This design comes from an exercise in tuning for small area on the open sky130 flow, not from production work.
RTL that was checked went through simulation tests only; none was proved equivalent to the original.
Some runs may be left out. An edit can pass the tests and still lose a function that they never use.
Only the layout flow was run in runs 3 and 4; the RTL was not checked for function there.
Power is estimated from default activity; no workload was simulated.

==> flow/design.v <==
module normalize (
    input  [15:0] data_in,
    output [7:0]  data_out
);
    wire ovf = ~((&data_in[15:7]) | ~(|data_in[15:7]));
    assign data_out = ovf ? {data_in[15], {7{~data_in[15]}}} : data_in[7:0];
endmodule
module int8mac (
    input  [7:0] inA,
    input  [7:0] inB,
    input        clk, reset,
    output [7:0] result
);
    reg  [15:0] acc;
    wire [7:0]  a = inA;
    wire [7:0]  b = inB;
    wire p0_0 = (a[0] & b[0]);
    wire p0_1 = (a[0] & b[1]);
    wire p0_2 = (a[0] & b[2]);
    wire p0_3 = (a[0] & b[3]);
    wire p0_4 = (a[0] & b[4]);
    wire p0_5 = (a[0] & b[5]);
    wire p0_6 = (a[0] & b[6]);
    wire p0_7 = ~(a[0] & b[7]);
    wire p1_0 = (a[1] & b[0]);
    wire p1_1 = (a[1] & b[1]);
    wire p1_2 = (a[1] & b[2]);
    wire p1_3 = (a[1] & b[3]);
    wire p1_4 = (a[1] & b[4]);
    wire p1_5 = (a[1] & b[5]);
    wire p1_6 = (a[1] & b[6]);
    wire p1_7 = ~(a[1] & b[7]);
    wire p2_0 = (a[2] & b[0]);
    wire p2_1 = (a[2] & b[1]);
    wire p2_2 = (a[2] & b[2]);
    wire p2_3 = (a[2] & b[3]);
    wire p2_4 = (a[2] & b[4]);
    wire p2_5 = (a[2] & b[5]);
    wire p2_6 = (a[2] & b[6]);
    wire p2_7 = ~(a[2] & b[7]);
    wire p3_0 = (a[3] & b[0]);
    wire p3_1 = (a[3] & b[1]);
    wire p3_2 = (a[3] & b[2]);
    wire p3_3 = (a[3] & b[3]);
    wire p3_4 = (a[3] & b[4]);
    wire p3_5 = (a[3] & b[5]);
    wire p3_6 = (a[3] & b[6]);
    wire p3_7 = ~(a[3] & b[7]);
    wire p4_0 = (a[4] & b[0]);
    wire p4_1 = (a[4] & b[1]);
    wire p4_2 = (a[4] & b[2]);
    wire p4_3 = (a[4] & b[3]);
    wire p4_4 = (a[4] & b[4]);
    wire p4_5 = (a[4] & b[5]);
    wire p4_6 = (a[4] & b[6]);
    wire p4_7 = ~(a[4] & b[7]);
    wire p5_0 = (a[5] & b[0]);
    wire p5_1 = (a[5] & b[1]);
    wire p5_2 = (a[5] & b[2]);
    wire p5_3 = (a[5] & b[3]);
    wire p5_4 = (a[5] & b[4]);
    wire p5_5 = (a[5] & b[5]);
    wire p5_6 = (a[5] & b[6]);
    wire p5_7 = ~(a[5] & b[7]);
    wire p6_0 = (a[6] & b[0]);
    wire p6_1 = (a[6] & b[1]);
    wire p6_2 = (a[6] & b[2]);
    wire p6_3 = (a[6] & b[3]);
    wire p6_4 = (a[6] & b[4]);
    wire p6_5 = (a[6] & b[5]);
    wire p6_6 = (a[6] & b[6]);
    wire p6_7 = ~(a[6] & b[7]);
    wire p7_0 = ~(a[7] & b[0]);
    wire p7_1 = ~(a[7] & b[1]);
    wire p7_2 = ~(a[7] & b[2]);
    wire p7_3 = ~(a[7] & b[3]);
    wire p7_4 = ~(a[7] & b[4]);
    wire p7_5 = ~(a[7] & b[5]);
    wire p7_6 = ~(a[7] & b[6]);
    wire p7_7 = (a[7] & b[7]);
    wire s1 = acc[0] ^ p0_0;
    wire c2 = acc[0] & p0_0;
    wire s3 = acc[1] ^ p0_1 ^ p1_0;
    wire c4 = (acc[1] & p0_1) | (acc[1] & p1_0) | (p0_1 & p1_0);
    wire s5 = c2 ^ s3;
    wire c6 = c2 & s3;
    wire s7 = acc[2] ^ p0_2 ^ p1_1;
    wire c8 = (acc[2] & p0_2) | (acc[2] & p1_1) | (p0_2 & p1_1);
    wire s9 = p2_0 ^ c4 ^ s7;
    wire c10 = (p2_0 & c4) | (p2_0 & s7) | (c4 & s7);
    wire s11 = c6 ^ s9;
    wire c12 = c6 & s9;
    wire s13 = acc[3] ^ p0_3 ^ p1_2;
    wire c14 = (acc[3] & p0_3) | (acc[3] & p1_2) | (p0_3 & p1_2);
    wire s15 = p2_1 ^ p3_0 ^ c8;
    wire c16 = (p2_1 & p3_0) | (p2_1 & c8) | (p3_0 & c8);
    wire s17 = s13 ^ c10 ^ s15;
    wire c18 = (s13 & c10) | (s13 & s15) | (c10 & s15);
    wire s19 = c12 ^ s17;
    wire c20 = c12 & s17;
    wire s21 = acc[4] ^ p0_4 ^ p1_3;
    wire c22 = (acc[4] & p0_4) | (acc[4] & p1_3) | (p0_4 & p1_3);
    wire s23 = p2_2 ^ p3_1 ^ p4_0;
    wire c24 = (p2_2 & p3_1) | (p2_2 & p4_0) | (p3_1 & p4_0);
    wire s25 = c14 ^ s21 ^ s23;
    wire c26 = (c14 & s21) | (c14 & s23) | (s21 & s23);
    wire s27 = c16 ^ s25 ^ c18;
    wire c28 = (c16 & s25) | (c16 & c18) | (s25 & c18);
    wire s29 = c20 ^ s27;
    wire c30 = c20 & s27;
    wire s31 = acc[5] ^ p0_5 ^ p1_4;
    wire c32 = (acc[5] & p0_5) | (acc[5] & p1_4) | (p0_5 & p1_4);
    wire s33 = p2_3 ^ p3_2 ^ p4_1;
    wire c34 = (p2_3 & p3_2) | (p2_3 & p4_1) | (p3_2 & p4_1);
    wire s35 = p5_0 ^ c22 ^ c24;
    wire c36 = (p5_0 & c22) | (p5_0 & c24) | (c22 & c24);
    wire s37 = s31 ^ s33 ^ c26;
    wire c38 = (s31 & s33) | (s31 & c26) | (s33 & c26);
    wire s39 = s35 ^ s37 ^ c28;
    wire c40 = (s35 & s37) | (s35 & c28) | (s37 & c28);
    wire s41 = c30 ^ s39;
    wire c42 = c30 & s39;
    wire s43 = acc[6] ^ p0_6 ^ p1_5;
    wire c44 = (acc[6] & p0_6) | (acc[6] & p1_5) | (p0_6 & p1_5);
    wire s45 = p2_4 ^ p3_3 ^ p4_2;
    wire c46 = (p2_4 & p3_3) | (p2_4 & p4_2) | (p3_3 & p4_2);
    wire s47 = p5_1 ^ p6_0 ^ c32;
    wire c48 = (p5_1 & p6_0) | (p5_1 & c32) | (p6_0 & c32);
    wire s49 = c34 ^ s43 ^ s45;
    wire c50 = (c34 & s43) | (c34 & s45) | (s43 & s45);
    wire s51 = c36 ^ s47 ^ s49;
    wire c52 = (c36 & s47) | (c36 & s49) | (s47 & s49);
    wire s53 = c38 ^ s51 ^ c40;
    wire c54 = (c38 & s51) | (c38 & c40) | (s51 & c40);
    wire s55 = c42 ^ s53;
    wire c56 = c42 & s53;
    wire s57 = acc[7] ^ p0_7 ^ p1_6;
    wire c58 = (acc[7] & p0_7) | (acc[7] & p1_6) | (p0_7 & p1_6);
    wire s59 = p2_5 ^ p3_4 ^ p4_3;
    wire c60 = (p2_5 & p3_4) | (p2_5 & p4_3) | (p3_4 & p4_3);
    wire s61 = p5_2 ^ p6_1 ^ p7_0;
    wire c62 = (p5_2 & p6_1) | (p5_2 & p7_0) | (p6_1 & p7_0);
    wire s63 = c44 ^ c46 ^ s57;
    wire c64 = (c44 & c46) | (c44 & s57) | (c46 & s57);
    wire s65 = s59 ^ s61 ^ c48;
    wire c66 = (s59 & s61) | (s59 & c48) | (s61 & c48);
    wire s67 = c50 ^ s63 ^ s65;
    wire c68 = (c50 & s63) | (c50 & s65) | (s63 & s65);
    wire s69 = c52 ^ s67 ^ c54;
    wire c70 = (c52 & s67) | (c52 & c54) | (s67 & c54);
    wire s71 = c56 ^ s69;
    wire c72 = c56 & s69;
    wire s73 = 1'b1 ^ acc[8] ^ p1_7;
    wire c74 = (1'b1 & acc[8]) | (1'b1 & p1_7) | (acc[8] & p1_7);
    wire s75 = p2_6 ^ p3_5 ^ p4_4;
    wire c76 = (p2_6 & p3_5) | (p2_6 & p4_4) | (p3_5 & p4_4);
    wire s77 = p5_3 ^ p6_2 ^ p7_1;
    wire c78 = (p5_3 & p6_2) | (p5_3 & p7_1) | (p6_2 & p7_1);
    wire s79 = c58 ^ c60 ^ c62;
    wire c80 = (c58 & c60) | (c58 & c62) | (c60 & c62);
    wire s81 = s73 ^ s75 ^ s77;
    wire c82 = (s73 & s75) | (s73 & s77) | (s75 & s77);
    wire s83 = c64 ^ s79 ^ s81;
    wire c84 = (c64 & s79) | (c64 & s81) | (s79 & s81);
    wire s85 = c66 ^ s83 ^ c68;
    wire c86 = (c66 & s83) | (c66 & c68) | (s83 & c68);
    wire s87 = s85 ^ c70 ^ c72;
    wire c88 = (s85 & c70) | (s85 & c72) | (c70 & c72);
    wire s89 = acc[9] ^ p2_7 ^ p3_6;
    wire c90 = (acc[9] & p2_7) | (acc[9] & p3_6) | (p2_7 & p3_6);
    wire s91 = p4_5 ^ p5_4 ^ p6_3;
    wire c92 = (p4_5 & p5_4) | (p4_5 & p6_3) | (p5_4 & p6_3);
    wire s93 = p7_2 ^ c74 ^ c76;
    wire c94 = (p7_2 & c74) | (p7_2 & c76) | (c74 & c76);
    wire s95 = c78 ^ s89 ^ s91;
    wire c96 = (c78 & s89) | (c78 & s91) | (s89 & s91);
    wire s97 = c80 ^ c82 ^ s93;
    wire c98 = (c80 & c82) | (c80 & s93) | (c82 & s93);
    wire s99 = s95 ^ c84 ^ s97;
    wire c100 = (s95 & c84) | (s95 & s97) | (c84 & s97);
    wire s101 = s99 ^ c86 ^ c88;
    wire c102 = (s99 & c86) | (s99 & c88) | (c86 & c88);
    wire s103 = acc[10] ^ p3_7 ^ p4_6;
    wire c104 = (acc[10] & p3_7) | (acc[10] & p4_6) | (p3_7 & p4_6);
    wire s105 = p5_5 ^ p6_4 ^ p7_3;
    wire c106 = (p5_5 & p6_4) | (p5_5 & p7_3) | (p6_4 & p7_3);
    wire s107 = c90 ^ c92 ^ s103;
    wire c108 = (c90 & c92) | (c90 & s103) | (c92 & s103);
    wire s109 = s105 ^ c94 ^ c96;
    wire c110 = (s105 & c94) | (s105 & c96) | (c94 & c96);
    wire s111 = s107 ^ c98 ^ s109;
    wire c112 = (s107 & c98) | (s107 & s109) | (c98 & s109);
    wire s113 = c100 ^ s111 ^ c102;
    wire c114 = (c100 & s111) | (c100 & c102) | (s111 & c102);
    wire s115 = acc[11] ^ p4_7 ^ p5_6;
    wire c116 = (acc[11] & p4_7) | (acc[11] & p5_6) | (p4_7 & p5_6);
    wire s117 = p6_5 ^ p7_4 ^ c104;
    wire c118 = (p6_5 & p7_4) | (p6_5 & c104) | (p7_4 & c104);
    wire s119 = c106 ^ s115 ^ c108;
    wire c120 = (c106 & s115) | (c106 & c108) | (s115 & c108);
    wire s121 = s117 ^ c110 ^ s119;
    wire c122 = (s117 & c110) | (s117 & s119) | (c110 & s119);
    wire s123 = c112 ^ s121 ^ c114;
    wire c124 = (c112 & s121) | (c112 & c114) | (s121 & c114);
    wire s125 = acc[12] ^ p5_7 ^ p6_6;
    wire c126 = (acc[12] & p5_7) | (acc[12] & p6_6) | (p5_7 & p6_6);
    wire s127 = p7_5 ^ c116 ^ s125;
    wire c128 = (p7_5 & c116) | (p7_5 & s125) | (c116 & s125);
    wire s129 = c118 ^ s127 ^ c120;
    wire c130 = (c118 & s127) | (c118 & c120) | (s127 & c120);
    wire s131 = c122 ^ s129 ^ c124;
    wire c132 = (c122 & s129) | (c122 & c124) | (s129 & c124);
    wire s133 = acc[13] ^ p6_7 ^ p7_6;
    wire c134 = (acc[13] & p6_7) | (acc[13] & p7_6) | (p6_7 & p7_6);
    wire s135 = c126 ^ s133 ^ c128;
    wire c136 = (c126 & s133) | (c126 & c128) | (s133 & c128);
    wire s137 = s135 ^ c130 ^ c132;
    wire c138 = (s135 & c130) | (s135 & c132) | (c130 & c132);
    wire s139 = acc[14] ^ p7_7 ^ c134;
    wire c140 = (acc[14] & p7_7) | (acc[14] & c134) | (p7_7 & c134);
    wire s141 = s139 ^ c136 ^ c138;
    wire c142 = (s139 & c136) | (s139 & c138) | (c136 & c138);
    wire [15:0] nxt;
    assign nxt[0] = s1;
    assign nxt[1] = s5;
    assign nxt[2] = s11;
    assign nxt[3] = s19;
    assign nxt[4] = s29;
    assign nxt[5] = s41;
    assign nxt[6] = s55;
    assign nxt[7] = s71;
    assign nxt[8] = s87;
    assign nxt[9] = s101;
    assign nxt[10] = s113;
    assign nxt[11] = s123;
    assign nxt[12] = s131;
    assign nxt[13] = s137;
    assign nxt[14] = s141;
    assign nxt[15] = acc[15] ^ 1'b1 ^ c140 ^ c142;
    always @(posedge clk or negedge reset) begin
        if (!reset) acc <= 16'd0;
        else        acc <= nxt;
    end
    normalize norm(.data_in(acc), .data_out(result));
endmodule
module systolic_array (
    input          clk,
    input          reset,
    input  [31:0]  matrixA,
    input  [31:0]  matrixB,
    input          valid_in,
    output [127:0] result
);
    wire [31:0] inA = valid_in ? matrixA : 32'd0;
    genvar r, c;
    generate
        for (r = 0; r < 4; r = r + 1) begin : row
            for (c = 0; c < 4; c = c + 1) begin : col
                int8mac mac (
                    .inA(inA[31-8*c -: 8]),
                    .inB(matrixB[31-8*r -: 8]),
                    .clk(clk), .reset(reset),
                    .result(result[127-8*(4*r+c) -: 8])
                );
            end
        end
    endgenerate
endmodule
module top (
    input axi_clk,axi_rst_n,
    output reg m_axis_valid,
    output [127:0] m_axis_data,
    input m_axis_ready,
    input s_axis_valid,
    input [63:0] s_axis_data,
    output s_axis_ready
);
    systolic_array uut (
        .clk(axi_clk),
        .reset(axi_rst_n),
        .matrixA(s_axis_data[63:32]),
        .matrixB(s_axis_data[31:0]),
        .valid_in(s_axis_valid),
        .result(m_axis_data)
    );
    assign s_axis_ready = 1'b1;
    always @(posedge axi_clk or negedge axi_rst_n) begin
        if (!axi_rst_n) m_axis_valid <= 1'b0;
        else            m_axis_valid <= 1'b1;
    end
endmodule
==> flow/run.sh <==
#!/bin/bash
# synth_recipe.tcl (not shown) runs the flow's synth.tcl, then flattens the netlist and writes it again
# the make line also repeats each setting of config.mk as NAME=value (left out here)
make -C /OpenROAD-flow-scripts/flow DESIGN_CONFIG=/design/flow/config.mk WORK_HOME=/design/flow/orfs CLKGATE_MAP_FILE= SYNTH_SCRIPT=/design/flow/synth_recipe.tcl finish
==> flow/config.mk <==
export PLATFORM = sky130hd
export DESIGN_NAME = top
export DESIGN_NICKNAME = top
export VERILOG_FILES = /design/flow/design.v
export SDC_FILE = /design/flow/constraint.sdc
export NUM_CORES = 4
export LEC_CHECK = 0
export ABC_AREA = 1
export CAP_MARGIN = 20
export CORE_MARGIN = 2
export CORE_UTILIZATION = 40
export PLACE_DENSITY = 0.6
export SLEW_MARGIN = 20
==> flow/constraint.sdc <==
create_clock -name core_clock -period 8.0 [get_ports {axi_clk}]
set_input_delay 1.6000 -clock core_clock [delete_from_list [all_inputs] [get_ports {axi_clk}]]
set_output_delay 1.6000 -clock core_clock [all_outputs]
set_load 0.01 [all_outputs]
**Run 1: placed cells, one colour a class**

Fill, decap, tap and diode cells in grey.
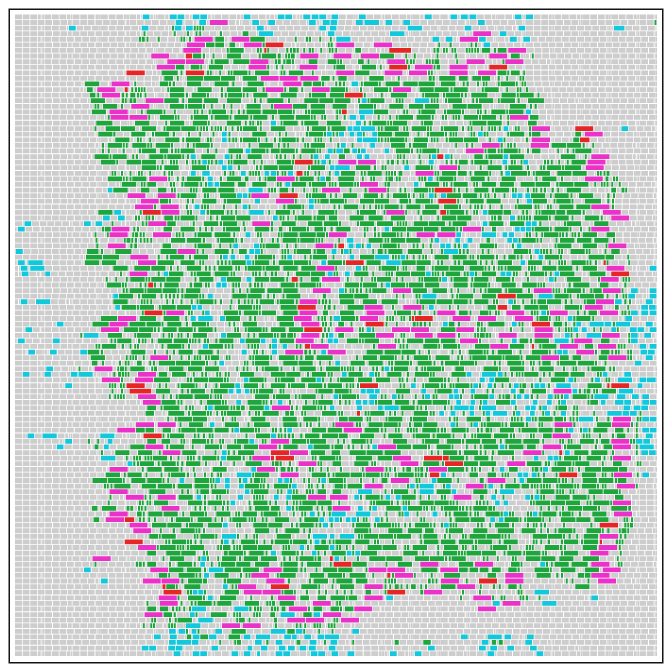
- magenta: registers (cells 257)
- green: remaining logic cells (cells 3,794)
- cyan: remaining buffers and delay cells (cells 608)
- red: clock drivers and dummy loads (cells 66)
Core Region: 97,840 um2
design area: 47,560 um2
Util after Layout: 48.61%
sequential cell area share: 13.52%
row count: 115

**Run 1: logic cells by family**

Scale bar: 100 um.
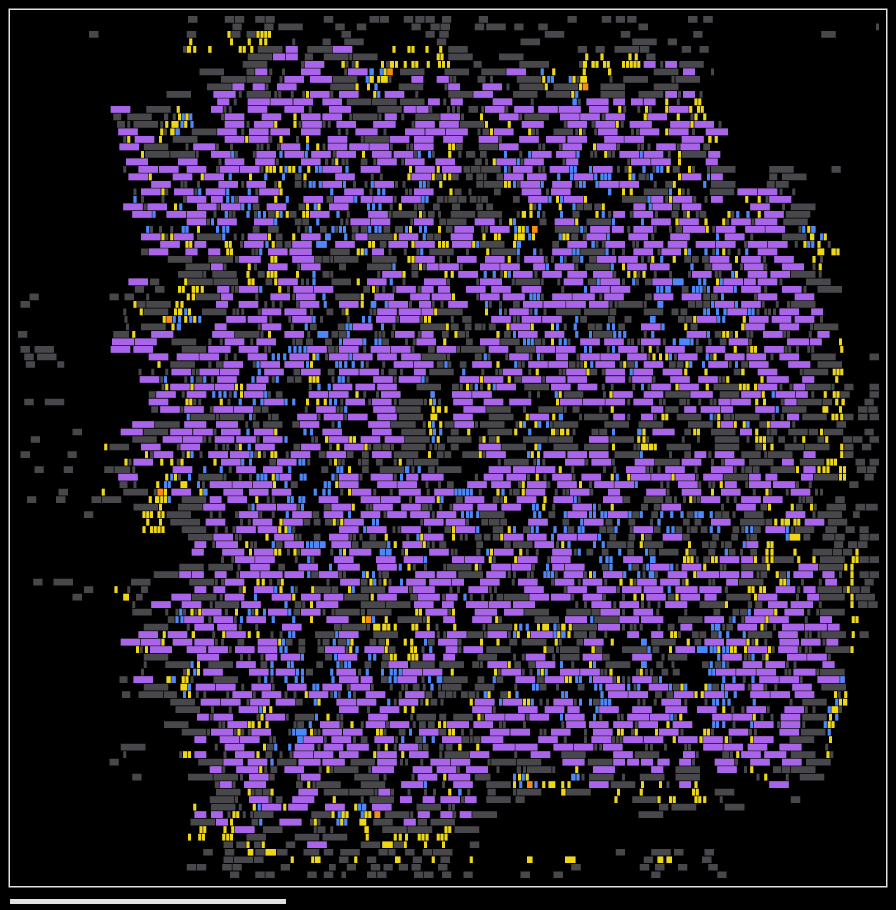
- blue: nor cells (cells 668; most used nor2_1)
- yellow: nand cells (cells 856; most used nand2_1; where spread over the die)
- orange: and/or cells (cells 8; most used or2_2)
- purple: fa/ha/maj cells (cells 1,136; most used fa_1; where spread over the die)
multi-input gate share of total cell area: 59.52%
commonest non-fill, non-tap cell in the layout: inv_1
Layout Cells excl Fill: 6,013

==> results.yml, run 1 <==
critical_path:
  worstPathMaxFanout: 9
  crit_start: "s_axis_data[40]"
  worstReg2RegStart: "uut.row[1].col[0].mac.acc[2]"
  required_ns: 8.44
  crit_type: "primary input to flip-flop"
  start_kind: "primary input"
  critPathCapture: "uut.row[1].col[2].mac.acc[15]"
  r2r_end: "uut.row[1].col[0].mac.acc[15]"
  end_kind: "flip-flop"
  reg2reg_depth: 19
  r2r_setup_slack_ns: 1.59
yosys:
  yosys_warnings: 2
  synthesis.instances: 4250
  synth-seq-cells: 257
  yosys.cell_types.count: 21
  synth.avg_cell_area_um2: 9.252
clock_tree:
  numCtsBuffers: 37
  holdBufCountCts: 0
  cts.sinks: 257
  clock_latency_ns: 0.58
  cts_root_buffer: "clkbuf_16"
  clkSlewWorstSetupHoldPaths_ns: 0.06
  cts_tree: "done"
  htreeDepth: 2
route:
  drtAntennaViolNets: 0
  first_pass_iters: 6
  drtIter0Drc: 1798
  drc: 0
layout:
  layout.nets: 5902
  drive_above_1_share_pct: 13.99
  syn_to_final_growth_pct: 20.95
  final_cell_mix: "1,075 x inv_1, 874 x fa_1, 808 x nand2_1"
  num-fill-cells: 9233
timing:
  tns_ns: 0
  setup_viol: 0
  relSlewSlack_pct: 35.23
  fin_skew_ns: 0.02246
  hold_viol: 0
  max_freq_mhz: 126.7
  period_needed_ns: 7.892
  finalCritPeriodShare_pct: 98.65
global_routing:
  grt_overflow: 0
  grt_pass1_wl_mm: 182.1
  grt_max_degree: 116
  grt_pass1_vias: 31990
  antenna_found_initial: 1
floorplanning:
  die_w_um: 317.5
  start_util_pct: 40.19
  ios: 198
outcome:
  status: "timing/DRC/antenna clean"
pwr:
  p_leak_nw: 23.72
  power.total_mw: 17.25
  ir_drop_uv: 190.0
  powerDensity_nw_per_um2: 362.6
placement:
  dp_hpwl_mm: 96.18
  dp_cells: 5929
  placed_cell_area_um2: 45840
  io_buffers: 195
job:
  drv_cap: 0
min_path:
  hold_class: "flip-flop to flip-flop"
**Run 1: signal metal coverage by tile**

Scale bar: 100 um. The die is cut into 32 by 32 equal tiles; dark purple is low, yellow is high, scaled to the fullest tile. Values are wire area over tile area, all layers added.
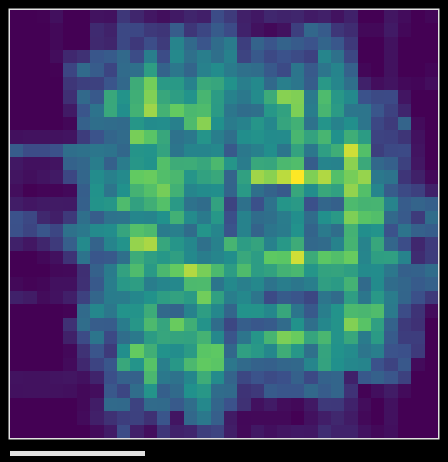
- nearly empty tiles: 13%
- emptiest ninth of the die: south-west
- densest ninth of the die: centre
- tiles over half the peak: 25%
- fullest tile: 0.59
drt wl/cell: 18.95 um
Via Count: 28,740
GR Util All Layers: 23.76%
WL final: 114.0 mm

**Run 1: wiring by layer**

Scale bar: 100 um. Only two layers are drawn.
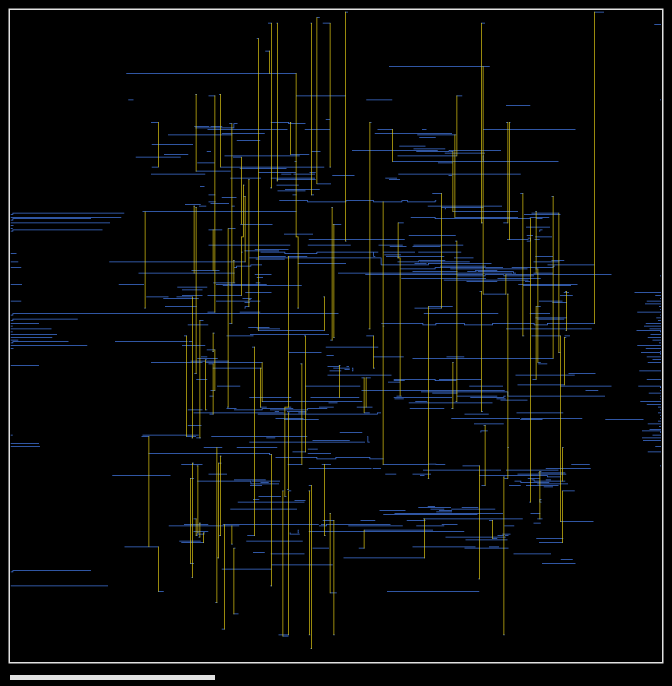
- yellow: M4 (wire length 5,500 um)
- blue: M3 (wire length 8,110 um)

[run 1: worst min-delay path by stage]
stage	startpoint	end	slack [ns]	cells after the start
finish	uut.row[0].col[3].mac.acc[0]	uut.row[0].col[3].mac.acc[0]	0.49	1
global route	uut.row[2].col[1].mac.acc[0]	uut.row[2].col[1].mac.acc[0]	0.52	1
CTS	uut.row[2].col[2].mac.acc[0]	uut.row[2].col[2].mac.acc[0]	0.50	1
detailed placement	uut.row[2].col[2].mac.acc[0]	uut.row[2].col[2].mac.acc[0]	0.49	1
global placement	uut.row[0].col[2].mac.acc[0]	uut.row[0].col[2].mac.acc[0]	0.48	1
floorplan	uut.row[0].col[0].mac.acc[0]	uut.row[0].col[0].mac.acc[0]	0.47	1
[run 1: routing by layer]
| layer | GRT usage, % | part of all wire (%) | up-vias |
|---|---|---|---|
| met1 | 30.96 | 40 | 14850 |
| met2 | 39.34 | 48 | 1006 |
| li1 | - | - | 12640 |
| met4 | 9.693 | 4.8 | 0 |
| met3 | 4.318 | 7.1 | 243 |
| met5 | 0.04728 | 0 | - |
[run 1: sequential cells by signal, indices dropped and copies added, names as in the netlist]
name	flops
m_axis_valid	1
uut.row.col.mac.acc	256
[run 1: cell families (layout without fill, tap and decap cells)]
group	count (synthesis)	count (layout)	synth area share, %
xor gates and xnor gates	32	32	0.7128
adders and majority gates	1136	1136	55.09
buffers and inverters	1292	1766	12.86
DFF	257	257	16.36
other	1	3	0.009537
and+or+nand+nor	1532	1532	14.98
[run 1: cell type report]
cell class | count | area, um2 | area share, %
Antenna cell | 1 | 2.502 | 0.005262
Clock buffer | 47 | 1003 | 2.110
Clock inverter | 19 | 178.9 | 0.3762
Inverter | 1092 | 4125 | 8.674
Multi-Input combinational cell | 2702 | 28310 | 59.52
Sequential cell | 257 | 6431 | 13.52
Tap cell | 1287 | 1610 | 3.386
Timing Repair Buffer | 608 | 5901 | 12.41
[run 1: metrics by stage]
step | hold slack [ns] | worst slack (ns)
final | 0.4937 | 0.1081
after global routing | 0.5213 | -0.01146
after CTS | 0.5001 | -0.01810
after detailed placement | 0.4855 | -0.7249
after global placement | 0.4766 | -0.6381
after floorplan | 0.4664 | -0.03047
[run 1: synthesized netlist by cell type]
library cell,count,area share [%]
fa_1,992,51
inv_2,8,0.076
nor2_1,652,6.2
dfrtp_1,257,16
nor3_1,16,0.20
conb_1,1,0.0095
xnor2_1,25,0.56
dlygate4sd1_1,1,0.022
nand3b_1,14,0.27
xor2_1,7,0.16
buf_2,82,1.0
nand2_1,813,7.8
nand3_1,21,0.27
nand2_2,8,0.13
ha_1,144,4.6
buf_1,25,0.24
or2_2,8,0.13
clkbuf_1,72,0.69
buf_4,14,0.27
inv_1,1084,10
buf_6,6,0.17
[run 1: critical path, cell delays in order]
cell and delay (ns):
clkdlybuf4s50_1 0.47, nand2_2 0.09, inv_2 0.09, buf_12 0.14, nand2_1 0.08, fa_1 0.45, fa_1 0.47, fa_2 0.35
fa_2 0.35, fa_2 0.35, fa_1 0.39, fa_1 0.49, inv_1 0.04, ha_1 0.21, fa_2 0.35, fa_2 0.35
fa_2 0.36, fa_2 0.35, fa_2 0.35, fa_2 0.35, fa_2 0.36, xnor2_2 0.15, xor2_1 0.14
[run 1: power breakdown]
group	switching (mW)	total (mW)	internal [mW]
sequential	0.622	2.95	2.33
clock	0.707	1.66	0.958
combinational	6.66	12.6	5.97
total	7.99	17.2	9.26
[run 1: what timing repair did]
action | CTS | global route
setup endpoints to repair | 13 | 28
gates resized for setup | 17 | 98
setup buffers | 7 | 10
pin swaps | 1 | 11
==> run 2, diff against run 1 <==
--- a/flow/config.mk
+++ b/flow/config.mk
@@ -7,3 +7,2 @@
 export LEC_CHECK = 0
-export ABC_AREA = 1
 export CAP_MARGIN = 20
**Run 2: wiring by layer**

Scale bar: 100 um. Only two layers are drawn.
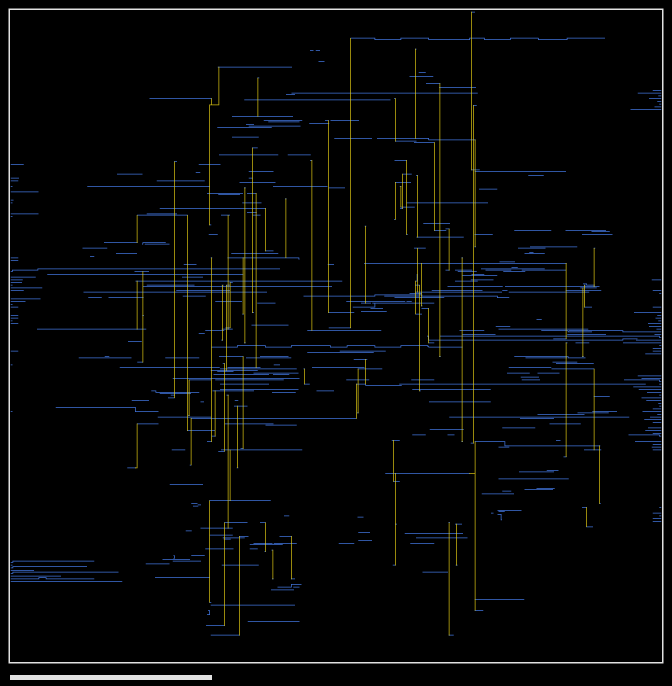
- blue: M3 (wire length 6,620 um)
- yellow: M4 (wire length 3,250 um)
drt wl/cell: 19.57 um
Via Count: 28,960

**Run 2: logic cells by family**

Scale bar: 100 um.
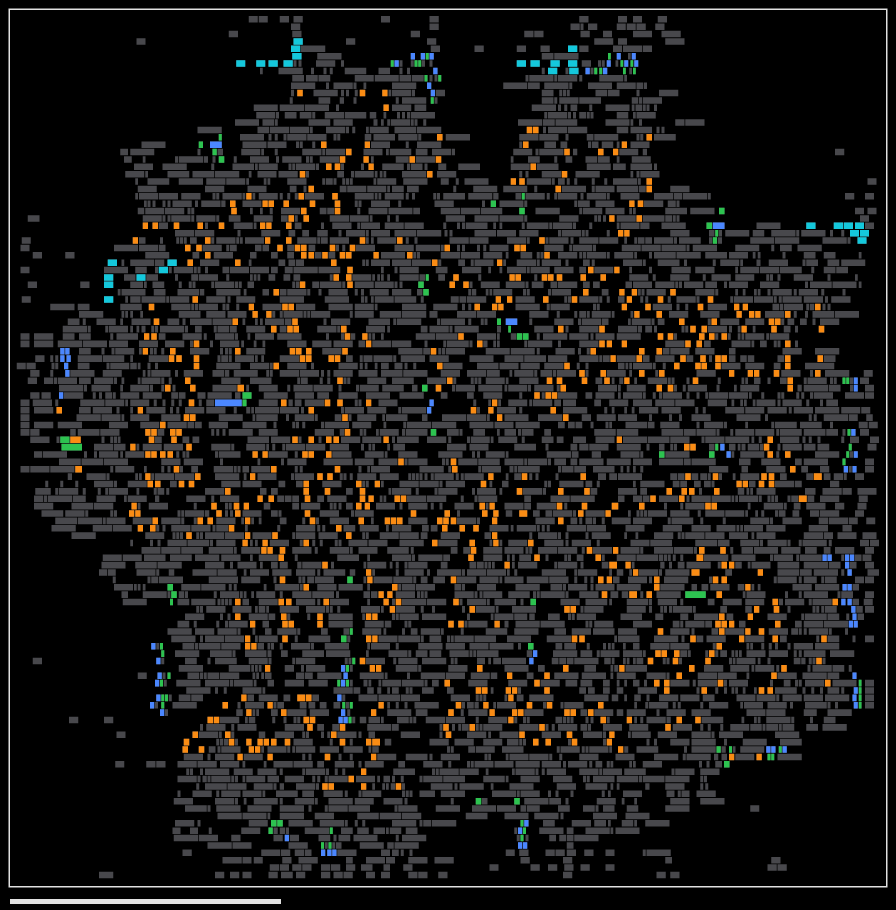
- cyan: mux cells (cells 28; most used mux2i_1)
- blue: aoi and oai cells (cells 80; most used a21oi_1; where spread over the die)
- green: nor cells (cells 91; most used nor2_1; where spread over the die)
- orange: and/or cells (cells 609; most used and3_1)
Layout Cells excl Fill: 5,815
multi-input gate share of total cell area: 61.31%

==> run 2 against run 1 <==
Sequential power grew 3%. Total power rose by 2.1%. Hold slack hardly changed. Flip-flop and latch count stayed put. Critical path depth is 2 lower. Global-route usage fell by 0.73 points. Fmax is 0.40% higher. Worst setup slack better by 0.032 ns. Synthesized area is 3.5% higher. Critical path type unchanged.
==> results.yml, run 2 <==
yosys:
  synth_ff_type: "dfrtp_1"
  synth_top_area_share_pct: 48.78
  ys_async_sr_fraction_pct: 100.0
  yosys_warnings: 2
  synthMuxAreaShare_pct: 0.6884
  synthSimpleGateAreaFrac_pct: 15.74
  yosys.cell_types.count: 35
  synth_commonest_cells: "1,023 x inv_1, 992 x fa_1, 577 x and3_1"
  synth-seq-cells: 257
  synth-edff-count: 0
  synth.most_common_cell: "inv_1"
  synth-compound-area-share_pct: 1.666
  synthesis.instances: 4120
  synth_top_family_by_area: "adder cells"
  netlist_top_cells_area: "fa_1 49%, dfrtp_1 16%, inv_1 9.4%, and3_1 8.9%, ha_1 4.4%"
timing:
  hold_slack_ns: 0.4932
  setup_viol: 0
  relSlewSlack_pct: 41.63
  hold_viol: 0
  finalCritPeriodShare_pct: 98.25
  max_freq_mhz: 127.2
  period_needed_ns: 7.860
floorplanning:
  ios: 198
  placementRows: 117
  core-area_um2: 101300
  start_util_pct: 40.19
  die_w_um: 323.0
layout:
  biggestRegsByFlops: "uut.row.col.mac.acc (256), m_axis_valid (1)"
  utilization_pct: 47.83
  syn_to_final_growth_pct: 19.03
  largest_register_ffs: 256
  fin_area_um2: 48460
  final_cell_mix: "1,023 x inv_1, 850 x fa_1, 577 x and3_1"
  top_register: "uut.row.col.mac.acc"
  final_common_cell: "inv_1"
route:
  drc: 0
  drtAntennaViolNets: 0
  first_pass_iters: 5
critical_path:
  r2r_end: "uut.row[3].col[1].mac.acc[15]"
  r2r_setup_slack_ns: 1.62
  required_ns: 8.45
  reg2reg_depth: 18
  crit_type: "primary input to flip-flop"
  start_kind: "primary input"
  worstPathMaxFanout: 8
min_path:
  min_to: "uut.row[0].col[1].mac.acc[0]"
  hold_class: "flip-flop to flip-flop"
  whs_path_depth: 1
clock_tree:
  clock_latency_ns: 0.59
  cts.sinks: 257
  clkSlewWorstSetupHoldPaths_ns: 0.06
  cts_root_buffer: "clkbuf_16"
  numCtsBuffers: 40
  holdBufCountCts: 0
outcome:
  status: "timing/DRC/antenna clean"
global_routing:
  grt_pass1_wl_mm: 184.1
  antenna_found_initial: 3
  grt_max_degree: 137
placement:
  io_buffers: 195
  dp_hpwl_mm: 90.42
  placed_cell_area_um2: 47030
job:
  drv_cap: 0
pwr:
  power.total_mw: 17.61
  powerDensity_nw_per_um2: 363.4
**Run 2: signal metal coverage by tile**

Scale bar: 100 um. The die is cut into 32 by 32 equal tiles; dark purple is low, yellow is high, scaled to the fullest tile. Values are wire area over tile area, all layers added.
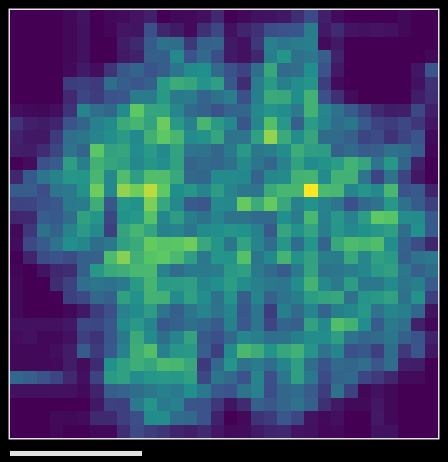
- tiles over half the peak: 21%
- nearly empty tiles: 12%
- fullest tile: 0.56
- densest ninth of the die: centre
WL final: 113.8 mm
GR Util All Layers: 23.03%

-- run 2: changes by cell type after synthesis, moves of 28 or more --
cell      previous run  this run
nor2_1             652        56
and3_1               0       577
nand2_1            813       474
clkbuf_1            72       282
buf_2               82         5
inv_1             1084      1023
a21oi_1              0        58
o21a_1               0        31
mux2i_1              0        28
-- run 2: per-stage QoR --
step | setup slack (ns) | instances
after global routing | -0.002953 | 5813
final | 0.1396 | 5815
after global placement | -0.6146 | 5738
after detailed placement | -0.6533 | 5738
after floorplan | 0.001180 | 4121
after CTS | 0.001823 | 5811
-- run 2: worst max path at each step --
stage,from,end,slack (ns),cells after the start
global route,s_axis_data[4],uut.row[3].col[1].mac.acc[15],-0.003,21
global placement,s_axis_data[40],uut.row[2].col[2].mac.acc[15],-0.61,22
finish,s_axis_data[4],uut.row[3].col[1].mac.acc[15],0.14,21
CTS,s_axis_data[48],uut.row[2].col[1].mac.acc[15],0.002,21
floorplan,s_axis_valid,uut.row[3].col[2].mac.acc[15],0.001,23
detailed placement,s_axis_data[40],uut.row[2].col[2].mac.acc[15],-0.65,22
-- run 2: timing repair --
action                                  CTS  global route
resized for setup                         2            14
gates cloned                              0             1
endpoints found under the setup margin    3            17
endpoints found under the hold margin     0             0
setup buffers                             1             0
-- run 2: metal layers --
layer	GRT usage, %	share of wire, %
met1	30.54	41
met2	39.38	50
met3	3.544	5.8
met4	6.274	2.9
met5	0	0
-- run 2: cell families after synthesis --
family	count (synthesis)
AOI/OAI and AO/OA	111
xor gates and xnor gates	32
other	1
buffers and inverters	1317
and+or+nand+nor	1238
adders and majority gates	1136
DFF	257
muxes	28
-- run 2: critical path, stage by stage --
cell and delay [ns]:
clkdlybuf4s50_1 0.48, buf_4 0.23, and3_1 0.21, fa_1 0.51, inv_1 0.05, fa_1 0.41, fa_1 0.51, fa_2 0.38
fa_1 0.40, fa_1 0.50, inv_1 0.04, ha_1 0.19, fa_1 0.40, fa_2 0.36, fa_2 0.35, fa_2 0.35
fa_2 0.34, fa_2 0.35, fa_2 0.37, xnor2_2 0.15, xnor2_1 0.12
-- run 2: cell type report --
class                   instances  area (um2)
flip-flops and latches        257        6431
repair buffers                544        5394
fillers                      9510       52850
well taps                    1368        1712
multi-input cells            2548       29710
clock inverters                13       147.6
diodes                          3       7.507
clock buffers                  59        1214
inverters                    1023        3840
-- run 2: power breakdown --
| group | internal [mW] | switching (mW) | total (mW) |
|---|---|---|---|
| combinational | 6.09 | 6.62 | 12.7 |
| clock | 1.14 | 0.721 | 1.86 |
| sequential | 2.33 | 0.705 | 3.04 |
| total | 9.57 | 8.04 | 17.6 |
## Run 3: files that changed since run 2, shown whole
==> flow/design.v <==
module normalize (
    input signed [15:0] data_in,
    output reg signed [7:0] data_out
);
    always @(*) begin
        if (data_in >= 128) begin
            data_out = 8'd127;
        end else if (data_in <= -128) begin
            data_out = -8'd128;
        end else begin
            data_out = $signed(data_in[7:0]);
        end
    end
endmodule
module int8mac (
    input signed [7:0] inA,
    input signed [7:0] inB,
    input clk, reset,
    output reg signed [7:0] outA,
    output reg signed [7:0] outB,
    output signed [7:0] result 
);
reg signed [15:0] product;
wire [7:0] norm_product;
normalize norm(.data_in(product), .data_out(norm_product));
always @(posedge clk or negedge reset) begin
    if (!reset) begin
        product <= 16'd0;
        outA <= 8'd0;
        outB <= 8'd0;
    end
    else begin
        product <= product + inA*inB;
        outA <= inA;
        outB <= inB;
    end
end
assign result = norm_product;
endmodule
module systolic_array(
    input clk,
    input reset,
    input [31:0] matrixA,
    input [31:0] matrixB,
    input valid_in,
    output [127:0] result,
    output reg valid_out
);
    wire [31:0] inA,inB;
    wire [7:0] inA0,inA1,inA2,inA3,inA4,inA5,inA6,inA7,inA8,inA9,inA10,inA11,inA12,inA13,inA14,inA15;
    wire [7:0] inB0,inB1,inB2,inB3,inB4,inB5,inB6,inB7,inB8,inB9,inB10,inB11,inB12,inB13,inB14,inB15;
    wire [7:0] out0,out1,out2,out3,out4,out5,out6,out7,out8,out9,out10,out11,out12,out13,out14,out15;
    assign inA = valid_in ? matrixA : 32'd0;
    assign inB = valid_in ? matrixB : 32'd0;
    reg [3:0]count;
    reg [7:0] inA1_buf0,inA2_buf0,inA2_buf1,inA3_buf0,inA3_buf1,inA3_buf2;
    reg [7:0] inB4_buf0,inB8_buf0,inB8_buf1,inB12_buf0,inB12_buf1,inB12_buf2;
    assign inA0 = inA[31:24];
    assign inA1 = inA[23:16];
    assign inA2 = inA[15:8];
    assign inA3 = inA[7:0];
    assign inB0 = inB[31:24];
    assign inB4 = inB[23:16];
    assign inB8 = inB[15:8];
    assign inB12 = inB[7:0];
    assign result = {out0,out1,out2,out3,out4,out5,out6,out7,out8,out9,out10,out11,out12,out13,out14,out15};
    int8mac mac0(inA0,inB0,clk,reset,inA4,inB1,out0);
    int8mac mac1(inA1_buf0,inB1,clk,reset,inA5,inB2,out1);
    int8mac mac2(inA2_buf1,inB2,clk,reset,inA6,inB3,out2);
    int8mac mac3(inA3_buf2,inB3,clk,reset,inA7,,out3);
    int8mac mac4(inA4,inB4_buf0,clk,reset,inA8,inB5,out4);
    int8mac mac5(inA5,inB5,clk,reset,inA9,inB6,out5);
    int8mac mac6(inA6,inB6,clk,reset,inA10,inB7,out6);
    int8mac mac7(inA7,inB7,clk,reset,inA11,,out7);
    int8mac mac8(inA8,inB8_buf1,clk,reset,inA12,inB9,out8);
    int8mac mac9(inA9,inB9,clk,reset,inA13,inB10,out9);
    int8mac mac10(inA10,inB10,clk,reset,inA14,inB11,out10);
    int8mac mac11(inA11,inB11,clk,reset,inA15,,out11);
    int8mac mac12(inA12,inB12_buf2,clk,reset,,inB13,out12);
    int8mac mac13(inA13,inB13,clk,reset,,inB14,out13);
    int8mac mac14(inA14,inB14,clk,reset,,inB15,out14);
    int8mac mac15(inA15,inB15,clk,reset,,,out15);
    always @(posedge clk or negedge reset) begin
        if (!reset) begin
            inA1_buf0 <= 8'd0;
            inA2_buf0 <= 8'd0;
            inA2_buf1 <= 8'd0;
            inA3_buf0 <= 8'd0;
            inA3_buf1 <= 8'd0;
            inA3_buf2 <= 8'd0;
            inB4_buf0 <= 8'd0;
            inB8_buf0 <= 8'd0;
            inB8_buf1 <= 8'd0;
            inB12_buf0 <= 8'd0;
            inB12_buf1 <= 8'd0;
            inB12_buf2 <= 8'd0;
        end else begin
            inA1_buf0 <= inA1;
            inA2_buf0 <= inA2;
            inA2_buf1 <= inA2_buf0;
            inA3_buf0 <= inA3;
            inA3_buf1 <= inA3_buf0;
            inA3_buf2 <= inA3_buf1;
            inB4_buf0 <= inB4;
            inB8_buf0 <= inB8;
            inB8_buf1 <= inB8_buf0;
            inB12_buf0 <= inB12;
            inB12_buf1 <= inB12_buf0;
            inB12_buf2 <= inB12_buf1;
        end
    end
    always @(posedge clk or negedge reset) begin
        if (!reset) begin
            valid_out <= 0;
            count <= 0;
        end else begin
            if (!valid_in) begin
                if (count < 6) begin
                    count <= count + 1;
                end else begin
                    valid_out <= 1;
                end
            end else begin
                count <= 0;
                valid_out <= 0;
            end
        end
    end
endmodule
module top (
    input axi_clk,axi_rst_n,
    output reg m_axis_valid,
    output reg [127:0] m_axis_data,
    input m_axis_ready,
    input s_axis_valid,
    input [63:0] s_axis_data,
    output reg s_axis_ready
);
    wire [127:0] result;
    wire valid_out;
    systolic_array uut (
        .clk(axi_clk),
        .reset(axi_rst_n),
        .matrixA(s_axis_data[63:32]),
        .matrixB(s_axis_data[31:0]),
        .valid_in(s_axis_valid),
        .result(result),
        .valid_out(valid_out)
    );
    always @(posedge axi_clk or negedge axi_rst_n) begin
        if (!axi_rst_n) begin
            m_axis_valid <= 0;
            m_axis_data <= 128'd0;
            s_axis_ready <= 1;
        end else begin
            m_axis_valid <= valid_out & !s_axis_valid;
            m_axis_data <= result;
            s_axis_ready <= 1;
        end
    end
endmodule
**Run 3: logic cells by family**

Scale bar: 100 um.
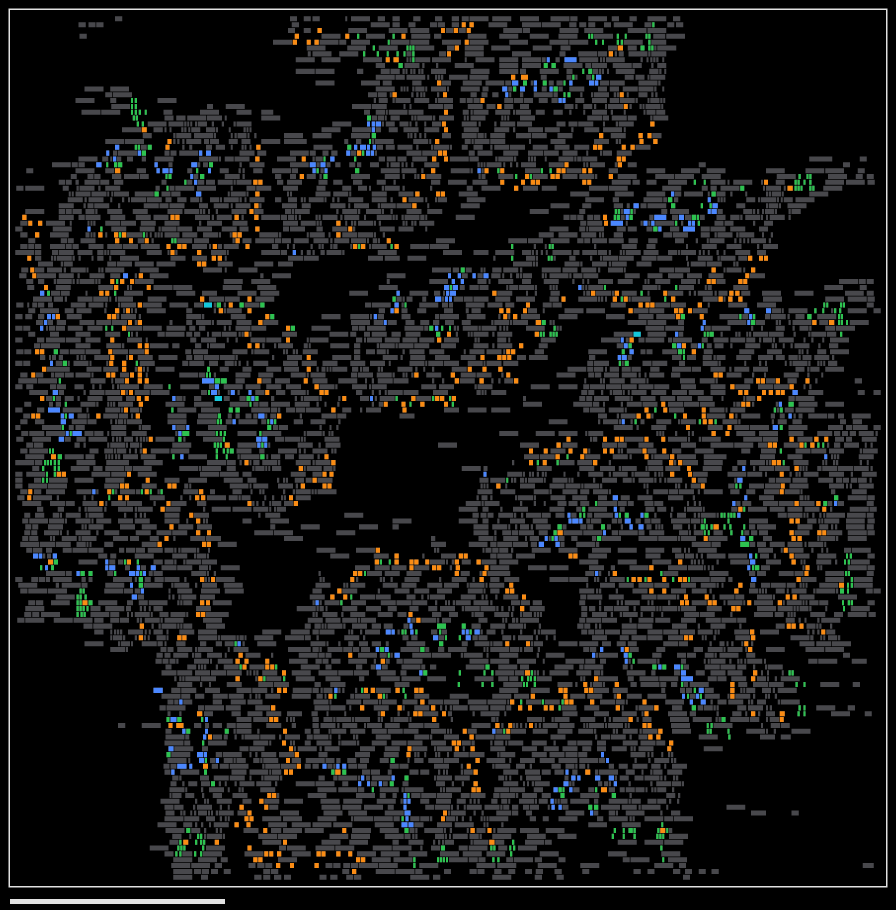
- green: nor cells (cells 511; most used nor2_1; where spread over the die)
- cyan: mux cells (cells 3; most used mux2i_1)
- orange: and/or cells (cells 649; most used and2_1; where spread over the die)
- blue: aoi and oai cells (cells 266; most used a21oi_1; where spread over the die)
Layout Cells excl Fill: 8,445
multi-input gate share of total cell area: 60.06%

**Run 3: signal metal coverage by tile**

Scale bar: 100 um. The die is cut into 20 by 20 equal tiles; dark purple is low, yellow is high, scaled to the fullest tile. Values are wire area over tile area, all layers added.
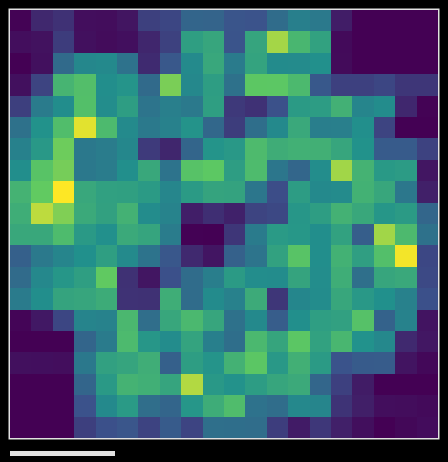
- emptiest ninth of the die: north-east
- nearly empty tiles: 9.0%
- mean over tiles: 0.13
GR Util All Layers: 17.87%
WL final: 138.8 mm

==> run 3 against run 2 <==
Clock power increased by 120%. Non-clock buffer count decreased by 340. Die area increased by 60%. Global-route usage decreased by 5.2 points. Synthesized cell count increased by 44%. Sequential power increased by 93%. Combinational power increased by about 20%. Fmax increased by 27%. Critical endpoint is now uut.mac0.product[15]. Largest power group unchanged. Highest routed layer is now met5.
==> results.yml, run 3 <==
outcome:
  status: "timing/DRC/antenna clean"
critical_path:
  worstPathMaxFanout: 9
  crit_family: "adder cells"
  cp_cell_sequence: "clkdlybuf4s50_1 > and3_1 > buf_4 > inv_1 > fa_1 > inv_1 > fa_1 > fa_1 > fa_1 > inv_1 > fa_1 > inv_1 > ha_1 > o21ai_1 > nor2_1 > o41ai_2 > o21ai_1 > a31oi_1 > xnor2_1"
  critPathMaxStageDelay_ns: 0.63
  crit_buf_inv: 6
global_routing:
  grt_pass1_wl_mm: 241.9
  antenna_found_initial: 2
layout:
  largest_register_ffs: 128
  syn_to_final_growth_pct: 11.69
  final_common_cell: "inv_1"
  final_cell_mix: "1,165 x inv_1, 1,136 x fa_1, 678 x dfrtp_1"
  layout.nets: 7997
clock_tree:
  cts_tree: "done"
  holdBufCountCts: 0
  clock_latency_ns: 0.70
yosys:
  synthesis.instances: 5948
  synth.most_common_cell: "inv_1"
  synth.avg_cell_area_um2: 10.98
  ys_async_sr_fraction_pct: 100.0
  synth_top_area_share_pct: 34.83
  synthAdderAreaFrac_pct: 46.19
  synth-seq-cells: 678
  synth_commonest_cells: "1,165 x inv_1, 1,136 x fa_1, 678 x dfrtp_1"
  synth_top_family_by_area: "adder cells"
placement:
  dp_hpwl_mm: 111.2
  place_ws_ns: 1.094
  io_buffers: 195
timing:
  tns_ns: 0
  fin_skew_ns: 0.02297
  hold_viol: 0
route:
  top_layer: "met5"
  wl_met1_mm: 62.57
  met3_length_mm: 5.005
  vias: 40870
floorplanning:
  die_w_um: 408.0
  ios: 198
pwr:
  power_frac_seq_pct: 23.2
  power.total_mw: 25.27
  ir_drop_uv: 255.3
  p_sw_share_pct: 43.36
**Run 3: clock tree after CTS**

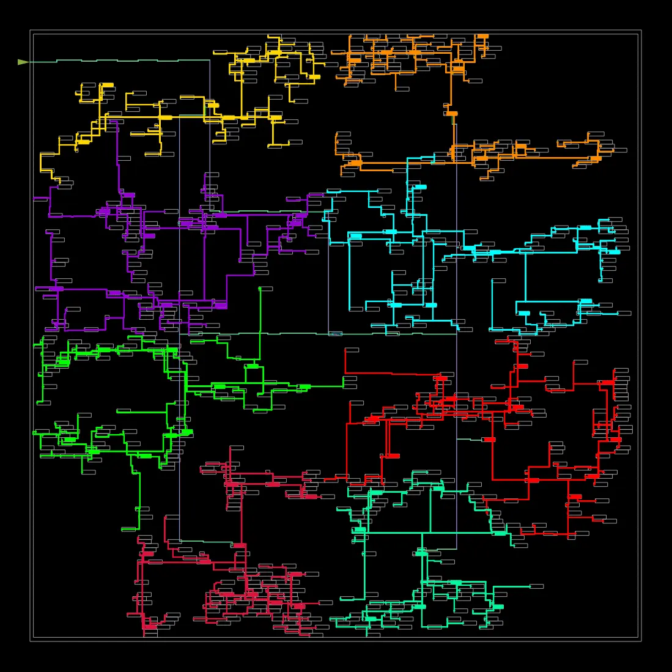
flip-flop and latch count: 678
clock root cell: clkbuf_16
Sink Count: 678

run 3: cell count changes in the layout (fill, tap and decap cells not counted), sizes merged, moves of 144 or more:
cell   change
and2     +548
and3     -540
nor2     +331
buf      -340
dfrtp    +421
inv      +148
ha       +449
fa       +144
xnor2    +236
run 3: layout make-up:
| type | count | area (um2) |
|---|---|---|
| antenna | 2 | 5.005 |
| clock buffer | 108 | 2419 |
| clock inverter | 49 | 573.1 |
| fill | 15210 | 89470 |
| inverter | 1165 | 4373 |
| multi-input combinational | 4064 | 43800 |
| sequential | 678 | 16970 |
| tap | 2175 | 2721 |
| timing repair buffer | 204 | 2072 |
run 3: power groups by stage:
stage | clock network, mW | logic, mW | registers [mW]
2_1_floorplan | 0 | 11.7 | 5.59
3_3_place_gp | 0 | 15.0 | 5.93
3_5_place_dp | 0 | 15.4 | 5.93
4_1_cts | 4.27 | 15.6 | 5.89
5_1_grt | 4.41 | 17.8 | 6.04
6_report | 4.11 | 15.3 | 5.86
run 3: per-layer routing:
layer,vias to the layer above,global-route usage (%)
li1,18790,-
met1,21340,24.43
met2,586,30.06
met3,153,2.312
met4,2,4.566
met5,-,0
run 3: final timing paths:
| check | from | to | slack [ns] | cells after the start |
|---|---|---|---|---|
| max in group asynchronous | axi_rst_n | m_axis_data[94] | 5.42 | 3 |
| worst min-delay path | uut.inA3_buf0[0] | uut.inA3_buf1[0] | 0.34 | 0 |
| worst max register to register | uut.inB4_buf0[0] | uut.mac4.product[15] | 2.46 | 15 |
| min in group asynchronous | axi_rst_n | uut.mac14.product[1] | 0.90 | 1 |
| worst min register to register | uut.inA3_buf0[0] | uut.inA3_buf1[0] | 0.34 | 0 |
| worst max-delay path | s_axis_data[63] | uut.mac0.product[15] | 1.83 | 19 |
run 3: kinds of logic after synthesis:
kind of cell | after synthesis
AO/OA/AOI/OAI | 365
XOR/XNOR | 305
buffers and inverters | 1206
flip-flops | 678
other | 1
multiplexers | 3
AND/OR/NAND/NOR | 1661
adder cells (fa/ha/maj) | 1729
run 3: worst register-to-register path, cell delays in order (launching register included):
cell	delay (ns)
dfrtp_1	0.64
and2_1	0.59
inv_1	0.12
fa_1	0.50
inv_1	0.05
fa_1	0.49
fa_1	0.60
fa_1	0.44
fa_1	0.46
ha_1	0.32
o21a_1	0.14
a2111oi_0	0.50
o21ai_1	0.23
nor2_1	0.13
o21bai_1	0.08
xnor2_1	0.13
run 3: through the flow:
step	hold slack (ns)	cells
after floorplan	0.3312	5948
after global placement	0.3317	8286
after detailed placement	0.3347	8286
after CTS	0.3449	8443
after global routing	0.3498	8443
final	0.3421	8445
## Run 4: files that changed since run 3, shown whole
removed: flow/run.sh
==> flow/design.v <==
module int8mac (
    input  [7:0] ag,      
    input  [7:0] agn,     
    input  [7:0] b,       
    input  [7:0] bn,      
    input        clk, reset,
    output [7:0] result
);
    reg  [15:0] nacc;
    wire [15:0] nxt;
    wire c66, c68, c70, c72, c74, c76, c78, c80, c82, c84, c86, c88, c90, c92, c94, c96, c98, c100, c102, c104, c106, c108, c110, c112, c114, c116, c118, c120, c122, c124, c126, c128, c130, c132, c134, c136, c138, c140, c142, c144, c146, c148, c150, c152, c154, c156, c158, c160, c162, c164, c166, c168, c170, c172, c174, c176, c178, c180, c182, c184, c186, c188, c190, c192, c194, c196, c198, c200, c202, c204, c206, p1, p2, p3, p4, p5, p6, p7, p8, p9, p10, p11, p12, p13, p14, p15, p16, p17, p18, p19, p20, p21, p22, p23, p24, p25, p26, p27, p28, p29, p30, p31, p32, p33, p34, p35, p36, p37, p38, p39, p40, p41, p42, p43, p44, p45, p46, p47, p48, p49, p50, p51, p52, p53, p54, p55, p56, p57, p58, p59, p60, p61, p62, p63, p64, q209, q210, q211, q212, q213, q214, s67, s71, s73, s77, s79, s81, s85, s87, s89, s91, s95, s97, s99, s101, s103, s107, s109, s111, s113, s115, s117, s121, s123, s125, s127, s129, s131, s133, s137, s139, s141, s143, s145, s147, s149, s153, s155, s157, s159, s161, s163, s167, s169, s171, s173, s175, s179, s181, s183, s185, s189, s191, s193, s197, s199, s203, x207;
    assign p1 = ~(ag[0] & b[0]);
    assign p2 = ~(ag[0] & b[1]);
    assign p3 = ~(ag[0] & b[2]);
    assign p4 = ~(ag[0] & b[3]);
    assign p5 = ~(ag[0] & b[4]);
    assign p6 = ~(ag[0] & b[5]);
    assign p7 = ~(ag[0] & b[6]);
    assign p8 = ~(agn[0] | bn[7]);
    assign p9 = ~(ag[1] & b[0]);
    assign p10 = ~(ag[1] & b[1]);
    assign p11 = ~(ag[1] & b[2]);
    assign p12 = ~(ag[1] & b[3]);
    assign p13 = ~(ag[1] & b[4]);
    assign p14 = ~(ag[1] & b[5]);
    assign p15 = ~(ag[1] & b[6]);
    assign p16 = ~(agn[1] | bn[7]);
    assign p17 = ~(ag[2] & b[0]);
    assign p18 = ~(ag[2] & b[1]);
    assign p19 = ~(ag[2] & b[2]);
    assign p20 = ~(ag[2] & b[3]);
    assign p21 = ~(ag[2] & b[4]);
    assign p22 = ~(ag[2] & b[5]);
    assign p23 = ~(ag[2] & b[6]);
    assign p24 = ~(agn[2] | bn[7]);
    assign p25 = ~(ag[3] & b[0]);
    assign p26 = ~(ag[3] & b[1]);
    assign p27 = ~(ag[3] & b[2]);
    assign p28 = ~(ag[3] & b[3]);
    assign p29 = ~(ag[3] & b[4]);
    assign p30 = ~(ag[3] & b[5]);
    assign p31 = ~(ag[3] & b[6]);
    assign p32 = ~(agn[3] | bn[7]);
    assign p33 = ~(ag[4] & b[0]);
    assign p34 = ~(ag[4] & b[1]);
    assign p35 = ~(ag[4] & b[2]);
    assign p36 = ~(ag[4] & b[3]);
    assign p37 = ~(ag[4] & b[4]);
    assign p38 = ~(ag[4] & b[5]);
    assign p39 = ~(ag[4] & b[6]);
    assign p40 = ~(agn[4] | bn[7]);
    assign p41 = ~(ag[5] & b[0]);
    assign p42 = ~(ag[5] & b[1]);
    assign p43 = ~(ag[5] & b[2]);
    assign p44 = ~(ag[5] & b[3]);
    assign p45 = ~(ag[5] & b[4]);
    assign p46 = ~(ag[5] & b[5]);
    assign p47 = ~(ag[5] & b[6]);
    assign p48 = ~(agn[5] | bn[7]);
    assign p49 = ~(ag[6] & b[0]);
    assign p50 = ~(ag[6] & b[1]);
    assign p51 = ~(ag[6] & b[2]);
    assign p52 = ~(ag[6] & b[3]);
    assign p53 = ~(ag[6] & b[4]);
    assign p54 = ~(ag[6] & b[5]);
    assign p55 = ~(ag[6] & b[6]);
    assign p56 = ~(agn[6] | bn[7]);
    assign p57 = ~(agn[7] | bn[0]);
    assign p58 = ~(agn[7] | bn[1]);
    assign p59 = ~(agn[7] | bn[2]);
    assign p60 = ~(agn[7] | bn[3]);
    assign p61 = ~(agn[7] | bn[4]);
    assign p62 = ~(agn[7] | bn[5]);
    assign p63 = ~(agn[7] | bn[6]);
    assign p64 = ~(ag[7] & b[7]);
    assign nxt[0] = ~(nacc[0] ^ p1);
    assign c66 = nacc[0] | p1;
    assign s67 = nacc[1] ^ p2 ^ p9;
    assign c68 = (nacc[1] & p2) | (nacc[1] & p9) | (p2 & p9);
    assign nxt[1] = ~(c66 ^ s67);
    assign c70 = c66 | s67;
    assign s71 = nacc[2] ^ p3 ^ p10;
    assign c72 = (nacc[2] & p3) | (nacc[2] & p10) | (p3 & p10);
    assign s73 = p17 ^ c68 ^ s71;
    assign c74 = (p17 & c68) | (p17 & s71) | (c68 & s71);
    assign nxt[2] = ~(c70 ^ s73);
    assign c76 = c70 | s73;
    assign s77 = nacc[3] ^ p4 ^ p11;
    assign c78 = (nacc[3] & p4) | (nacc[3] & p11) | (p4 & p11);
    assign s79 = p18 ^ p25 ^ c72;
    assign c80 = (p18 & p25) | (p18 & c72) | (p25 & c72);
    assign s81 = s77 ^ c74 ^ s79;
    assign c82 = (s77 & c74) | (s77 & s79) | (c74 & s79);
    assign nxt[3] = ~(c76 ^ s81);
    assign c84 = c76 | s81;
    assign s85 = nacc[4] ^ p5 ^ p12;
    assign c86 = (nacc[4] & p5) | (nacc[4] & p12) | (p5 & p12);
    assign s87 = p19 ^ p26 ^ p33;
    assign c88 = (p19 & p26) | (p19 & p33) | (p26 & p33);
    assign s89 = c78 ^ s85 ^ s87;
    assign c90 = (c78 & s85) | (c78 & s87) | (s85 & s87);
    assign s91 = c80 ^ s89 ^ c82;
    assign c92 = (c80 & s89) | (c80 & c82) | (s89 & c82);
    assign nxt[4] = ~(c84 ^ s91);
    assign c94 = c84 | s91;
    assign s95 = nacc[5] ^ p6 ^ p13;
    assign c96 = (nacc[5] & p6) | (nacc[5] & p13) | (p6 & p13);
    assign s97 = p20 ^ p27 ^ p34;
    assign c98 = (p20 & p27) | (p20 & p34) | (p27 & p34);
    assign s99 = p41 ^ c86 ^ c88;
    assign c100 = (p41 & c86) | (p41 & c88) | (c86 & c88);
    assign s101 = s95 ^ s97 ^ c90;
    assign c102 = (s95 & s97) | (s95 & c90) | (s97 & c90);
    assign s103 = s99 ^ s101 ^ c92;
    assign c104 = (s99 & s101) | (s99 & c92) | (s101 & c92);
    assign nxt[5] = ~(c94 ^ s103);
    assign c106 = c94 | s103;
    assign s107 = nacc[6] ^ p7 ^ p14;
    assign c108 = (nacc[6] & p7) | (nacc[6] & p14) | (p7 & p14);
    assign s109 = p21 ^ p28 ^ p35;
    assign c110 = (p21 & p28) | (p21 & p35) | (p28 & p35);
    assign s111 = p42 ^ p49 ^ c96;
    assign c112 = (p42 & p49) | (p42 & c96) | (p49 & c96);
    assign s113 = c98 ^ s107 ^ s109;
    assign c114 = (c98 & s107) | (c98 & s109) | (s107 & s109);
    assign s115 = c100 ^ s111 ^ s113;
    assign c116 = (c100 & s111) | (c100 & s113) | (s111 & s113);
    assign s117 = c102 ^ s115 ^ c104;
    assign c118 = (c102 & s115) | (c102 & c104) | (s115 & c104);
    assign nxt[6] = ~(c106 ^ s117);
    assign c120 = c106 | s117;
    assign s121 = nacc[7] ^ p8 ^ p15;
    assign c122 = (nacc[7] & p8) | (nacc[7] & p15) | (p8 & p15);
    assign s123 = p22 ^ p29 ^ p36;
    assign c124 = (p22 & p29) | (p22 & p36) | (p29 & p36);
    assign s125 = p43 ^ p50 ^ p57;
    assign c126 = (p43 & p50) | (p43 & p57) | (p50 & p57);
    assign s127 = c108 ^ c110 ^ s121;
    assign c128 = (c108 & c110) | (c108 & s121) | (c110 & s121);
    assign s129 = s123 ^ s125 ^ c112;
    assign c130 = (s123 & s125) | (s123 & c112) | (s125 & c112);
    assign s131 = c114 ^ s127 ^ s129;
    assign c132 = (c114 & s127) | (c114 & s129) | (s127 & s129);
    assign s133 = c116 ^ s131 ^ c118;
    assign c134 = (c116 & s131) | (c116 & c118) | (s131 & c118);
    assign nxt[7] = ~(c120 ^ s133);
    assign c136 = c120 | s133;
    assign s137 = nacc[8] ^ p16;
    assign c138 = nacc[8] & p16;
    assign s139 = p23 ^ p30 ^ p37;
    assign c140 = (p23 & p30) | (p23 & p37) | (p30 & p37);
    assign s141 = p44 ^ p51 ^ p58;
    assign c142 = (p44 & p51) | (p44 & p58) | (p51 & p58);
    assign s143 = s137 ^ c122 ^ c124;
    assign c144 = (s137 & c122) | (s137 & c124) | (c122 & c124);
    assign s145 = c126 ^ s139 ^ s141;
    assign c146 = (c126 & s139) | (c126 & s141) | (s139 & s141);
    assign s147 = c128 ^ s143 ^ s145;
    assign c148 = (c128 & s143) | (c128 & s145) | (s143 & s145);
    assign s149 = c130 ^ s147 ^ c132;
    assign c150 = (c130 & s147) | (c130 & c132) | (s147 & c132);
    assign nxt[8] = s149 ^ c134 ^ c136;
    assign c152 = (s149 & c134) | (s149 & c136) | (c134 & c136);
    assign s153 = nacc[9] ^ p24 ^ p31;
    assign c154 = (nacc[9] & p24) | (nacc[9] & p31) | (p24 & p31);
    assign s155 = p38 ^ p45 ^ p52;
    assign c156 = (p38 & p45) | (p38 & p52) | (p45 & p52);
    assign s157 = p59 ^ c138 ^ c140;
    assign c158 = (p59 & c138) | (p59 & c140) | (c138 & c140);
    assign s159 = c142 ^ s153 ^ s155;
    assign c160 = (c142 & s153) | (c142 & s155) | (s153 & s155);
    assign s161 = c144 ^ c146 ^ s157;
    assign c162 = (c144 & c146) | (c144 & s157) | (c146 & s157);
    assign s163 = s159 ^ c148 ^ s161;
    assign c164 = (s159 & c148) | (s159 & s161) | (c148 & s161);
    assign nxt[9] = s163 ^ c150 ^ c152;
    assign c166 = (s163 & c150) | (s163 & c152) | (c150 & c152);
    assign s167 = nacc[10] ^ p32 ^ p39;
    assign c168 = (nacc[10] & p32) | (nacc[10] & p39) | (p32 & p39);
    assign s169 = p46 ^ p53 ^ p60;
    assign c170 = (p46 & p53) | (p46 & p60) | (p53 & p60);
    assign s171 = c154 ^ c156 ^ s167;
    assign c172 = (c154 & c156) | (c154 & s167) | (c156 & s167);
    assign s173 = s169 ^ c158 ^ c160;
    assign c174 = (s169 & c158) | (s169 & c160) | (c158 & c160);
    assign s175 = s171 ^ c162 ^ s173;
    assign c176 = (s171 & c162) | (s171 & s173) | (c162 & s173);
    assign nxt[10] = c164 ^ s175 ^ c166;
    assign c178 = (c164 & s175) | (c164 & c166) | (s175 & c166);
    assign s179 = nacc[11] ^ p40 ^ p47;
    assign c180 = (nacc[11] & p40) | (nacc[11] & p47) | (p40 & p47);
    assign s181 = p54 ^ p61 ^ c168;
    assign c182 = (p54 & p61) | (p54 & c168) | (p61 & c168);
    assign s183 = c170 ^ s179 ^ c172;
    assign c184 = (c170 & s179) | (c170 & c172) | (s179 & c172);
    assign s185 = s181 ^ c174 ^ s183;
    assign c186 = (s181 & c174) | (s181 & s183) | (c174 & s183);
    assign nxt[11] = c176 ^ s185 ^ c178;
    assign c188 = (c176 & s185) | (c176 & c178) | (s185 & c178);
    assign s189 = nacc[12] ^ p48 ^ p55;
    assign c190 = (nacc[12] & p48) | (nacc[12] & p55) | (p48 & p55);
    assign s191 = p62 ^ c180 ^ s189;
    assign c192 = (p62 & c180) | (p62 & s189) | (c180 & s189);
    assign s193 = c182 ^ s191 ^ c184;
    assign c194 = (c182 & s191) | (c182 & c184) | (s191 & c184);
    assign nxt[12] = c186 ^ s193 ^ c188;
    assign c196 = (c186 & s193) | (c186 & c188) | (s193 & c188);
    assign s197 = nacc[13] ^ p56 ^ p63;
    assign c198 = (nacc[13] & p56) | (nacc[13] & p63) | (p56 & p63);
    assign s199 = c190 ^ s197 ^ c192;
    assign c200 = (c190 & s197) | (c190 & c192) | (s197 & c192);
    assign nxt[13] = s199 ^ c194 ^ c196;
    assign c202 = (s199 & c194) | (s199 & c196) | (c194 & c196);
    assign s203 = nacc[14] ^ p64 ^ c198;
    assign c204 = (nacc[14] & p64) | (nacc[14] & c198) | (p64 & c198);
    assign nxt[14] = s203 ^ c200 ^ c202;
    assign c206 = (s203 & c200) | (s203 & c202) | (c200 & c202);
    assign x207 = nacc[15] ^ c204;
    assign nxt[15] = ~(x207 ^ c206);
    assign q209 = ~(nacc[14] & nacc[13] & nacc[12] & nacc[11]);
    assign q210 = ~(nacc[10] & nacc[9] & nacc[8] & nacc[7]);
    assign q211 = ~(nacc[14] | nacc[13] | nacc[12] | nacc[11]);
    assign q212 = ~(nacc[10] | nacc[9] | nacc[8] | nacc[7]);
    assign q213 = ~((q209 | q210) & nacc[15]);
    assign q214 = ~((q211 & q212) | nacc[15]);
    assign result[0] = ~((nacc[0] & q213) | q214);
    assign result[1] = ~((nacc[1] & q213) | q214);
    assign result[2] = ~((nacc[2] & q213) | q214);
    assign result[3] = ~((nacc[3] & q213) | q214);
    assign result[4] = ~((nacc[4] & q213) | q214);
    assign result[5] = ~((nacc[5] & q213) | q214);
    assign result[6] = ~((nacc[6] & q213) | q214);
    assign result[7] = ~nacc[15];
    always @(posedge clk or negedge reset) begin
        if (!reset) nacc <= 16'hffff;
        else        nacc <= nxt;
    end
endmodule
module systolic_array (
    input          clk,
    input          reset,
    input  [31:0]  matrixA,
    input  [31:0]  matrixB,
    input          valid_in,
    output [127:0] result
);
    wire [31:0] agn = ~(matrixA & {32{valid_in}});
    wire [31:0] ag  = ~agn;
    wire [31:0] bn  = ~matrixB;
    genvar r, c;
    generate
        for (r = 0; r < 4; r = r + 1) begin : row
            for (c = 0; c < 4; c = c + 1) begin : col
                int8mac mac (
                    .ag(ag[31-8*c -: 8]),
                    .agn(agn[31-8*c -: 8]),
                    .b(matrixB[31-8*r -: 8]),
                    .bn(bn[31-8*r -: 8]),
                    .clk(clk), .reset(reset),
                    .result(result[127-8*(4*r+c) -: 8])
                );
            end
        end
    endgenerate
endmodule
module top (
    input axi_clk,axi_rst_n,
    output reg m_axis_valid,
    output [127:0] m_axis_data,
    input m_axis_ready,
    input s_axis_valid,
    input [63:0] s_axis_data,
    output s_axis_ready
);
    systolic_array uut (
        .clk(axi_clk),
        .reset(axi_rst_n),
        .matrixA(s_axis_data[63:32]),
        .matrixB(s_axis_data[31:0]),
        .valid_in(s_axis_valid),
        .result(m_axis_data)
    );
    assign s_axis_ready = 1'b1;
    always @(posedge axi_clk or negedge axi_rst_n) begin
        if (!axi_rst_n) m_axis_valid <= 1'b0;
        else            m_axis_valid <= 1'b1;
    end
endmodule
==> flow/flow/run.sh <==
#!/bin/bash
# Layout flow: the standard synthesis (for the register set and names), then
# the combinational logic is replaced by the gate-level netlist that
# flow/gen.py builds (the same gates as rtl/), then the standard layout.
set -euo pipefail
R=orfs/results/sky130hd/top/base
bash standard.sh synth > synth.log 2>&1
cp $R/1_2_yosys.v $R/1_2_yosys_std.v
python3 flow/gen.py net $R/1_2_yosys_std.v $R/1_2_yosys.v > gen.log 2>&1
rm -f $R/1_synth.odb $R/1_synth.sdc
bash standard.sh finish > layout.log 2>&1
==> flow/flow/gen.py <==
#!/usr/bin/env python3
"""Gate-level generator for the 4x4 int8 MAC array.

One gate list describes every multiply-accumulate cell: Baugh-Wooley partial
products fused with the 16-bit accumulator into a single column-compression
tree of full and half adders.  The accumulator is stored inverted
(nacc = ~acc, reset to all ones), so every partial product is a NAND/NOR and
the whole tree runs on inverted bits without inverters (a full adder is
self-dual).

  gen.py rtl DIR              write DIR/rtl/*.v (plain Verilog, same gates)
  gen.py net STD.v OUT.v      write a sky130hd netlist for the layout, taking
                              the flip-flop instances verbatim from the
                              standard synthesis netlist STD.v
"""
import re
import sys

W = 16
T_IN, T_Q = 1.9, 0.45          # arrival of gated a / b and of flop outputs
D = {"fa_s": 0.50, "fa_c": 0.40, "ha_s": 0.30, "ha_c": 0.20, "x2": 0.22,
     "g": 0.12}


class Mac:
    """Gate list of one MAC cell with local net names."""

    def __init__(self):
        self.g = []            # (cell, {pin: net}) ; outputs included
        self.n = 0
        self.inv = {}          # net -> inverted net (shared inverters)

    def new(self, p="n"):
        self.n += 1
        return "%s%d" % (p, self.n)

    def add(self, cell, **pins):
        self.g.append((cell, pins))

    def invert(self, net):
        if net not in self.inv:
            o = self.new("i")
            self.add("inv_1", A=net, Y=o)
            self.inv[net] = o
        return self.inv[net]


def build_mac():
    m = Mac()
    # columns hold signals (net, pol, t): true value = net ^ pol
    cols = [[] for _ in range(W)]
    const = 0
    for i in range(8):
        for j in range(8):
            k = i + j
            if k >= W:
                continue
            o = m.new("p")
            if i == 7 and j < 7:
                # true term ~(a7 b_j); its inverse a7 b_j = nor(~a7, ~b_j)
                m.add("nor2_1", A="agn[7]", B="bn[%d]" % j, Y=o)
            elif j == 7 and i < 7:
                m.add("nor2_1", A="agn[%d]" % i, B="bn[7]", Y=o)
            else:
                m.add("nand2_1", A="ag[%d]" % i, B="b[%d]" % j, Y=o)
            cols[k].append((o, 1, T_IN + D["g"]))
    const = ((1 << 15) + (1 << 8)) % (1 << W)
    for k in range(W):
        cols[k].append(("nacc[%d]" % k, 1, T_Q))
    consts = [(const >> k) & 1 for k in range(W)]

    nxt = [None] * W
    stats = {"fa": 0, "ha": 0, "inv": 0, "x": 0}

    def same_pol(col, n):
        """pick n earliest signals, preferring one polarity"""
        col.sort(key=lambda s: s[2])
        best = None
        for pol in (1, 0):
            cand = [s for s in col if s[1] == pol][:n]
            if len(cand) == n:
                t = max(s[2] for s in cand)
                if best is None or t < best[0]:
                    best = (t, cand)
        if best is None:
            cand = col[:n]
        else:
            cand = best[1]
        for s in cand:
            col.remove(s)
        return cand

    def to_pol(s, pol):
        if s[1] == pol:
            return s
        stats["inv"] += 1
        return (m.invert(s[0]), pol, s[2] + 0.1)

    for k in range(W):
        col = cols[k]
        if k == W - 1:
            # only the sum bit: xor chain, parity of polarities and constant
            col.sort(key=lambda s: s[2])
            par = consts[k]
            nets = []
            for s in col:
                par ^= s[1]
                nets.append((s[0], s[2]))
            while len(nets) > 1:
                nets.sort(key=lambda s: s[1])
                (x, tx), (y, ty) = nets[0], nets[1]
                del nets[0:2]
                o = m.new("x")
                if len(nets) == 0 and par == 0:
                    # result must be stored inverted: ~(x ^ y)
                    m.add("xnor2_1", A=x, B=y, Y=o)
                    par = 1
                else:
                    m.add("xor2_1", A=x, B=y, X=o)
                stats["x"] += 1
                nets.append((o, max(tx, ty) + D["x2"]))
            if par == 0:
                nxt[k] = m.invert(nets[0][0])
            else:
                nxt[k] = nets[0][0]
            continue
        while True:
            q = consts[k]
            n = len(col)
            if n + q <= 1 and n == 1:
                break
            if q and n >= 2 and (n + q) % 2 == 1 or (q and n == 2):
                # full adder with constant 1: on inverted inputs this is a
                # half adder cell with inverted outputs
                x, y = same_pol(col, 2)
                if x[1] != y[1]:
                    y = to_pol(y, x[1])
                s, c = m.new("s"), m.new("c")
                t = max(x[2], y[2])
                if x[1] == 1:
                    m.add("ha_1", A=x[0], B=y[0], SUM=s, COUT=c)
                    col.append((s, 1, t + D["ha_s"]))
                    cols[k + 1].append((c, 1, t + D["ha_c"]))
                else:
                    m.add("xnor2_1", A=x[0], B=y[0], Y=s)
                    m.add("or2_1", A=x[0], B=y[0], X=c)
                    col.append((s, 0, t + D["ha_s"]))
                    cols[k + 1].append((c, 0, t + D["ha_c"]))
                consts[k] = 0
                stats["ha"] += 1
                continue
            if q and n == 1:
                # add constant 1 to a single bit: sum = ~x, carry = x
                x = col.pop()
                col.append((x[0], x[1] ^ 1, x[2]))
                cols[k + 1].append(x)
                consts[k] = 0
                continue
            if n >= 3:
                x, y, z = same_pol(col, 3)
                pol = 1 if (x[1] + y[1] + z[1]) >= 2 else 0
                x, y, z = to_pol(x, pol), to_pol(y, pol), to_pol(z, pol)
                s, c = m.new("s"), m.new("c")
                m.add("fa_1", A=x[0], B=y[0], CIN=z[0], SUM=s, COUT=c)
                t = max(x[2], y[2], z[2])
                col.append((s, pol, t + D["fa_s"]))
                cols[k + 1].append((c, pol, t + D["fa_c"]))
                stats["fa"] += 1
                continue
            # two bits: half adder
            x, y = same_pol(col, 2)
            if x[1] != y[1]:
                y = to_pol(y, x[1])
            s, c = m.new("s"), m.new("c")
            t = max(x[2], y[2])
            if x[1] == 0:
                m.add("ha_1", A=x[0], B=y[0], SUM=s, COUT=c)
                col.append((s, 0, t + D["ha_s"]))
                cols[k + 1].append((c, 0, t + D["ha_c"]))
            else:
                # true sum x^y = ~x ^ ~y, inverted: xnor ; true carry x&y,
                # inverted: ~x | ~y
                m.add("xnor2_1", A=x[0], B=y[0], Y=s)
                m.add("or2_1", A=x[0], B=y[0], X=c)
                col.append((s, 1, t + D["ha_s"]))
                cols[k + 1].append((c, 1, t + D["ha_c"]))
            stats["ha"] += 1
        s = col[0]
        if s[1] == 0:
            nxt[k] = m.invert(s[0])
        else:
            nxt[k] = s[0]
    # name each column's final bit after the register input it drives
    assert len(set(nxt)) == W
    ren = {}
    for k in range(W):
        assert not nxt[k].startswith("nacc") and "[" not in nxt[k]
        ren[nxt[k]] = "nxt[%d]" % k
    m.g = [(cell, dict((p, ren.get(v, v)) for p, v in pins.items()))
           for cell, pins in m.g]

    # saturation of acc = ~nacc to signed 8 bits
    x1, x2, y1, y2, A, B = (m.new("q") for _ in range(6))
    m.add("nand4_1", A="nacc[14]", B="nacc[13]", C="nacc[12]", D="nacc[11]", Y=x1)
    m.add("nand4_1", A="nacc[10]", B="nacc[9]", C="nacc[8]", D="nacc[7]", Y=x2)
    m.add("nor4_1", A="nacc[14]", B="nacc[13]", C="nacc[12]", D="nacc[11]", Y=y1)
    m.add("nor4_1", A="nacc[10]", B="nacc[9]", C="nacc[8]", D="nacc[7]", Y=y2)
    m.add("o21ai_0", A1=x1, A2=x2, B1="nacc[15]", Y=A)
    m.add("a21oi_1", A1=y1, A2=y2, B1="nacc[15]", Y=B)
    for i in range(7):
        m.add("a21oi_1", A1="nacc[%d]" % i, A2=A, B1=B, Y="result[%d]" % i)
    m.add("inv_1", A="nacc[15]", Y="result[7]")
    m.stats = stats
    return m


OUTS = {"Y", "X", "SUM", "COUT", "HI", "LO"}

EXPR = {
    "inv_1": lambda p: "~%s" % p["A"],
    "nand2_1": lambda p: "~(%s & %s)" % (p["A"], p["B"]),
    "nor2_1": lambda p: "~(%s | %s)" % (p["A"], p["B"]),
    "or2_1": lambda p: "%s | %s" % (p["A"], p["B"]),
    "xor2_1": lambda p: "%s ^ %s" % (p["A"], p["B"]),
    "xnor2_1": lambda p: "~(%s ^ %s)" % (p["A"], p["B"]),
    "nand4_1": lambda p: "~(%s & %s & %s & %s)" % (p["A"], p["B"], p["C"], p["D"]),
    "nor4_1": lambda p: "~(%s | %s | %s | %s)" % (p["A"], p["B"], p["C"], p["D"]),
    "o21ai_0": lambda p: "~((%s | %s) & %s)" % (p["A1"], p["A2"], p["B1"]),
    "a21oi_1": lambda p: "~((%s & %s) | %s)" % (p["A1"], p["A2"], p["B1"]),
    "buf_alias": lambda p: p["A"],
}


def rtl_lines(m):
    out = []
    for cell, p in m.g:
        if cell == "fa_1":
            a, b, c = p["A"], p["B"], p["CIN"]
            out.append("    assign %s = %s ^ %s ^ %s;" % (p["SUM"], a, b, c))
            out.append("    assign %s = (%s & %s) | (%s & %s) | (%s & %s);"
                       % (p["COUT"], a, b, a, c, b, c))
        elif cell == "ha_1":
            out.append("    assign %s = %s ^ %s;" % (p["SUM"], p["A"], p["B"]))
            out.append("    assign %s = %s & %s;" % (p["COUT"], p["A"], p["B"]))
        else:
            o = [v for k, v in p.items() if k in OUTS][0]
            out.append("    assign %s = %s;" % (o, EXPR[cell](p)))
    return out


def local_wires(m):
    ws = set()
    for cell, p in m.g:
        for k, v in p.items():
            if k in OUTS and "[" not in v:
                ws.add(v)
    return sorted(ws, key=lambda s: (s[0], int(s[1:])))


def write_rtl(d):
    m = build_mac()
    mac = ["// Generated by flow/gen.py (see gen/README.md). Do not edit.",
           "// One multiply-accumulate cell: nacc holds the inverted 16-bit",
           "// accumulator; each accepted beat adds ag*b to acc = ~nacc.",
           "module int8mac (",
           "    input  [7:0] ag,     // gated A[c]",
           "    input  [7:0] agn,    // ~ag",
           "    input  [7:0] b,      // B[r]",
           "    input  [7:0] bn,     // ~b",
           "    input        clk, reset,",
           "    output [7:0] result",
           ");",
           "    reg  [15:0] nacc;",
           "    wire [15:0] nxt;",
           "    wire " + ", ".join(local_wires(m)) + ";"]
    mac += rtl_lines(m)
    mac += ["",
            "    always @(posedge clk or negedge reset) begin",
            "        if (!reset) nacc <= 16'hffff;",
            "        else        nacc <= nxt;",
            "    end",
            "endmodule", ""]
    open(d + "/rtl/int8mac.v", "w").write("\n".join(mac))
    open(d + "/rtl/normalizer.v", "w").write(
        "// The saturation to signed 8 bits is part of int8mac (rtl/int8mac.v),\n"
        "// computed from the inverted accumulator.\n")
    sa = """// 4x4 array of multiply-accumulate cells; cell (r, c) accumulates
// A[c] * B[r] for every accepted beat, in the cycle the beat is accepted.
module systolic_array (
    input          clk,
    input          reset,
    input  [31:0]  matrixA,
    input  [31:0]  matrixB,
    input          valid_in,
    output [127:0] result
);
    wire [31:0] agn = ~(matrixA & {32{valid_in}});
    wire [31:0] ag  = ~agn;
    wire [31:0] bn  = ~matrixB;

    genvar r, c;
    generate
        for (r = 0; r < 4; r = r + 1) begin : row
            for (c = 0; c < 4; c = c + 1) begin : col
                int8mac mac (
                    .ag(ag[31-8*c -: 8]),
                    .agn(agn[31-8*c -: 8]),
                    .b(matrixB[31-8*r -: 8]),
                    .bn(bn[31-8*r -: 8]),
                    .clk(clk), .reset(reset),
                    .result(result[127-8*(4*r+c) -: 8])
                );
            end
        end
    endgenerate
endmodule
"""
    open(d + "/rtl/systolic_array.v", "w").write(sa)
    top = """module top (
    input axi_clk,axi_rst_n,
    //AXI4-S Master
    output reg m_axis_valid,
    output [127:0] m_axis_data,
    input m_axis_ready,
    //AXI4-S Slave
    input s_axis_valid,
    input [63:0] s_axis_data,
    output s_axis_ready
);
    // every accepted beat is in the accumulators right after its edge,
    // so the results are valid from the first edge after reset
    systolic_array uut (
        .clk(axi_clk),
        .reset(axi_rst_n),
        .matrixA(s_axis_data[63:32]),
        .matrixB(s_axis_data[31:0]),
        .valid_in(s_axis_valid),
        .result(m_axis_data)
    );

    assign s_axis_ready = 1'b1;

    always @(posedge axi_clk or negedge axi_rst_n) begin
        if (!axi_rst_n) m_axis_valid <= 1'b0;
        else            m_axis_valid <= 1'b1;
    end
endmodule
"""
    open(d + "/rtl/AXI4_Stream_wrapper.v", "w").write(top)
    sys.stderr.write("mac: %s, gates %d\n" % (m.stats, len(m.g)))


def esc(n):
    if re.match(r"^(s_axis_data|m_axis_data)\[\d+\]$", n):
        return n
    return n if re.match(r"^[A-Za-z_][A-Za-z0-9_]*$", n) else "\\" + n + " "


def write_net(std, outp):
    txt = open(std).read()
    cells = re.findall(r"^\s*(sky130_fd_sc_hd__\w+)\s+(\\\S+|\S+)\s*\((.*?)\);",
                       txt, re.S | re.M)
    flops = {}
    other = None
    keep = []
    for typ, name, body in cells:
        if not re.match(r"sky130_fd_sc_hd__(df|sdf|edf)", typ):
            continue
        pins = dict((p, v.strip()) for p, v in re.findall(r"\.(\w+)\(([^()]*)\)", body))
        nm = name.lstrip("\\").strip()
        mm = re.match(r"uut\.row\[(\d)\]\.col\[(\d)\]\.mac\.nacc\[(\d+)\]\$_DFF_PN1_$", nm)
        if mm:
            flops[tuple(int(x) for x in mm.groups())] = pins
        elif nm == "m_axis_valid$_DFF_PN0_":
            other = pins
        else:
            raise SystemExit("unexpected register " + nm)
        keep.append("  %s %s (%s);" % (typ, name.strip() if name.startswith("\\") else name,
                                        body.strip()))
    if len(flops) != 256 or other is None:
        raise SystemExit("register set differs: %d" % len(flops))
    m = build_mac()
    lines = []
    wires = set()
    cnt = [0]

    def inst(cell, pins):
        cnt[0] += 1
        lines.append("  sky130_fd_sc_hd__%s g%d (%s);" % (
            cell, cnt[0], ", ".join(".%s(%s)" % (k, esc(v)) for k, v in pins.items())))
        for k, v in pins.items():
            if k in OUTS:
                wires.add(v)

    def net_of(q, d_, v):
        return esc(v)

    # m_axis_valid's D and s_axis_ready are constant 1
    inst("conb_1", {"HI": other["D"].lstrip("\\").strip()})
    inst("conb_1", {"HI": "s_axis_ready"})
    # shared signals
    for c in range(4):
        for i in range(8):
            a = "s_axis_data[%d]" % (56 - 8 * c + i)
            inst("nand2_1", {"A": a, "B": "s_axis_valid", "Y": "agn_%d_%d" % (c, i)})
            inst("inv_1", {"A": "agn_%d_%d" % (c, i), "Y": "ag_%d_%d" % (c, i)})
    for r in range(4):
        for j in range(8):
            inst("inv_1", {"A": "s_axis_data[%d]" % (24 - 8 * r + j), "Y": "bn_%d_%d" % (r, j)})
    for r in range(4):
        for c in range(4):
            pre = "m%d%d_" % (r, c)

            def mp(v):
                mm = re.match(r"^(\w+)\[(\d+)\]$", v)
                if mm:
                    s, i = mm.group(1), int(mm.group(2))
                    if s == "ag":
                        return "ag_%d_%d" % (c, i)
                    if s == "agn":
                        return "agn_%d_%d" % (c, i)
                    if s == "b":
                        return "s_axis_data[%d]" % (24 - 8 * r + i)
                    if s == "bn":
                        return "bn_%d_%d" % (r, i)
                    if s == "nacc":
                        return flops[(r, c, i)]["Q"].lstrip("\\").strip()
                    if s == "nxt":
                        return flops[(r, c, i)]["D"].lstrip("\\").strip()
                    if s == "result":
                        return "m_axis_data[%d]" % (127 - 8 * (4 * r + c) - 7 + i)
                    raise SystemExit(v)
                return pre + v
            for cell, p in m.g:
                inst(cell, dict((k, mp(v)) for k, v in p.items()))
    ports = """module top(axi_clk, axi_rst_n, m_axis_valid, m_axis_data, m_axis_ready, s_axis_valid, s_axis_data, s_axis_ready);
  input axi_clk;
  input axi_rst_n;
  output m_axis_valid;
  output [127:0] m_axis_data;
  input m_axis_ready;
  input s_axis_valid;
  input [63:0] s_axis_data;
  output s_axis_ready;
"""
    portnames = {"m_axis_valid", "s_axis_ready"}
    decl = []
    allw = set(wires)
    for f in list(flops.values()) + [other]:
        allw.add(f["Q"].lstrip("\\").strip())
        allw.add(f["D"].lstrip("\\").strip())
    for w in sorted(allw):
        if "[" in w and w.split("[")[0] in ("m_axis_data", "s_axis_data"):
            continue
        if w in portnames:
            continue
        decl.append("  wire %s;" % esc(w))
    body = ports + "\n".join(decl) + "\n" + "\n".join(keep) + "\n" + "\n".join(lines) + "\nendmodule\n"
    open(outp, "w").write(body)


if __name__ == "__main__":
    if sys.argv[1] == "rtl":
        write_rtl(sys.argv[2])
    else:
        write_net(sys.argv[2], sys.argv[3])
==> flow/standard.sh <==
#!/bin/bash
# synth_recipe.tcl (not shown) runs the flow's synth.tcl, then flattens the netlist and writes it again
# the make line also repeats each setting of config.mk as NAME=value (left out here)
make -C /OpenROAD-flow-scripts/flow DESIGN_CONFIG=/design/flow/config.mk WORK_HOME=/design/flow/orfs CLKGATE_MAP_FILE= SYNTH_SCRIPT=/design/flow/synth_recipe.tcl "${@:-finish}"
**Run 4: placed cells, one colour a class**

Fill, decap, tap and diode cells in grey.
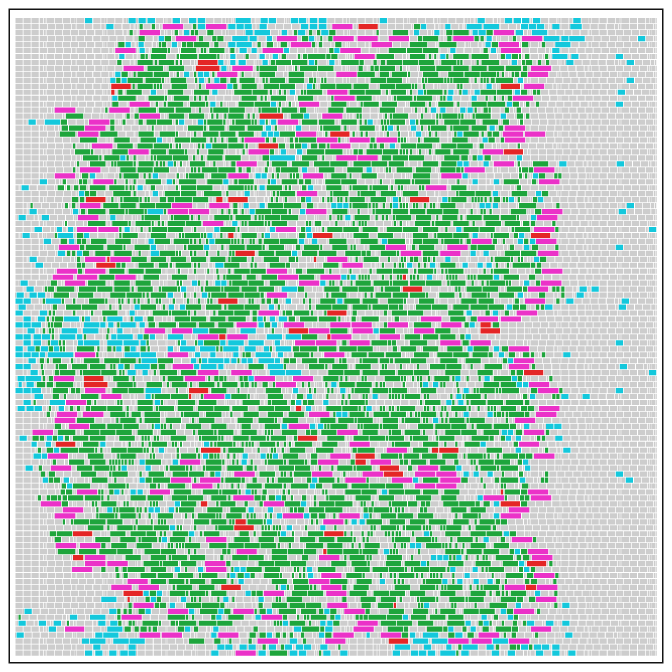
- red: clock drivers and dummy loads (cells 61)
- cyan: remaining buffers and delay cells (cells 688)
- green: remaining logic cells (cells 2,642)
- magenta: registers (cells 257)
row count: 107
sequential cell area share: 15.33%
design area: 44,050 um2
Util after Layout: 51.73%
Core Region: 85,150 um2

**Run 4: signal metal coverage by tile**

Scale bar: 100 um. The die is cut into 30 by 30 equal tiles; dark purple is low, yellow is high, scaled to the fullest tile. Values are wire area over tile area, all layers added.
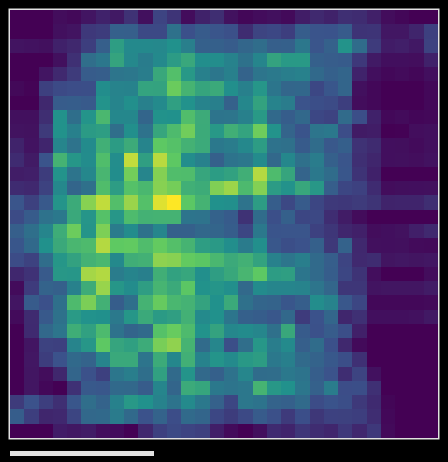
- fullest tile: 0.65
- nearly empty tiles: 9.3%
- densest ninth of the die: centre
- tiles over half the peak: 23%
drt wl/cell: 22.48 um
WL final: 107.8 mm

==> run 4 against run 3 <==
First-iteration DRC count shrank 6.0%. Global-route usage grew 7.7 points. Design area shrank 40%. Sequential share of layout area shrank 7.9 points. Critical endpoint is now uut.row[1].col[0].mac.nacc[14]. Largest power group unchanged. Still clean on timing, DRC and antenna. Sequential power shrank 35%.
==> results.yml, run 4 <==
global_routing:
  grt_pass1_wl_mm: 169.4
  grt_usage_pct: 25.58
  antenna_found_initial: 3
  grt_pass1_vias: 28300
  grt_overflow: 0
  grt_max_degree: 70
route:
  drtAntennaViolNets: 0
  first_pass_iters: 6
  drc: 0
  vias: 25040
  drtIter0Drc: 1788
  viasPerCell: 5.225
timing:
  finalCritPeriodShare_pct: 98.27
  max_freq_mhz: 127.2
  final_max_slew_viol_count: 0
  hold_viol: 0
  worst_slew_pin_slew_ns: 1.193
  timing.final.ws_setup_ns: 0.1380
  fin_skew_ns: 0.02330
  rsz0062_at_grt: "false"
  setup_viol: 0
  relSlewSlack_pct: 19.60
  period_needed_ns: 7.862
pwr:
  switching_power_mw: 8.202
  combPwrFrac_pct: 72.1
  ir_drop_uv: 267.3
  power_frac_seq_pct: 19.4
  pwr-share-clk_pct: 8.5
  p_leak_nw: 15.38
  powerDensity_nw_per_um2: 446.3
  p_int_mw: 11.46
  p_sw_share_pct: 41.72
critical_path:
  reg2reg_depth: 15
  end_kind: "flip-flop"
  crit_type: "primary input to flip-flop"
  required_ns: 8.50
  cp_data_arrival_time_ns: 8.36
  worstPathMaxFanout: 10
  start_kind: "primary input"
floorplanning:
  die_w_um: 297.3
  ios: 198
  die-area_um2: 88380
  die_y_um: 297.3
  start_util_pct: 40.41
yosys:
  synthesis.instances: 2899
  synth.avg_cell_area_um2: 11.87
  synthesis.area_um2: 34410
  yosys_warnings: 2
layout:
  area.sequential_um2: 6751
  layout.nets: 4701
  biggestRegsByFlops: "uut.row.col.mac.nacc (256), m_axis_valid (1)"
  syn_to_final_growth_pct: 28.02
  drive_above_1_share_pct: 26.73
  top_register: "uut.row.col.mac.nacc"
  num-fill-cells: 7574
  multi_input_area_um2: 27790
  largest_register_ffs: 256
  final_cell_mix: "862 x fa_1, 805 x nand2_1, 415 x buf_4"
clock_tree:
  cts.sinks: 257
  clk_path_buf_depth: 3
  clkSlewWorstSetupHoldPaths_ns: 0.06
  cts_root_buffer: "clkbuf_16"
  clock_latency_ns: 0.57
  cts_tree: "done"
  numCtsBuffers: 36
  htreeDepth: 2
  holdBufCountCts: 0
placement:
  io_buffers: 195
  place_ws_ns: -0.8667
  placed_cell_area_um2: 42390
  routabilityCongestion: 0.8911
  dp_hpwl_mm: 85.93
job:
  drv_cap: 0
outcome:
  status: "timing/DRC/antenna clean"
min_path:
  whs_path_depth: 1
  hold_class: "flip-flop to flip-flop"
**Run 4: logic cells by family**

Scale bar: 100 um.
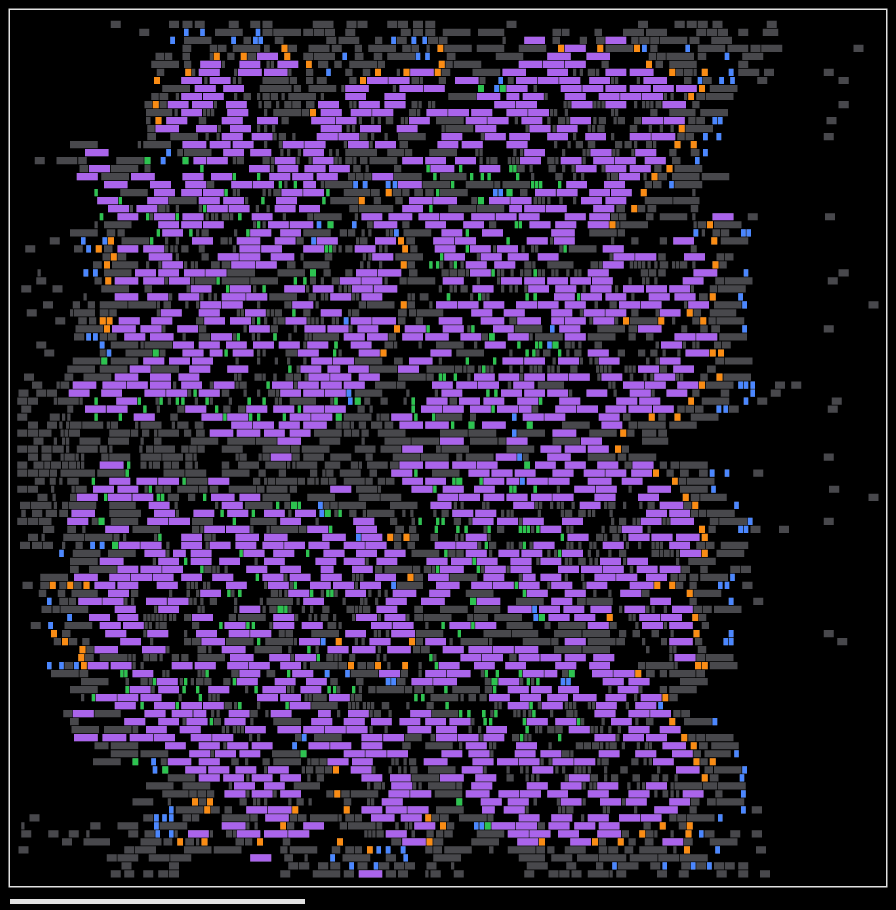
- purple: fa/ha/maj cells (cells 1,008; most used fa_1)
- orange: and/or cells (cells 128; most used or2_1; where spread over the die)
- blue: aoi and oai cells (cells 144; most used a21oi_1; where spread over the die)
- green: nor cells (cells 256; most used nor2_1)
commonest non-fill, non-tap cell in the layout: fa_1
multi-input gate share of total cell area: 63.08%
Layout Cells excl Fill: 4,793

-- run 4: final cells by class --
type                            instances  share of cell area, %
Sequential cell                       257                  15.33
Tap cell                             1144                  3.250
Clock inverter                         13                 0.3636
Timing Repair Buffer                  688                  14.90
Clock buffer                           48                  2.309
Multi-Input combinational cell       2562                  63.08
Antenna cell                            1               0.005681
Inverter                               80                 0.7556
-- run 4: critical path, cell delays in order --
cell and delay (ns):
clkdlybuf4s50_1 0.52, nand2_4 0.11, clkinvlp_4 0.13, buf_12 0.15, nand2_1 0.07, fa_1 0.39
fa_1 0.50, fa_2 0.35, fa_1 0.38, fa_1 0.39, fa_2 0.36, fa_1 0.48
or2_1 0.24, fa_2 0.36, fa_1 0.39, fa_2 0.35, fa_2 0.35, fa_2 0.35
fa_2 0.35, fa_2 0.53
-- run 4: layer usage --
layer  global-route usage (%)  part of all wire (%)
met1                    35.68                    41
met2                    38.35                    45
met3                    6.580                   9.4
met4                    10.32                   4.7
met5                        0                 0.017
-- run 4: timing repair --
item,4_1_cts,5_1_grt
resized for setup,66,28
setup buffers,11,6
gates cloned,2,0
endpoints found under the setup margin,32,32
endpoints found under the hold margin,0,0
pin swaps,1,4
-- run 4: final timing paths --
check                                                   start                        endpoint  slack [ns]
worst max-delay path                          s_axis_data[57]  uut.row[1].col[0].mac.nacc[14]        0.14
worst min-delay path            uut.row[1].col[0].mac.nacc[0]   uut.row[1].col[0].mac.nacc[0]        0.49
worst max register to register  uut.row[3].col[2].mac.nacc[2]  uut.row[3].col[2].mac.nacc[14]        1.64
worst min register to register  uut.row[1].col[0].mac.nacc[0]   uut.row[1].col[0].mac.nacc[0]        0.49
max in group asynchronous                           axi_rst_n                    m_axis_valid        5.64
min in group asynchronous                           axi_rst_n   uut.row[2].col[3].mac.nacc[1]        1.25
-- run 4: metrics by stage --
step	util [%]	power, mW	hold slack [ns]	TNS (ns)	cells
after floorplan	-	12.78	0.4744	0	2899
after global placement	49.78	17.37	0.4820	-31.26	4710
after detailed placement	49.78	17.82	0.4881	-35.27	4710
after CTS	51.57	19.91	0.4988	0	4784
after global routing	51.73	21.89	0.5025	0	4792
final	51.73	19.66	0.4935	0	4793
-- run 4: power groups by stage --
stage / clock network (mW) / logic, mW / registers, mW
floorplan: 0 / 9.28 / 3.50
global placement: 0 / 13.6 / 3.81
detailed placement: 0 / 14.0 / 3.81
CTS: 1.73 / 14.4 / 3.81
global route: 1.76 / 16.2 / 3.94
finish: 1.68 / 14.2 / 3.81
==> run 5, diff against run 4 <==
--- a/flow/design.v
+++ b/flow/design.v
@@ -244,7 +244,19 @@
     input          valid_in,
-    output [127:0] result
+    output [127:0] result,
+    output         busy       
 );
-    wire [31:0] agn = ~(matrixA & {32{valid_in}});
+    reg  [31:0] a_q, b_q;
+    reg         pv;
+    always @(posedge clk) begin
+        a_q <= matrixA;
+        b_q <= matrixB;
+    end
+    always @(posedge clk or negedge reset) begin
+        if (!reset) pv <= 1'b0;
+        else        pv <= valid_in;
+    end
+    assign busy = pv;
+    wire [31:0] agn = ~(a_q & {32{pv}});
     wire [31:0] ag  = ~agn;
-    wire [31:0] bn  = ~matrixB;
+    wire [31:0] bn  = ~b_q;
     genvar r, c;
@@ -256,3 +268,3 @@
                     .agn(agn[31-8*c -: 8]),
-                    .b(matrixB[31-8*r -: 8]),
+                    .b(b_q[31-8*r -: 8]),
                     .bn(bn[31-8*r -: 8]),
@@ -274,2 +286,3 @@
 );
+    wire busy;
     systolic_array uut (
@@ -280,3 +293,4 @@
         .valid_in(s_axis_valid),
-        .result(m_axis_data)
+        .result(m_axis_data),
+        .busy(busy)
     );
@@ -285,3 +299,3 @@
         if (!axi_rst_n) m_axis_valid <= 1'b0;
-        else            m_axis_valid <= 1'b1;
+        else            m_axis_valid <= !s_axis_valid;
     end
--- a/flow/flow/gen.py
+++ b/flow/flow/gen.py
@@ -5,3 +5,4 @@
 products fused with the 16-bit accumulator into a single column-compression
-tree of full and half adders.  The accumulator is stored inverted
+tree of full and half adders.  The beat is registered first (a_q, b_q, pv),
+so the tree runs register to register.  The accumulator is stored inverted
 (nacc = ~acc, reset to all ones), so every partial product is a NAND/NOR and
@@ -19,3 +20,3 @@
 W = 16
-T_IN, T_Q = 1.9, 0.45          # arrival of gated a / b and of flop outputs
+T_IN, T_Q = 0.9, 0.45          # arrival of gated a / b and of flop outputs
 D = {"fa_s": 0.50, "fa_c": 0.40, "ha_s": 0.30, "ha_c": 0.20, "x2": 0.22,
@@ -263,3 +264,4 @@
            "// One multiply-accumulate cell: nacc holds the inverted 16-bit",
-           "// accumulator; each accepted beat adds ag*b to acc = ~nacc.",
+           "// accumulator; each step adds ag*b to acc = ~nacc, and result is",
+           "// acc saturated to signed 8 bits.",
            "module int8mac (",
@@ -286,4 +288,5 @@
         "// computed from the inverted accumulator.\n")
-    sa = """// 4x4 array of multiply-accumulate cells; cell (r, c) accumulates
-// A[c] * B[r] for every accepted beat, in the cycle the beat is accepted.
+    sa = """// 4x4 array of multiply-accumulate cells.  A beat is registered in the
+// cycle it is accepted (a_q, b_q, pv) and added in the next: cell (r, c)
+// accumulates A[c] * B[r].
 module systolic_array (
@@ -294,7 +297,23 @@
     input          valid_in,
-    output [127:0] result
+    output [127:0] result,
+    output         busy      // a registered beat is not yet accumulated
 );
-    wire [31:0] agn = ~(matrixA & {32{valid_in}});
+    reg  [31:0] a_q, b_q;
+    reg         pv;
+
+    always @(posedge clk) begin
+        a_q <= matrixA;
+        b_q <= matrixB;
+    end
+
+    always @(posedge clk or negedge reset) begin
+        if (!reset) pv <= 1'b0;
+        else        pv <= valid_in;
+    end
+
+    assign busy = pv;
+
+    wire [31:0] agn = ~(a_q & {32{pv}});
     wire [31:0] ag  = ~agn;
-    wire [31:0] bn  = ~matrixB;
+    wire [31:0] bn  = ~b_q;
 
@@ -307,3 +326,3 @@
                     .agn(agn[31-8*c -: 8]),
-                    .b(matrixB[31-8*r -: 8]),
+                    .b(b_q[31-8*r -: 8]),
                     .bn(bn[31-8*r -: 8]),
@@ -329,4 +348,4 @@
 );
-    // every accepted beat is in the accumulators right after its edge,
-    // so the results are valid from the first edge after reset
+    wire busy;
+
     systolic_array uut (
@@ -337,3 +356,4 @@
         .valid_in(s_axis_valid),
-        .result(m_axis_data)
+        .result(m_axis_data),
+        .busy(busy)
     );
@@ -342,5 +362,7 @@
 
+    // a beat accepted at an edge is in the accumulators one edge later, so
+    // the results are valid after every edge at which no beat is accepted
     always @(posedge axi_clk or negedge axi_rst_n) begin
         if (!axi_rst_n) m_axis_valid <= 1'b0;
-        else            m_axis_valid <= 1'b1;
+        else            m_axis_valid <= !s_axis_valid;
     end
@@ -358,2 +380,7 @@
 
+def unesc(n):
+    n = n.strip()
+    return n[1:].strip() if n.startswith("\\") else n
+
+
 def write_net(std, outp):
@@ -362,4 +389,3 @@
                        txt, re.S | re.M)
-    flops = {}
-    other = None
+    regs = {}
     keep = []
@@ -368,15 +394,28 @@
             continue
-        pins = dict((p, v.strip()) for p, v in re.findall(r"\.(\w+)\(([^()]*)\)", body))
-        nm = name.lstrip("\\").strip()
-        mm = re.match(r"uut\.row\[(\d)\]\.col\[(\d)\]\.mac\.nacc\[(\d+)\]\$_DFF_PN1_$", nm)
-        if mm:
-            flops[tuple(int(x) for x in mm.groups())] = pins
-        elif nm == "m_axis_valid$_DFF_PN0_":
-            other = pins
-        else:
-            raise SystemExit("unexpected register " + nm)
-        keep.append("  %s %s (%s);" % (typ, name.strip() if name.startswith("\\") else name,
+        pins = dict((p, unesc(v)) for p, v in re.findall(r"\.(\w+)\(([^()]*)\)", body))
+        nm = unesc(name)
+        base = nm.split("$")[0]
+        regs[base] = (typ, pins)
+        keep.append("  %s %s (%s);" % (typ, name.strip() + (" " if name.startswith("\\") else ""),
                                         body.strip()))
-    if len(flops) != 256 or other is None:
-        raise SystemExit("register set differs: %d" % len(flops))
+    expect = {"m_axis_valid": "dfrtp", "uut.pv": "dfrtp"}
+    for i in range(32):
+        expect["uut.a_q[%d]" % i] = "dfxtp"
+        expect["uut.b_q[%d]" % i] = "dfxtp"
+    for r in range(4):
+        for c in range(4):
+            for k in range(W):
+                expect["uut.row[%d].col[%d].mac.nacc[%d]" % (r, c, k)] = "dfstp"
+    if set(regs) != set(expect):
+        raise SystemExit("register set differs: %s" % sorted(set(regs) ^ set(expect))[:10])
+    for k, t in expect.items():
+        if not regs[k][0].startswith("sky130_fd_sc_hd__" + t):
+            raise SystemExit("register %s is %s" % (k, regs[k][0]))
+
+    def Q(b):
+        return regs[b][1]["Q"]
+
+    def Dn(b):
+        return regs[b][1]["D"]
+
     m = build_mac()
@@ -394,7 +433,11 @@
 
-    def net_of(q, d_, v):
-        return esc(v)
-
-    # m_axis_valid's D and s_axis_ready are constant 1
-    inst("conb_1", {"HI": other["D"].lstrip("\\").strip()})
+    # registers loaded straight from ports
+    direct = {"uut.pv": "s_axis_valid"}
+    for i in range(32):
+        direct["uut.a_q[%d]" % i] = "s_axis_data[%d]" % (32 + i)
+        direct["uut.b_q[%d]" % i] = "s_axis_data[%d]" % i
+    for b, p in direct.items():
+        if Dn(b) != p:
+            inst("buf_1", {"A": p, "X": Dn(b)})
+    inst("inv_1", {"A": "s_axis_valid", "Y": Dn("m_axis_valid")})
     inst("conb_1", {"HI": "s_axis_ready"})
@@ -403,4 +446,4 @@
         for i in range(8):
-            a = "s_axis_data[%d]" % (56 - 8 * c + i)
-            inst("nand2_1", {"A": a, "B": "s_axis_valid", "Y": "agn_%d_%d" % (c, i)})
+            a = Q("uut.a_q[%d]" % (24 - 8 * c + i))
+            inst("nand2_1", {"A": a, "B": Q("uut.pv"), "Y": "agn_%d_%d" % (c, i)})
             inst("inv_1", {"A": "agn_%d_%d" % (c, i), "Y": "ag_%d_%d" % (c, i)})
@@ -408,3 +451,3 @@
         for j in range(8):
-            inst("inv_1", {"A": "s_axis_data[%d]" % (24 - 8 * r + j), "Y": "bn_%d_%d" % (r, j)})
+            inst("inv_1", {"A": Q("uut.b_q[%d]" % (24 - 8 * r + j)), "Y": "bn_%d_%d" % (r, j)})
     for r in range(4):
@@ -412,2 +455,3 @@
             pre = "m%d%d_" % (r, c)
+            mac = "uut.row[%d].col[%d].mac." % (r, c)
 
@@ -422,3 +466,3 @@
                     if s == "b":
-                        return "s_axis_data[%d]" % (24 - 8 * r + i)
+                        return Q("uut.b_q[%d]" % (24 - 8 * r + i))
                     if s == "bn":
@@ -426,5 +470,5 @@
                     if s == "nacc":
-                        return flops[(r, c, i)]["Q"].lstrip("\\").strip()
+                        return Q(mac + "nacc[%d]" % i)
                     if s == "nxt":
-                        return flops[(r, c, i)]["D"].lstrip("\\").strip()
+                        return Dn(mac + "nacc[%d]" % i)
                     if s == "result":
@@ -445,12 +489,10 @@
 """
-    portnames = {"m_axis_valid", "s_axis_ready"}
-    decl = []
+    portnames = {"m_axis_valid", "s_axis_ready", "s_axis_valid", "axi_clk", "axi_rst_n"}
     allw = set(wires)
-    for f in list(flops.values()) + [other]:
-        allw.add(f["Q"].lstrip("\\").strip())
-        allw.add(f["D"].lstrip("\\").strip())
+    for typ, pins in regs.values():
+        allw.add(pins["Q"])
+        allw.add(pins["D"])
+    decl = []
     for w in sorted(allw):
-        if "[" in w and w.split("[")[0] in ("m_axis_data", "s_axis_data"):
-            continue
-        if w in portnames:
+        if re.match(r"^(m_axis_data|s_axis_data)\[\d+\]$", w) or w in portnames:
             continue
**Run 5: logic cells by family**

Scale bar: 100 um.
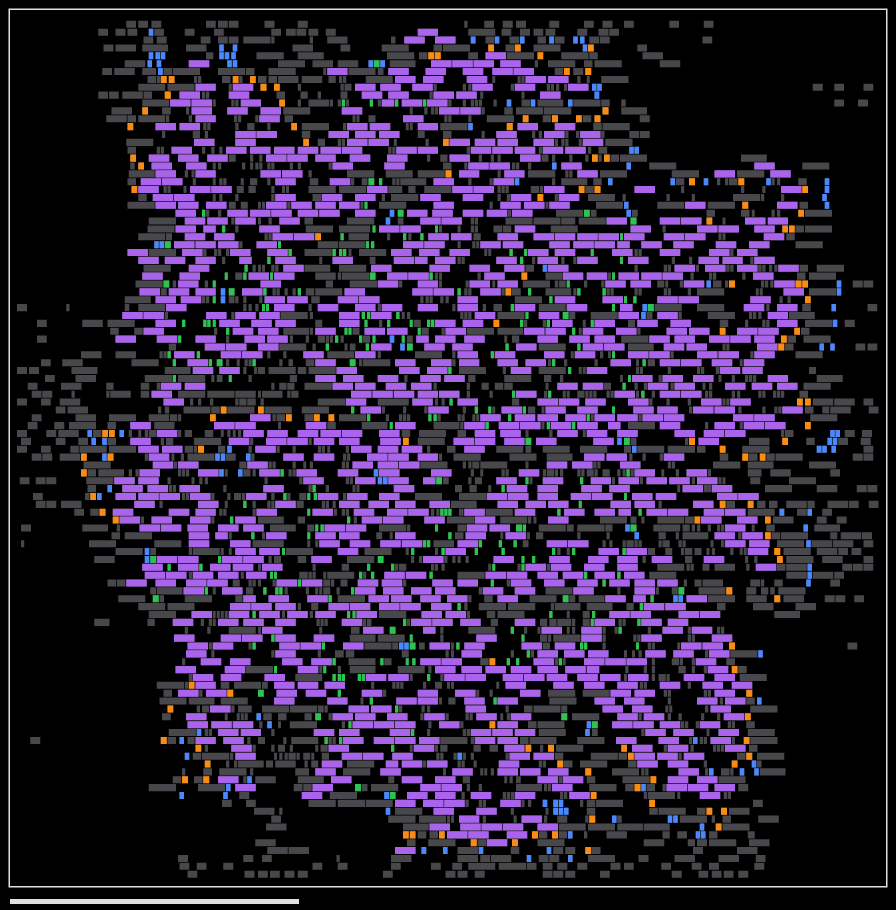
- orange: and/or cells (cells 128; most used or2_1; where spread over the die)
- purple: fa/ha/maj cells (cells 1,008; most used fa_1)
- green: nor cells (cells 256; most used nor2_1)
- blue: aoi and oai cells (cells 144; most used a21oi_1; where spread over the die)
multi-input gate share of total cell area: 65.38%
Layout Cells excl Fill: 4,546

**Run 5: clock tree after CTS**

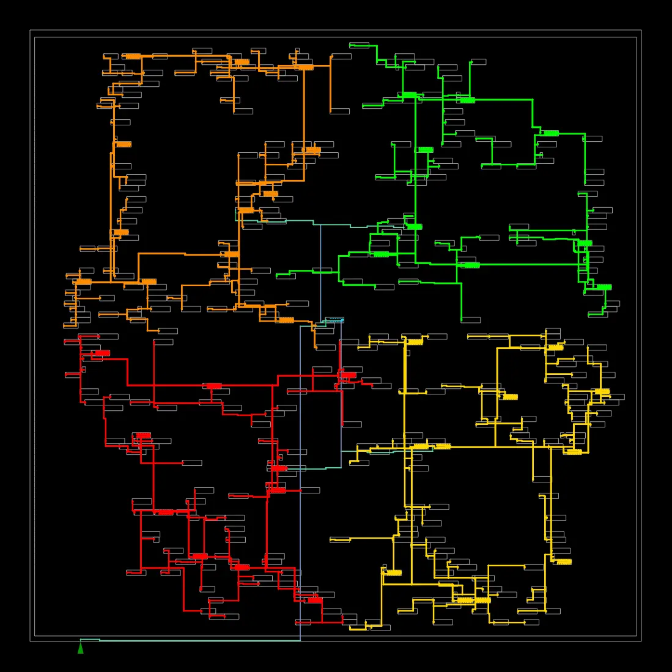
Sink Count: 322
flip-flop and latch count: 322
CTS H-Tree Depth: 2
CTS buffer count: 43

==> run 5 against run 4 <==
Largest power group unchanged. Cell count decreased by 5.2%. Still clean. Flip-flop and latch count increased by 65. Utilization decreased by 4.4 points. Largest cell class unchanged.
==> results.yml, run 5 <==
timing:
  final_max_slew_viol_count: 0
  timing.final.ws_setup_ns: 0.3546
  hold_viol: 0
  rsz0062_at_grt: "false"
  setup_viol: 0
  fin_skew_ns: 0.03000
  max_freq_mhz: 130.8
  period_needed_ns: 7.645
  worst_slew_pin_slew_ns: 1.143
  finalCritPeriodShare_pct: 95.57
  tns_ns: 0
  relSlewSlack_pct: 22.97
clock_tree:
  cts.repair.resized: 0
  clock_latency_ns: 0.60
  cts_tree: "done"
  clk_path_buf_depth: 3
  cts_setup_buffers: 0
  cts_root_buffer: "clkbuf_16"
  holdBufCountCts: 0
  clkSlewWorstSetupHoldPaths_ns: 0.06
yosys:
  yosys_warnings: 3
  synth.avg_cell_area_um2: 12.05
  synthesis.instances: 2964
  synthesis.area_um2: 35710
critical_path:
  critPathMaxStageDelay_ns: 0.57
  crit_type: "flip-flop to flip-flop"
  required_ns: 8.50
  cp_data_arrival_time_ns: 8.14
  start_kind: "flip-flop"
  worstPathMaxFanout: 21
  end_kind: "flip-flop"
  crit_path_frequent_cell: "fa_1"
  critPathSlowestCell: "fa_1"
  cp_cell_sequence: "buf_4 > nand2_1 > inv_1 > buf_12 > nand2_1 > fa_1 > fa_1 > fa_1 > fa_1 > fa_1 > fa_1 > or2_1 > fa_1 > fa_1 > fa_1 > fa_1 > fa_1 > fa_1 > fa_1 > xnor2_1"
global_routing:
  grt_overflow: 0
  grt_pass1_vias: 27420
  antenna_found_initial: 0
  grt_pass1_wl_mm: 167.9
  grt_usage_pct: 24.71
  grt_max_degree: 118
layout:
  final_cell_mix: "992 x fa_1, 832 x nand2_1, 256 x dfstp_2"
  top_register: "uut.row.col.mac.nacc"
  num-fill-cells: 8126
  biggestRegsByFlops: "uut.row.col.mac.nacc (256), uut.a_q (32), uut.b_q (32)"
  layout.nets: 4422
  drive_above_1_share_pct: 14.02
  largest_register_ffs: 256
  diodes: 0
  syn_to_final_growth_pct: 17.14
  final_common_cell: "fa_1"
  utilization_pct: 47.33
floorplanning:
  placementRows: 109
  start_util_pct: 40.41
  ios: 198
  die_w_um: 302.8
  die_y_um: 302.8
  die-area_um2: 91680
pwr:
  ir_drop_uv: 225.5
  switching_power_mw: 7.927
  combPwrFrac_pct: 66.9
  p_int_mw: 10.68
  pwr-share-clk_pct: 10.7
  powerDensity_nw_per_um2: 444.9
  p_sw_share_pct: 42.60
  p_leak_nw: 14.20
  power_frac_seq_pct: 22.3
  power.total_mw: 18.61
placement:
  routabilityCongestion: 0.9030
  io_buffers: 195
  dp_hpwl_mm: 82.46
  place_ws_ns: 0.3616
  placed_cell_area_um2: 40390
route:
  routed-wl-met2_mm: 51.08
  drtIter0Drc: 1537
  first_pass_iters: 6
  wl_met1_mm: 43.94
  wl_per_cell_um: 23.52
  met3_length_mm: 8.650
  top_layer: "met4"
  viasPerCell: 5.313
  vias: 24160
  wirelength_mm: 106.9
  drtAntennaViolNets: 0
  drc: 0
min_path:
  hold_class: "flip-flop to flip-flop"
outcome:
  status: "timing/DRC/antenna clean"
job:
  drv_cap: 0
**Run 5: placed cells, one colour a class**

Fill, decap, tap and diode cells in grey.
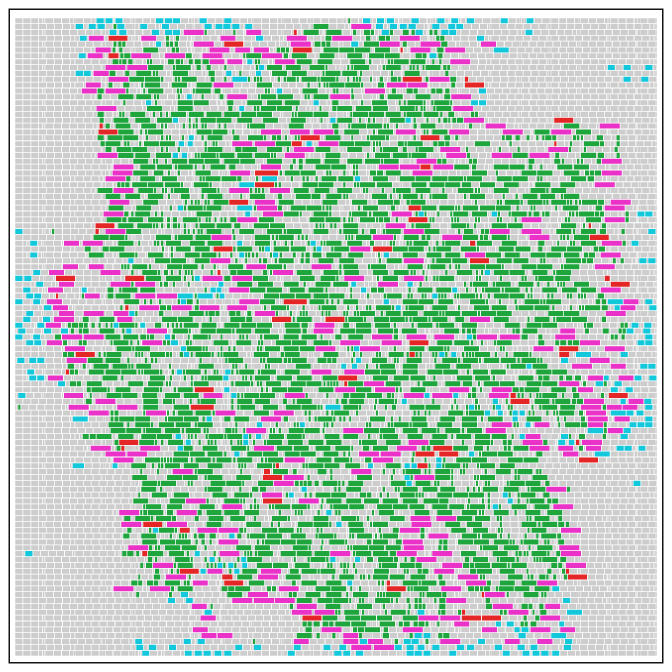
- magenta: registers (cells 322)
- cyan: remaining buffers and delay cells (cells 337)
- green: remaining logic cells (cells 2,642)
- red: clock drivers and dummy loads (cells 80)
Core Region: 88,370 um2
design area: 41,830 um2

## run 5: cell types whose count changed in the layout (fill, tap and decap cells not counted), sizes merged
| cell | delta |
|---|---|
| buf | -348 |
| dfxtp | +64 |
| clkinv | +9 |
| inv | +8 |
| clkbuf | +6 |
| clkinvlp | -5 |
| clkdlybuf4s50 | +3 |
| bufbuf | -2 |
| dlymetal6s2s | -2 |
| conb | -1 |
| dfrtp | +1 |
| diode | -1 |
## run 5: power by group through the flow
stage / Clock, mW / Combinational, mW / Sequential, mW
after floorplan: 0 / 9.05 / 3.89
after global placement: 0 / 12.2 / 4.18
after detailed placement: 0 / 12.5 / 4.17
after CTS: 2.06 / 12.7 / 4.17
after global routing: 2.12 / 14.3 / 4.30
final: 2.00 / 12.5 / 4.16
## run 5: final cells by class
class	count	area, um2	share of cell area (%)
Inverter	81	304.0	0.7268
Multi-Input combinational cell	2561	27350	65.38
Tap cell	1165	1458	3.485
Timing Repair Buffer	337	3223	7.705
Sequential cell	322	8058	19.26
Clock inverter	24	222.7	0.5324
Clock buffer	56	1216	2.907
## run 5: path summary, 6_finish.rpt
check	slack, ns	from	depth (start not counted)	end
worst max-delay path	0.35	uut.pv	20	uut.row[1].col[0].mac.nacc[15]
worst min-delay path	0.49	uut.row[2].col[1].mac.nacc[0]	1	uut.row[2].col[1].mac.nacc[0]
worst min register to register	0.49	uut.row[2].col[1].mac.nacc[0]	1	uut.row[2].col[1].mac.nacc[0]
min in group asynchronous	1.00	axi_rst_n	1	m_axis_valid
worst max register to register	0.35	uut.pv	20	uut.row[1].col[0].mac.nacc[15]
max in group asynchronous	5.84	axi_rst_n	2	uut.row[0].col[1].mac.nacc[0]
## run 5: worst max-delay path: cells and delay by family (launching register included)
kind / cells / cell delay [ns]
xor gates and xnor gates: 1 / 0.16
adders and majority gates: 13 / 5.41
buffers and inverters: 3 / 0.90
DFF: 1 / 0.34
and+or+nand+nor: 3 / 0.68
## run 5: per-layer routing
metal	GRT usage, %	vias up
li1	-	9942
met1	34.15	13180
met2	39.23	876
met3	5.779	157
met4	7.131	0
met5	0	-
## run 5: metrics by stage
| stage | std cells | hold slack, ns |
|---|---|---|
| 6_report | 4546 | 0.4923 |
| 3_5_place_dp | 4466 | 0.4849 |
| 3_3_place_gp | 4466 | 0.4822 |
| 2_1_floorplan | 2964 | 0.4750 |
| 4_1_cts | 4546 | 0.4945 |
| 5_1_grt | 4546 | 0.5004 |
==> run 6, diff against run 5 <==
--- a/flow/flow/run.sh
+++ b/flow/flow/run.sh
@@ -10,2 +10,2 @@
 rm -f $R/1_synth.odb $R/1_synth.sdc
-bash standard.sh finish > layout.log 2>&1
+bash standard.sh "BUFFER_PORTS_ARGS=-buffer_cell sky130_fd_sc_hd__buf_1" finish > layout.log 2>&1
--- a/flow/config.mk
+++ b/flow/config.mk
@@ -10,2 +10,3 @@
 export CORE_UTILIZATION = 40
+export GPL_TIMING_DRIVEN = 0
 export PLACE_DENSITY = 0.6
**Run 6: clock tree after CTS**

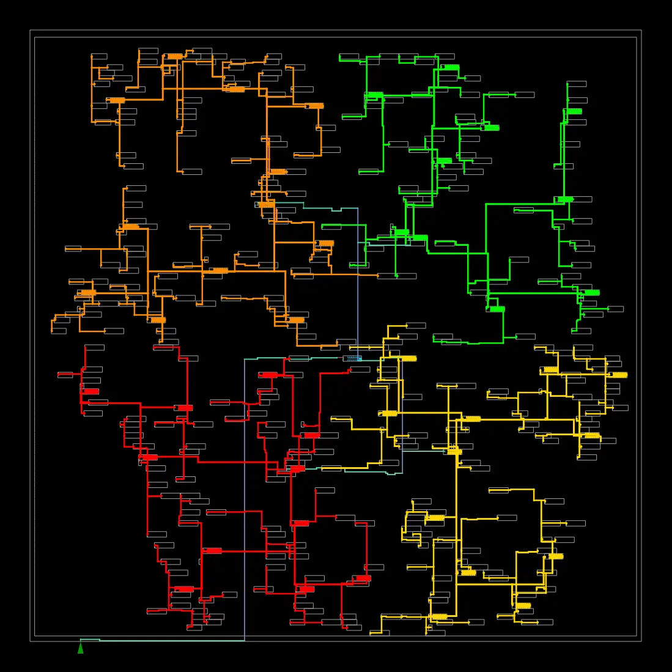
CTS buffer count: 46

**Run 6: signal metal coverage by tile**

Scale bar: 100 um. The die is cut into 30 by 30 equal tiles; dark purple is low, yellow is high, scaled to the fullest tile. Values are wire area over tile area, all layers added.
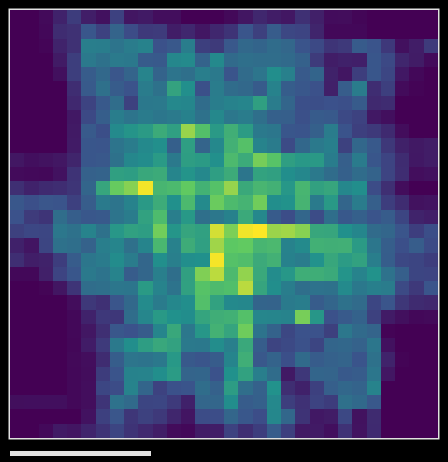
- nearly empty tiles: 14%
- densest ninth of the die: centre
- emptiest ninth of the die: south-west
- mean over tiles: 0.19
drt wl/cell: 23.95 um
GR Util All Layers: 24.57%
Via Count: 24,180

==> run 6 against run 5 <==
Global-route usage shrank 0.14 points. Sequential share of layout area grew 0.70 points. Flip-flop and latch count is the same. Synthesized cell count is the same. Fmax shrank 1.8%. Design area shrank 3.0%. Total power shrank 1.6%. Die area is the same. Via count is essentially flat. Hold slack is essentially flat. Utilization shrank 1.4 points. Non-clock buffer count shrank 96. Largest cell class unchanged. Highest routed layer is now met5.
==> results.yml, run 6 <==
clock_tree:
  htreeDepth: 2
  cts.sinks: 322
  clkSlewWorstSetupHoldPaths_ns: 0.05
  cts_root_buffer: "clkbuf_16"
  holdBufCountCts: 0
route:
  first_pass_iters: 5
  drc: 0
  wirelength_mm: 106.7
critical_path:
  end_kind: "flip-flop"
  worstPathMaxFanout: 28
  cp_cell_sequence: "buf_16 > nand2_1 > inv_6 > nand2_1 > fa_1 > fa_1 > fa_1 > fa_1 > fa_1 > fa_1 > or2_1 > fa_1 > fa_1 > fa_1 > fa_1 > fa_1 > fa_1 > fa_1 > xnor2_1"
  required_ns: 8.52
  crit_type: "flip-flop to flip-flop"
  critPathSlowestCell: "fa_1"
floorplanning:
  ios: 198
  die_y_um: 302.8
  die_w_um: 302.8
layout:
  biggestRegsByFlops: "uut.row.col.mac.nacc (256), uut.a_q (32), uut.b_q (32)"
  syn_to_final_growth_pct: 13.60
  num-fill-cells: 8156
  diodes: 0
  drive_above_1_share_pct: 13.49
  final_cell_mix: "992 x fa_1, 821 x nand2_1, 256 x dfstp_2"
  top_register: "uut.row.col.mac.nacc"
global_routing:
  antenna_found_initial: 2
  grt_pass1_vias: 27770
yosys:
  synthesis.area_um2: 35710
  synthesis.instances: 2964
timing:
  rsz0062_at_grt: "false"
  final_max_slew_viol_count: 0
  tns_ns: 0
  finalCritPeriodShare_pct: 97.28
pwr:
  power.total_mw: 18.30
  ir_drop_uv: 189.0
outcome:
  status: "timing/DRC/antenna clean"
placement:
  dp_hpwl_mm: 80.52
  routabilityCongestion: 0.8545
  placed_cell_area_um2: 38830
  place_ws_ns: -0.4135
  io_buffers: 195
min_path:
  hold_class: "flip-flop to flip-flop"
**Run 6: placed cells, one colour a class**

Fill, decap, tap and diode cells in grey.
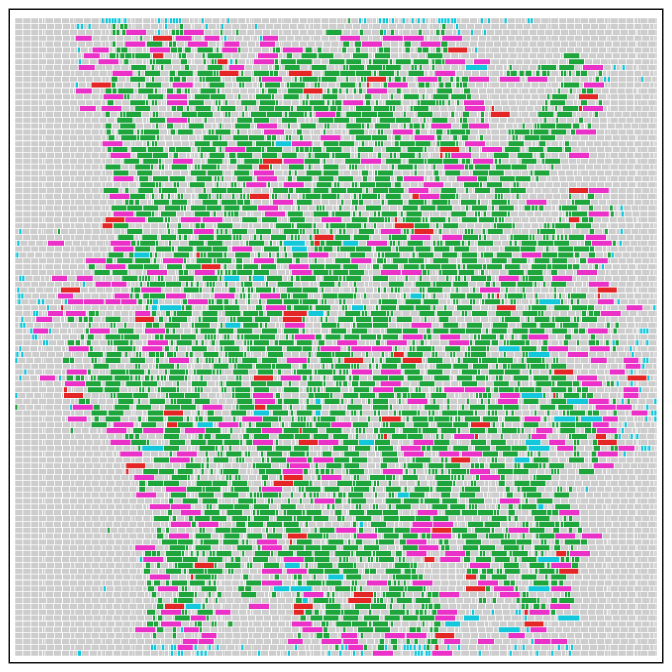
- red: clock drivers and dummy loads (cells 84)
- cyan: remaining buffers and delay cells (cells 241)
- green: remaining logic cells (cells 2,645)
- magenta: registers (cells 322)
design area: 40,570 um2
row count: 109

-- run 6: worst paths after layout --
kind	cells past startpoint	from	end
setup / recovery	19	uut.pv	uut.row[2].col[2].mac.nacc[15]
hold / removal	1	uut.row[1].col[1].mac.nacc[0]	uut.row[1].col[1].mac.nacc[0]
setup reg to reg	19	uut.pv	uut.row[2].col[2].mac.nacc[15]
hold reg to reg	1	uut.row[1].col[1].mac.nacc[0]	uut.row[1].col[1].mac.nacc[0]
max in group asynchronous	6	axi_rst_n	uut.row[1].col[0].mac.nacc[6]
min in group asynchronous	1	axi_rst_n	uut.row[1].col[2].mac.nacc[0]
-- run 6: timing repair --
| item | in CTS | in global routing |
|---|---|---|
| gates cloned | 2 | 1 |
| endpoints found under the setup margin | 32 | 29 |
| gates resized for setup | 22 | 31 |
| setup buffers | 1 | 5 |
-- run 6: worst max-delay path, delay by kind of cell, from the launching register on --
kind                       cells  cell delay, ns
xor gates and xnor gates       1            0.15
adders and majority gates     13            5.57
buffers and inverters          2            0.63
DFF                            1            0.58
and+or+nand+nor                3            0.74
-- run 6: cell type report --
type / count / area [um2] / area share (%)
clock buffer: 72 / 1400 / 3.451
timing repair inverter: 3 / 22.52 / 0.05551
sequential: 322 / 8097 / 19.96
clock inverter: 12 / 141.4 / 0.3485
inverter: 81 / 401.6 / 0.9900
multi-input combinational: 2561 / 27380 / 67.48
timing repair buffer: 241 / 1672 / 4.120
tap: 1165 / 1458 / 3.593
-- run 6: power breakdown --
group	internal (mW)	switching, mW	total, mW
Sequential	3.31	0.864	4.17
Combinational	5.70	6.30	12.0
Clock	1.29	0.839	2.13
Total	10.3	8.00	18.3
-- run 6: metal layers --
| metal | up-vias | wire (um) | track usage (%) |
|---|---|---|---|
| li1 | 9780 | - | - |
| met1 | 13240 | 43230 | 33.22 |
| met2 | 948 | 51050 | 39.44 |
| met3 | 201 | 8738 | 5.922 |
| met4 | 6 | 3639 | 7.495 |
| met5 | - | 90 | 0.6211 |

## Gallery

Clock tree after CTS.
picture 1
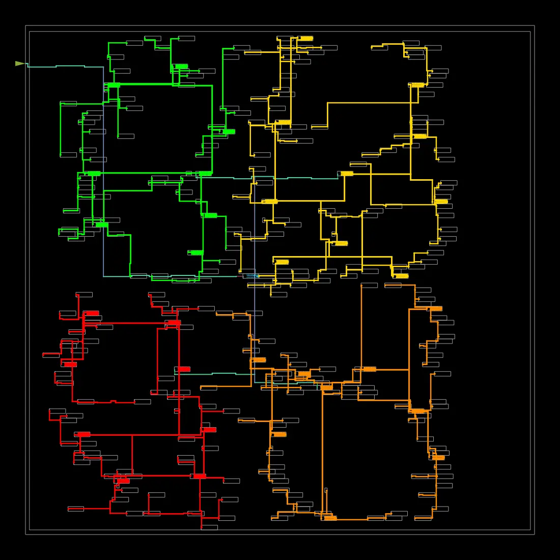
picture 2
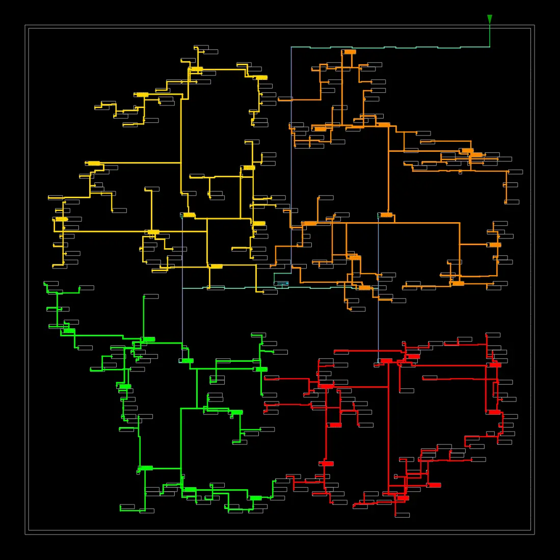
picture 3
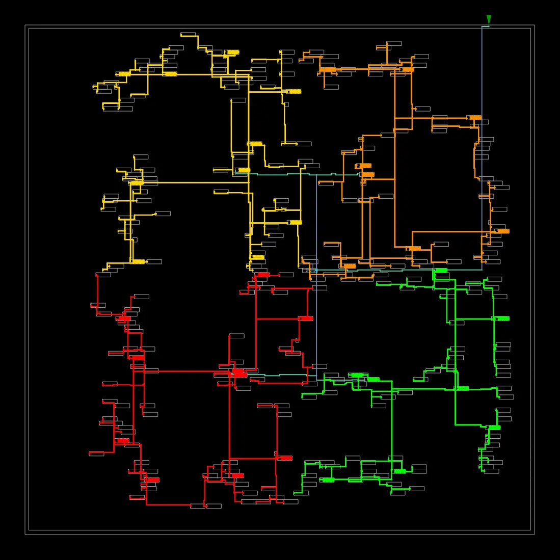
For run 2, see picture 2.
For run 4, see picture 1.
For run 1, see picture 3.

## port drivers added, routing unchanged
Ports are ideal in the flow. The routed layouts listed here were re-timed in OpenROAD.
Step 1, drivers: a clkbuf_16 drives axi_clk and a buf_2 each remaining input, both assumed.
Step 2 adds t to the input delays and takes it off the output delays; t is the mean of the earliest and latest rising clock arrival at the registers after step 1. Input paths then give back, and output paths get back, about the clock's delay inside the block.
Three values: ideal ports, drivers, drivers and shift; two values: the first two.
run	t, ns	setup slack, ns	hold WS [ns]	cell pins on the clock port's net
run 1	0.631	0.108 / 0.153 / -0.477	0.494 / 0.494 / 0.494	1
run 2	0.647	0.140 / 0.188 / -0.460	0.493 / 0.493 / 0.493	1
run 3	0.762	1.831 / 1.882 / 1.120	0.342 / 0.342 / 0.342	1
run 4	0.631	0.138 / 0.181 / -0.450	0.493 / 0.493 / 0.493	1
run 5	0.649	0.355 / 0.355 / 0.355	0.492 / 0.492 / 0.492	1
run 6	0.656	0.217 / 0.217 / 0.217	0.492 / 0.492 / 0.492	1
With both steps, setup timing fails in run 1, run 2 and run 4, where it was met with ideal ports. The setup slack of run 3, which loses most, moves by +0.051 ns with the drivers and by -0.711 ns with both steps.
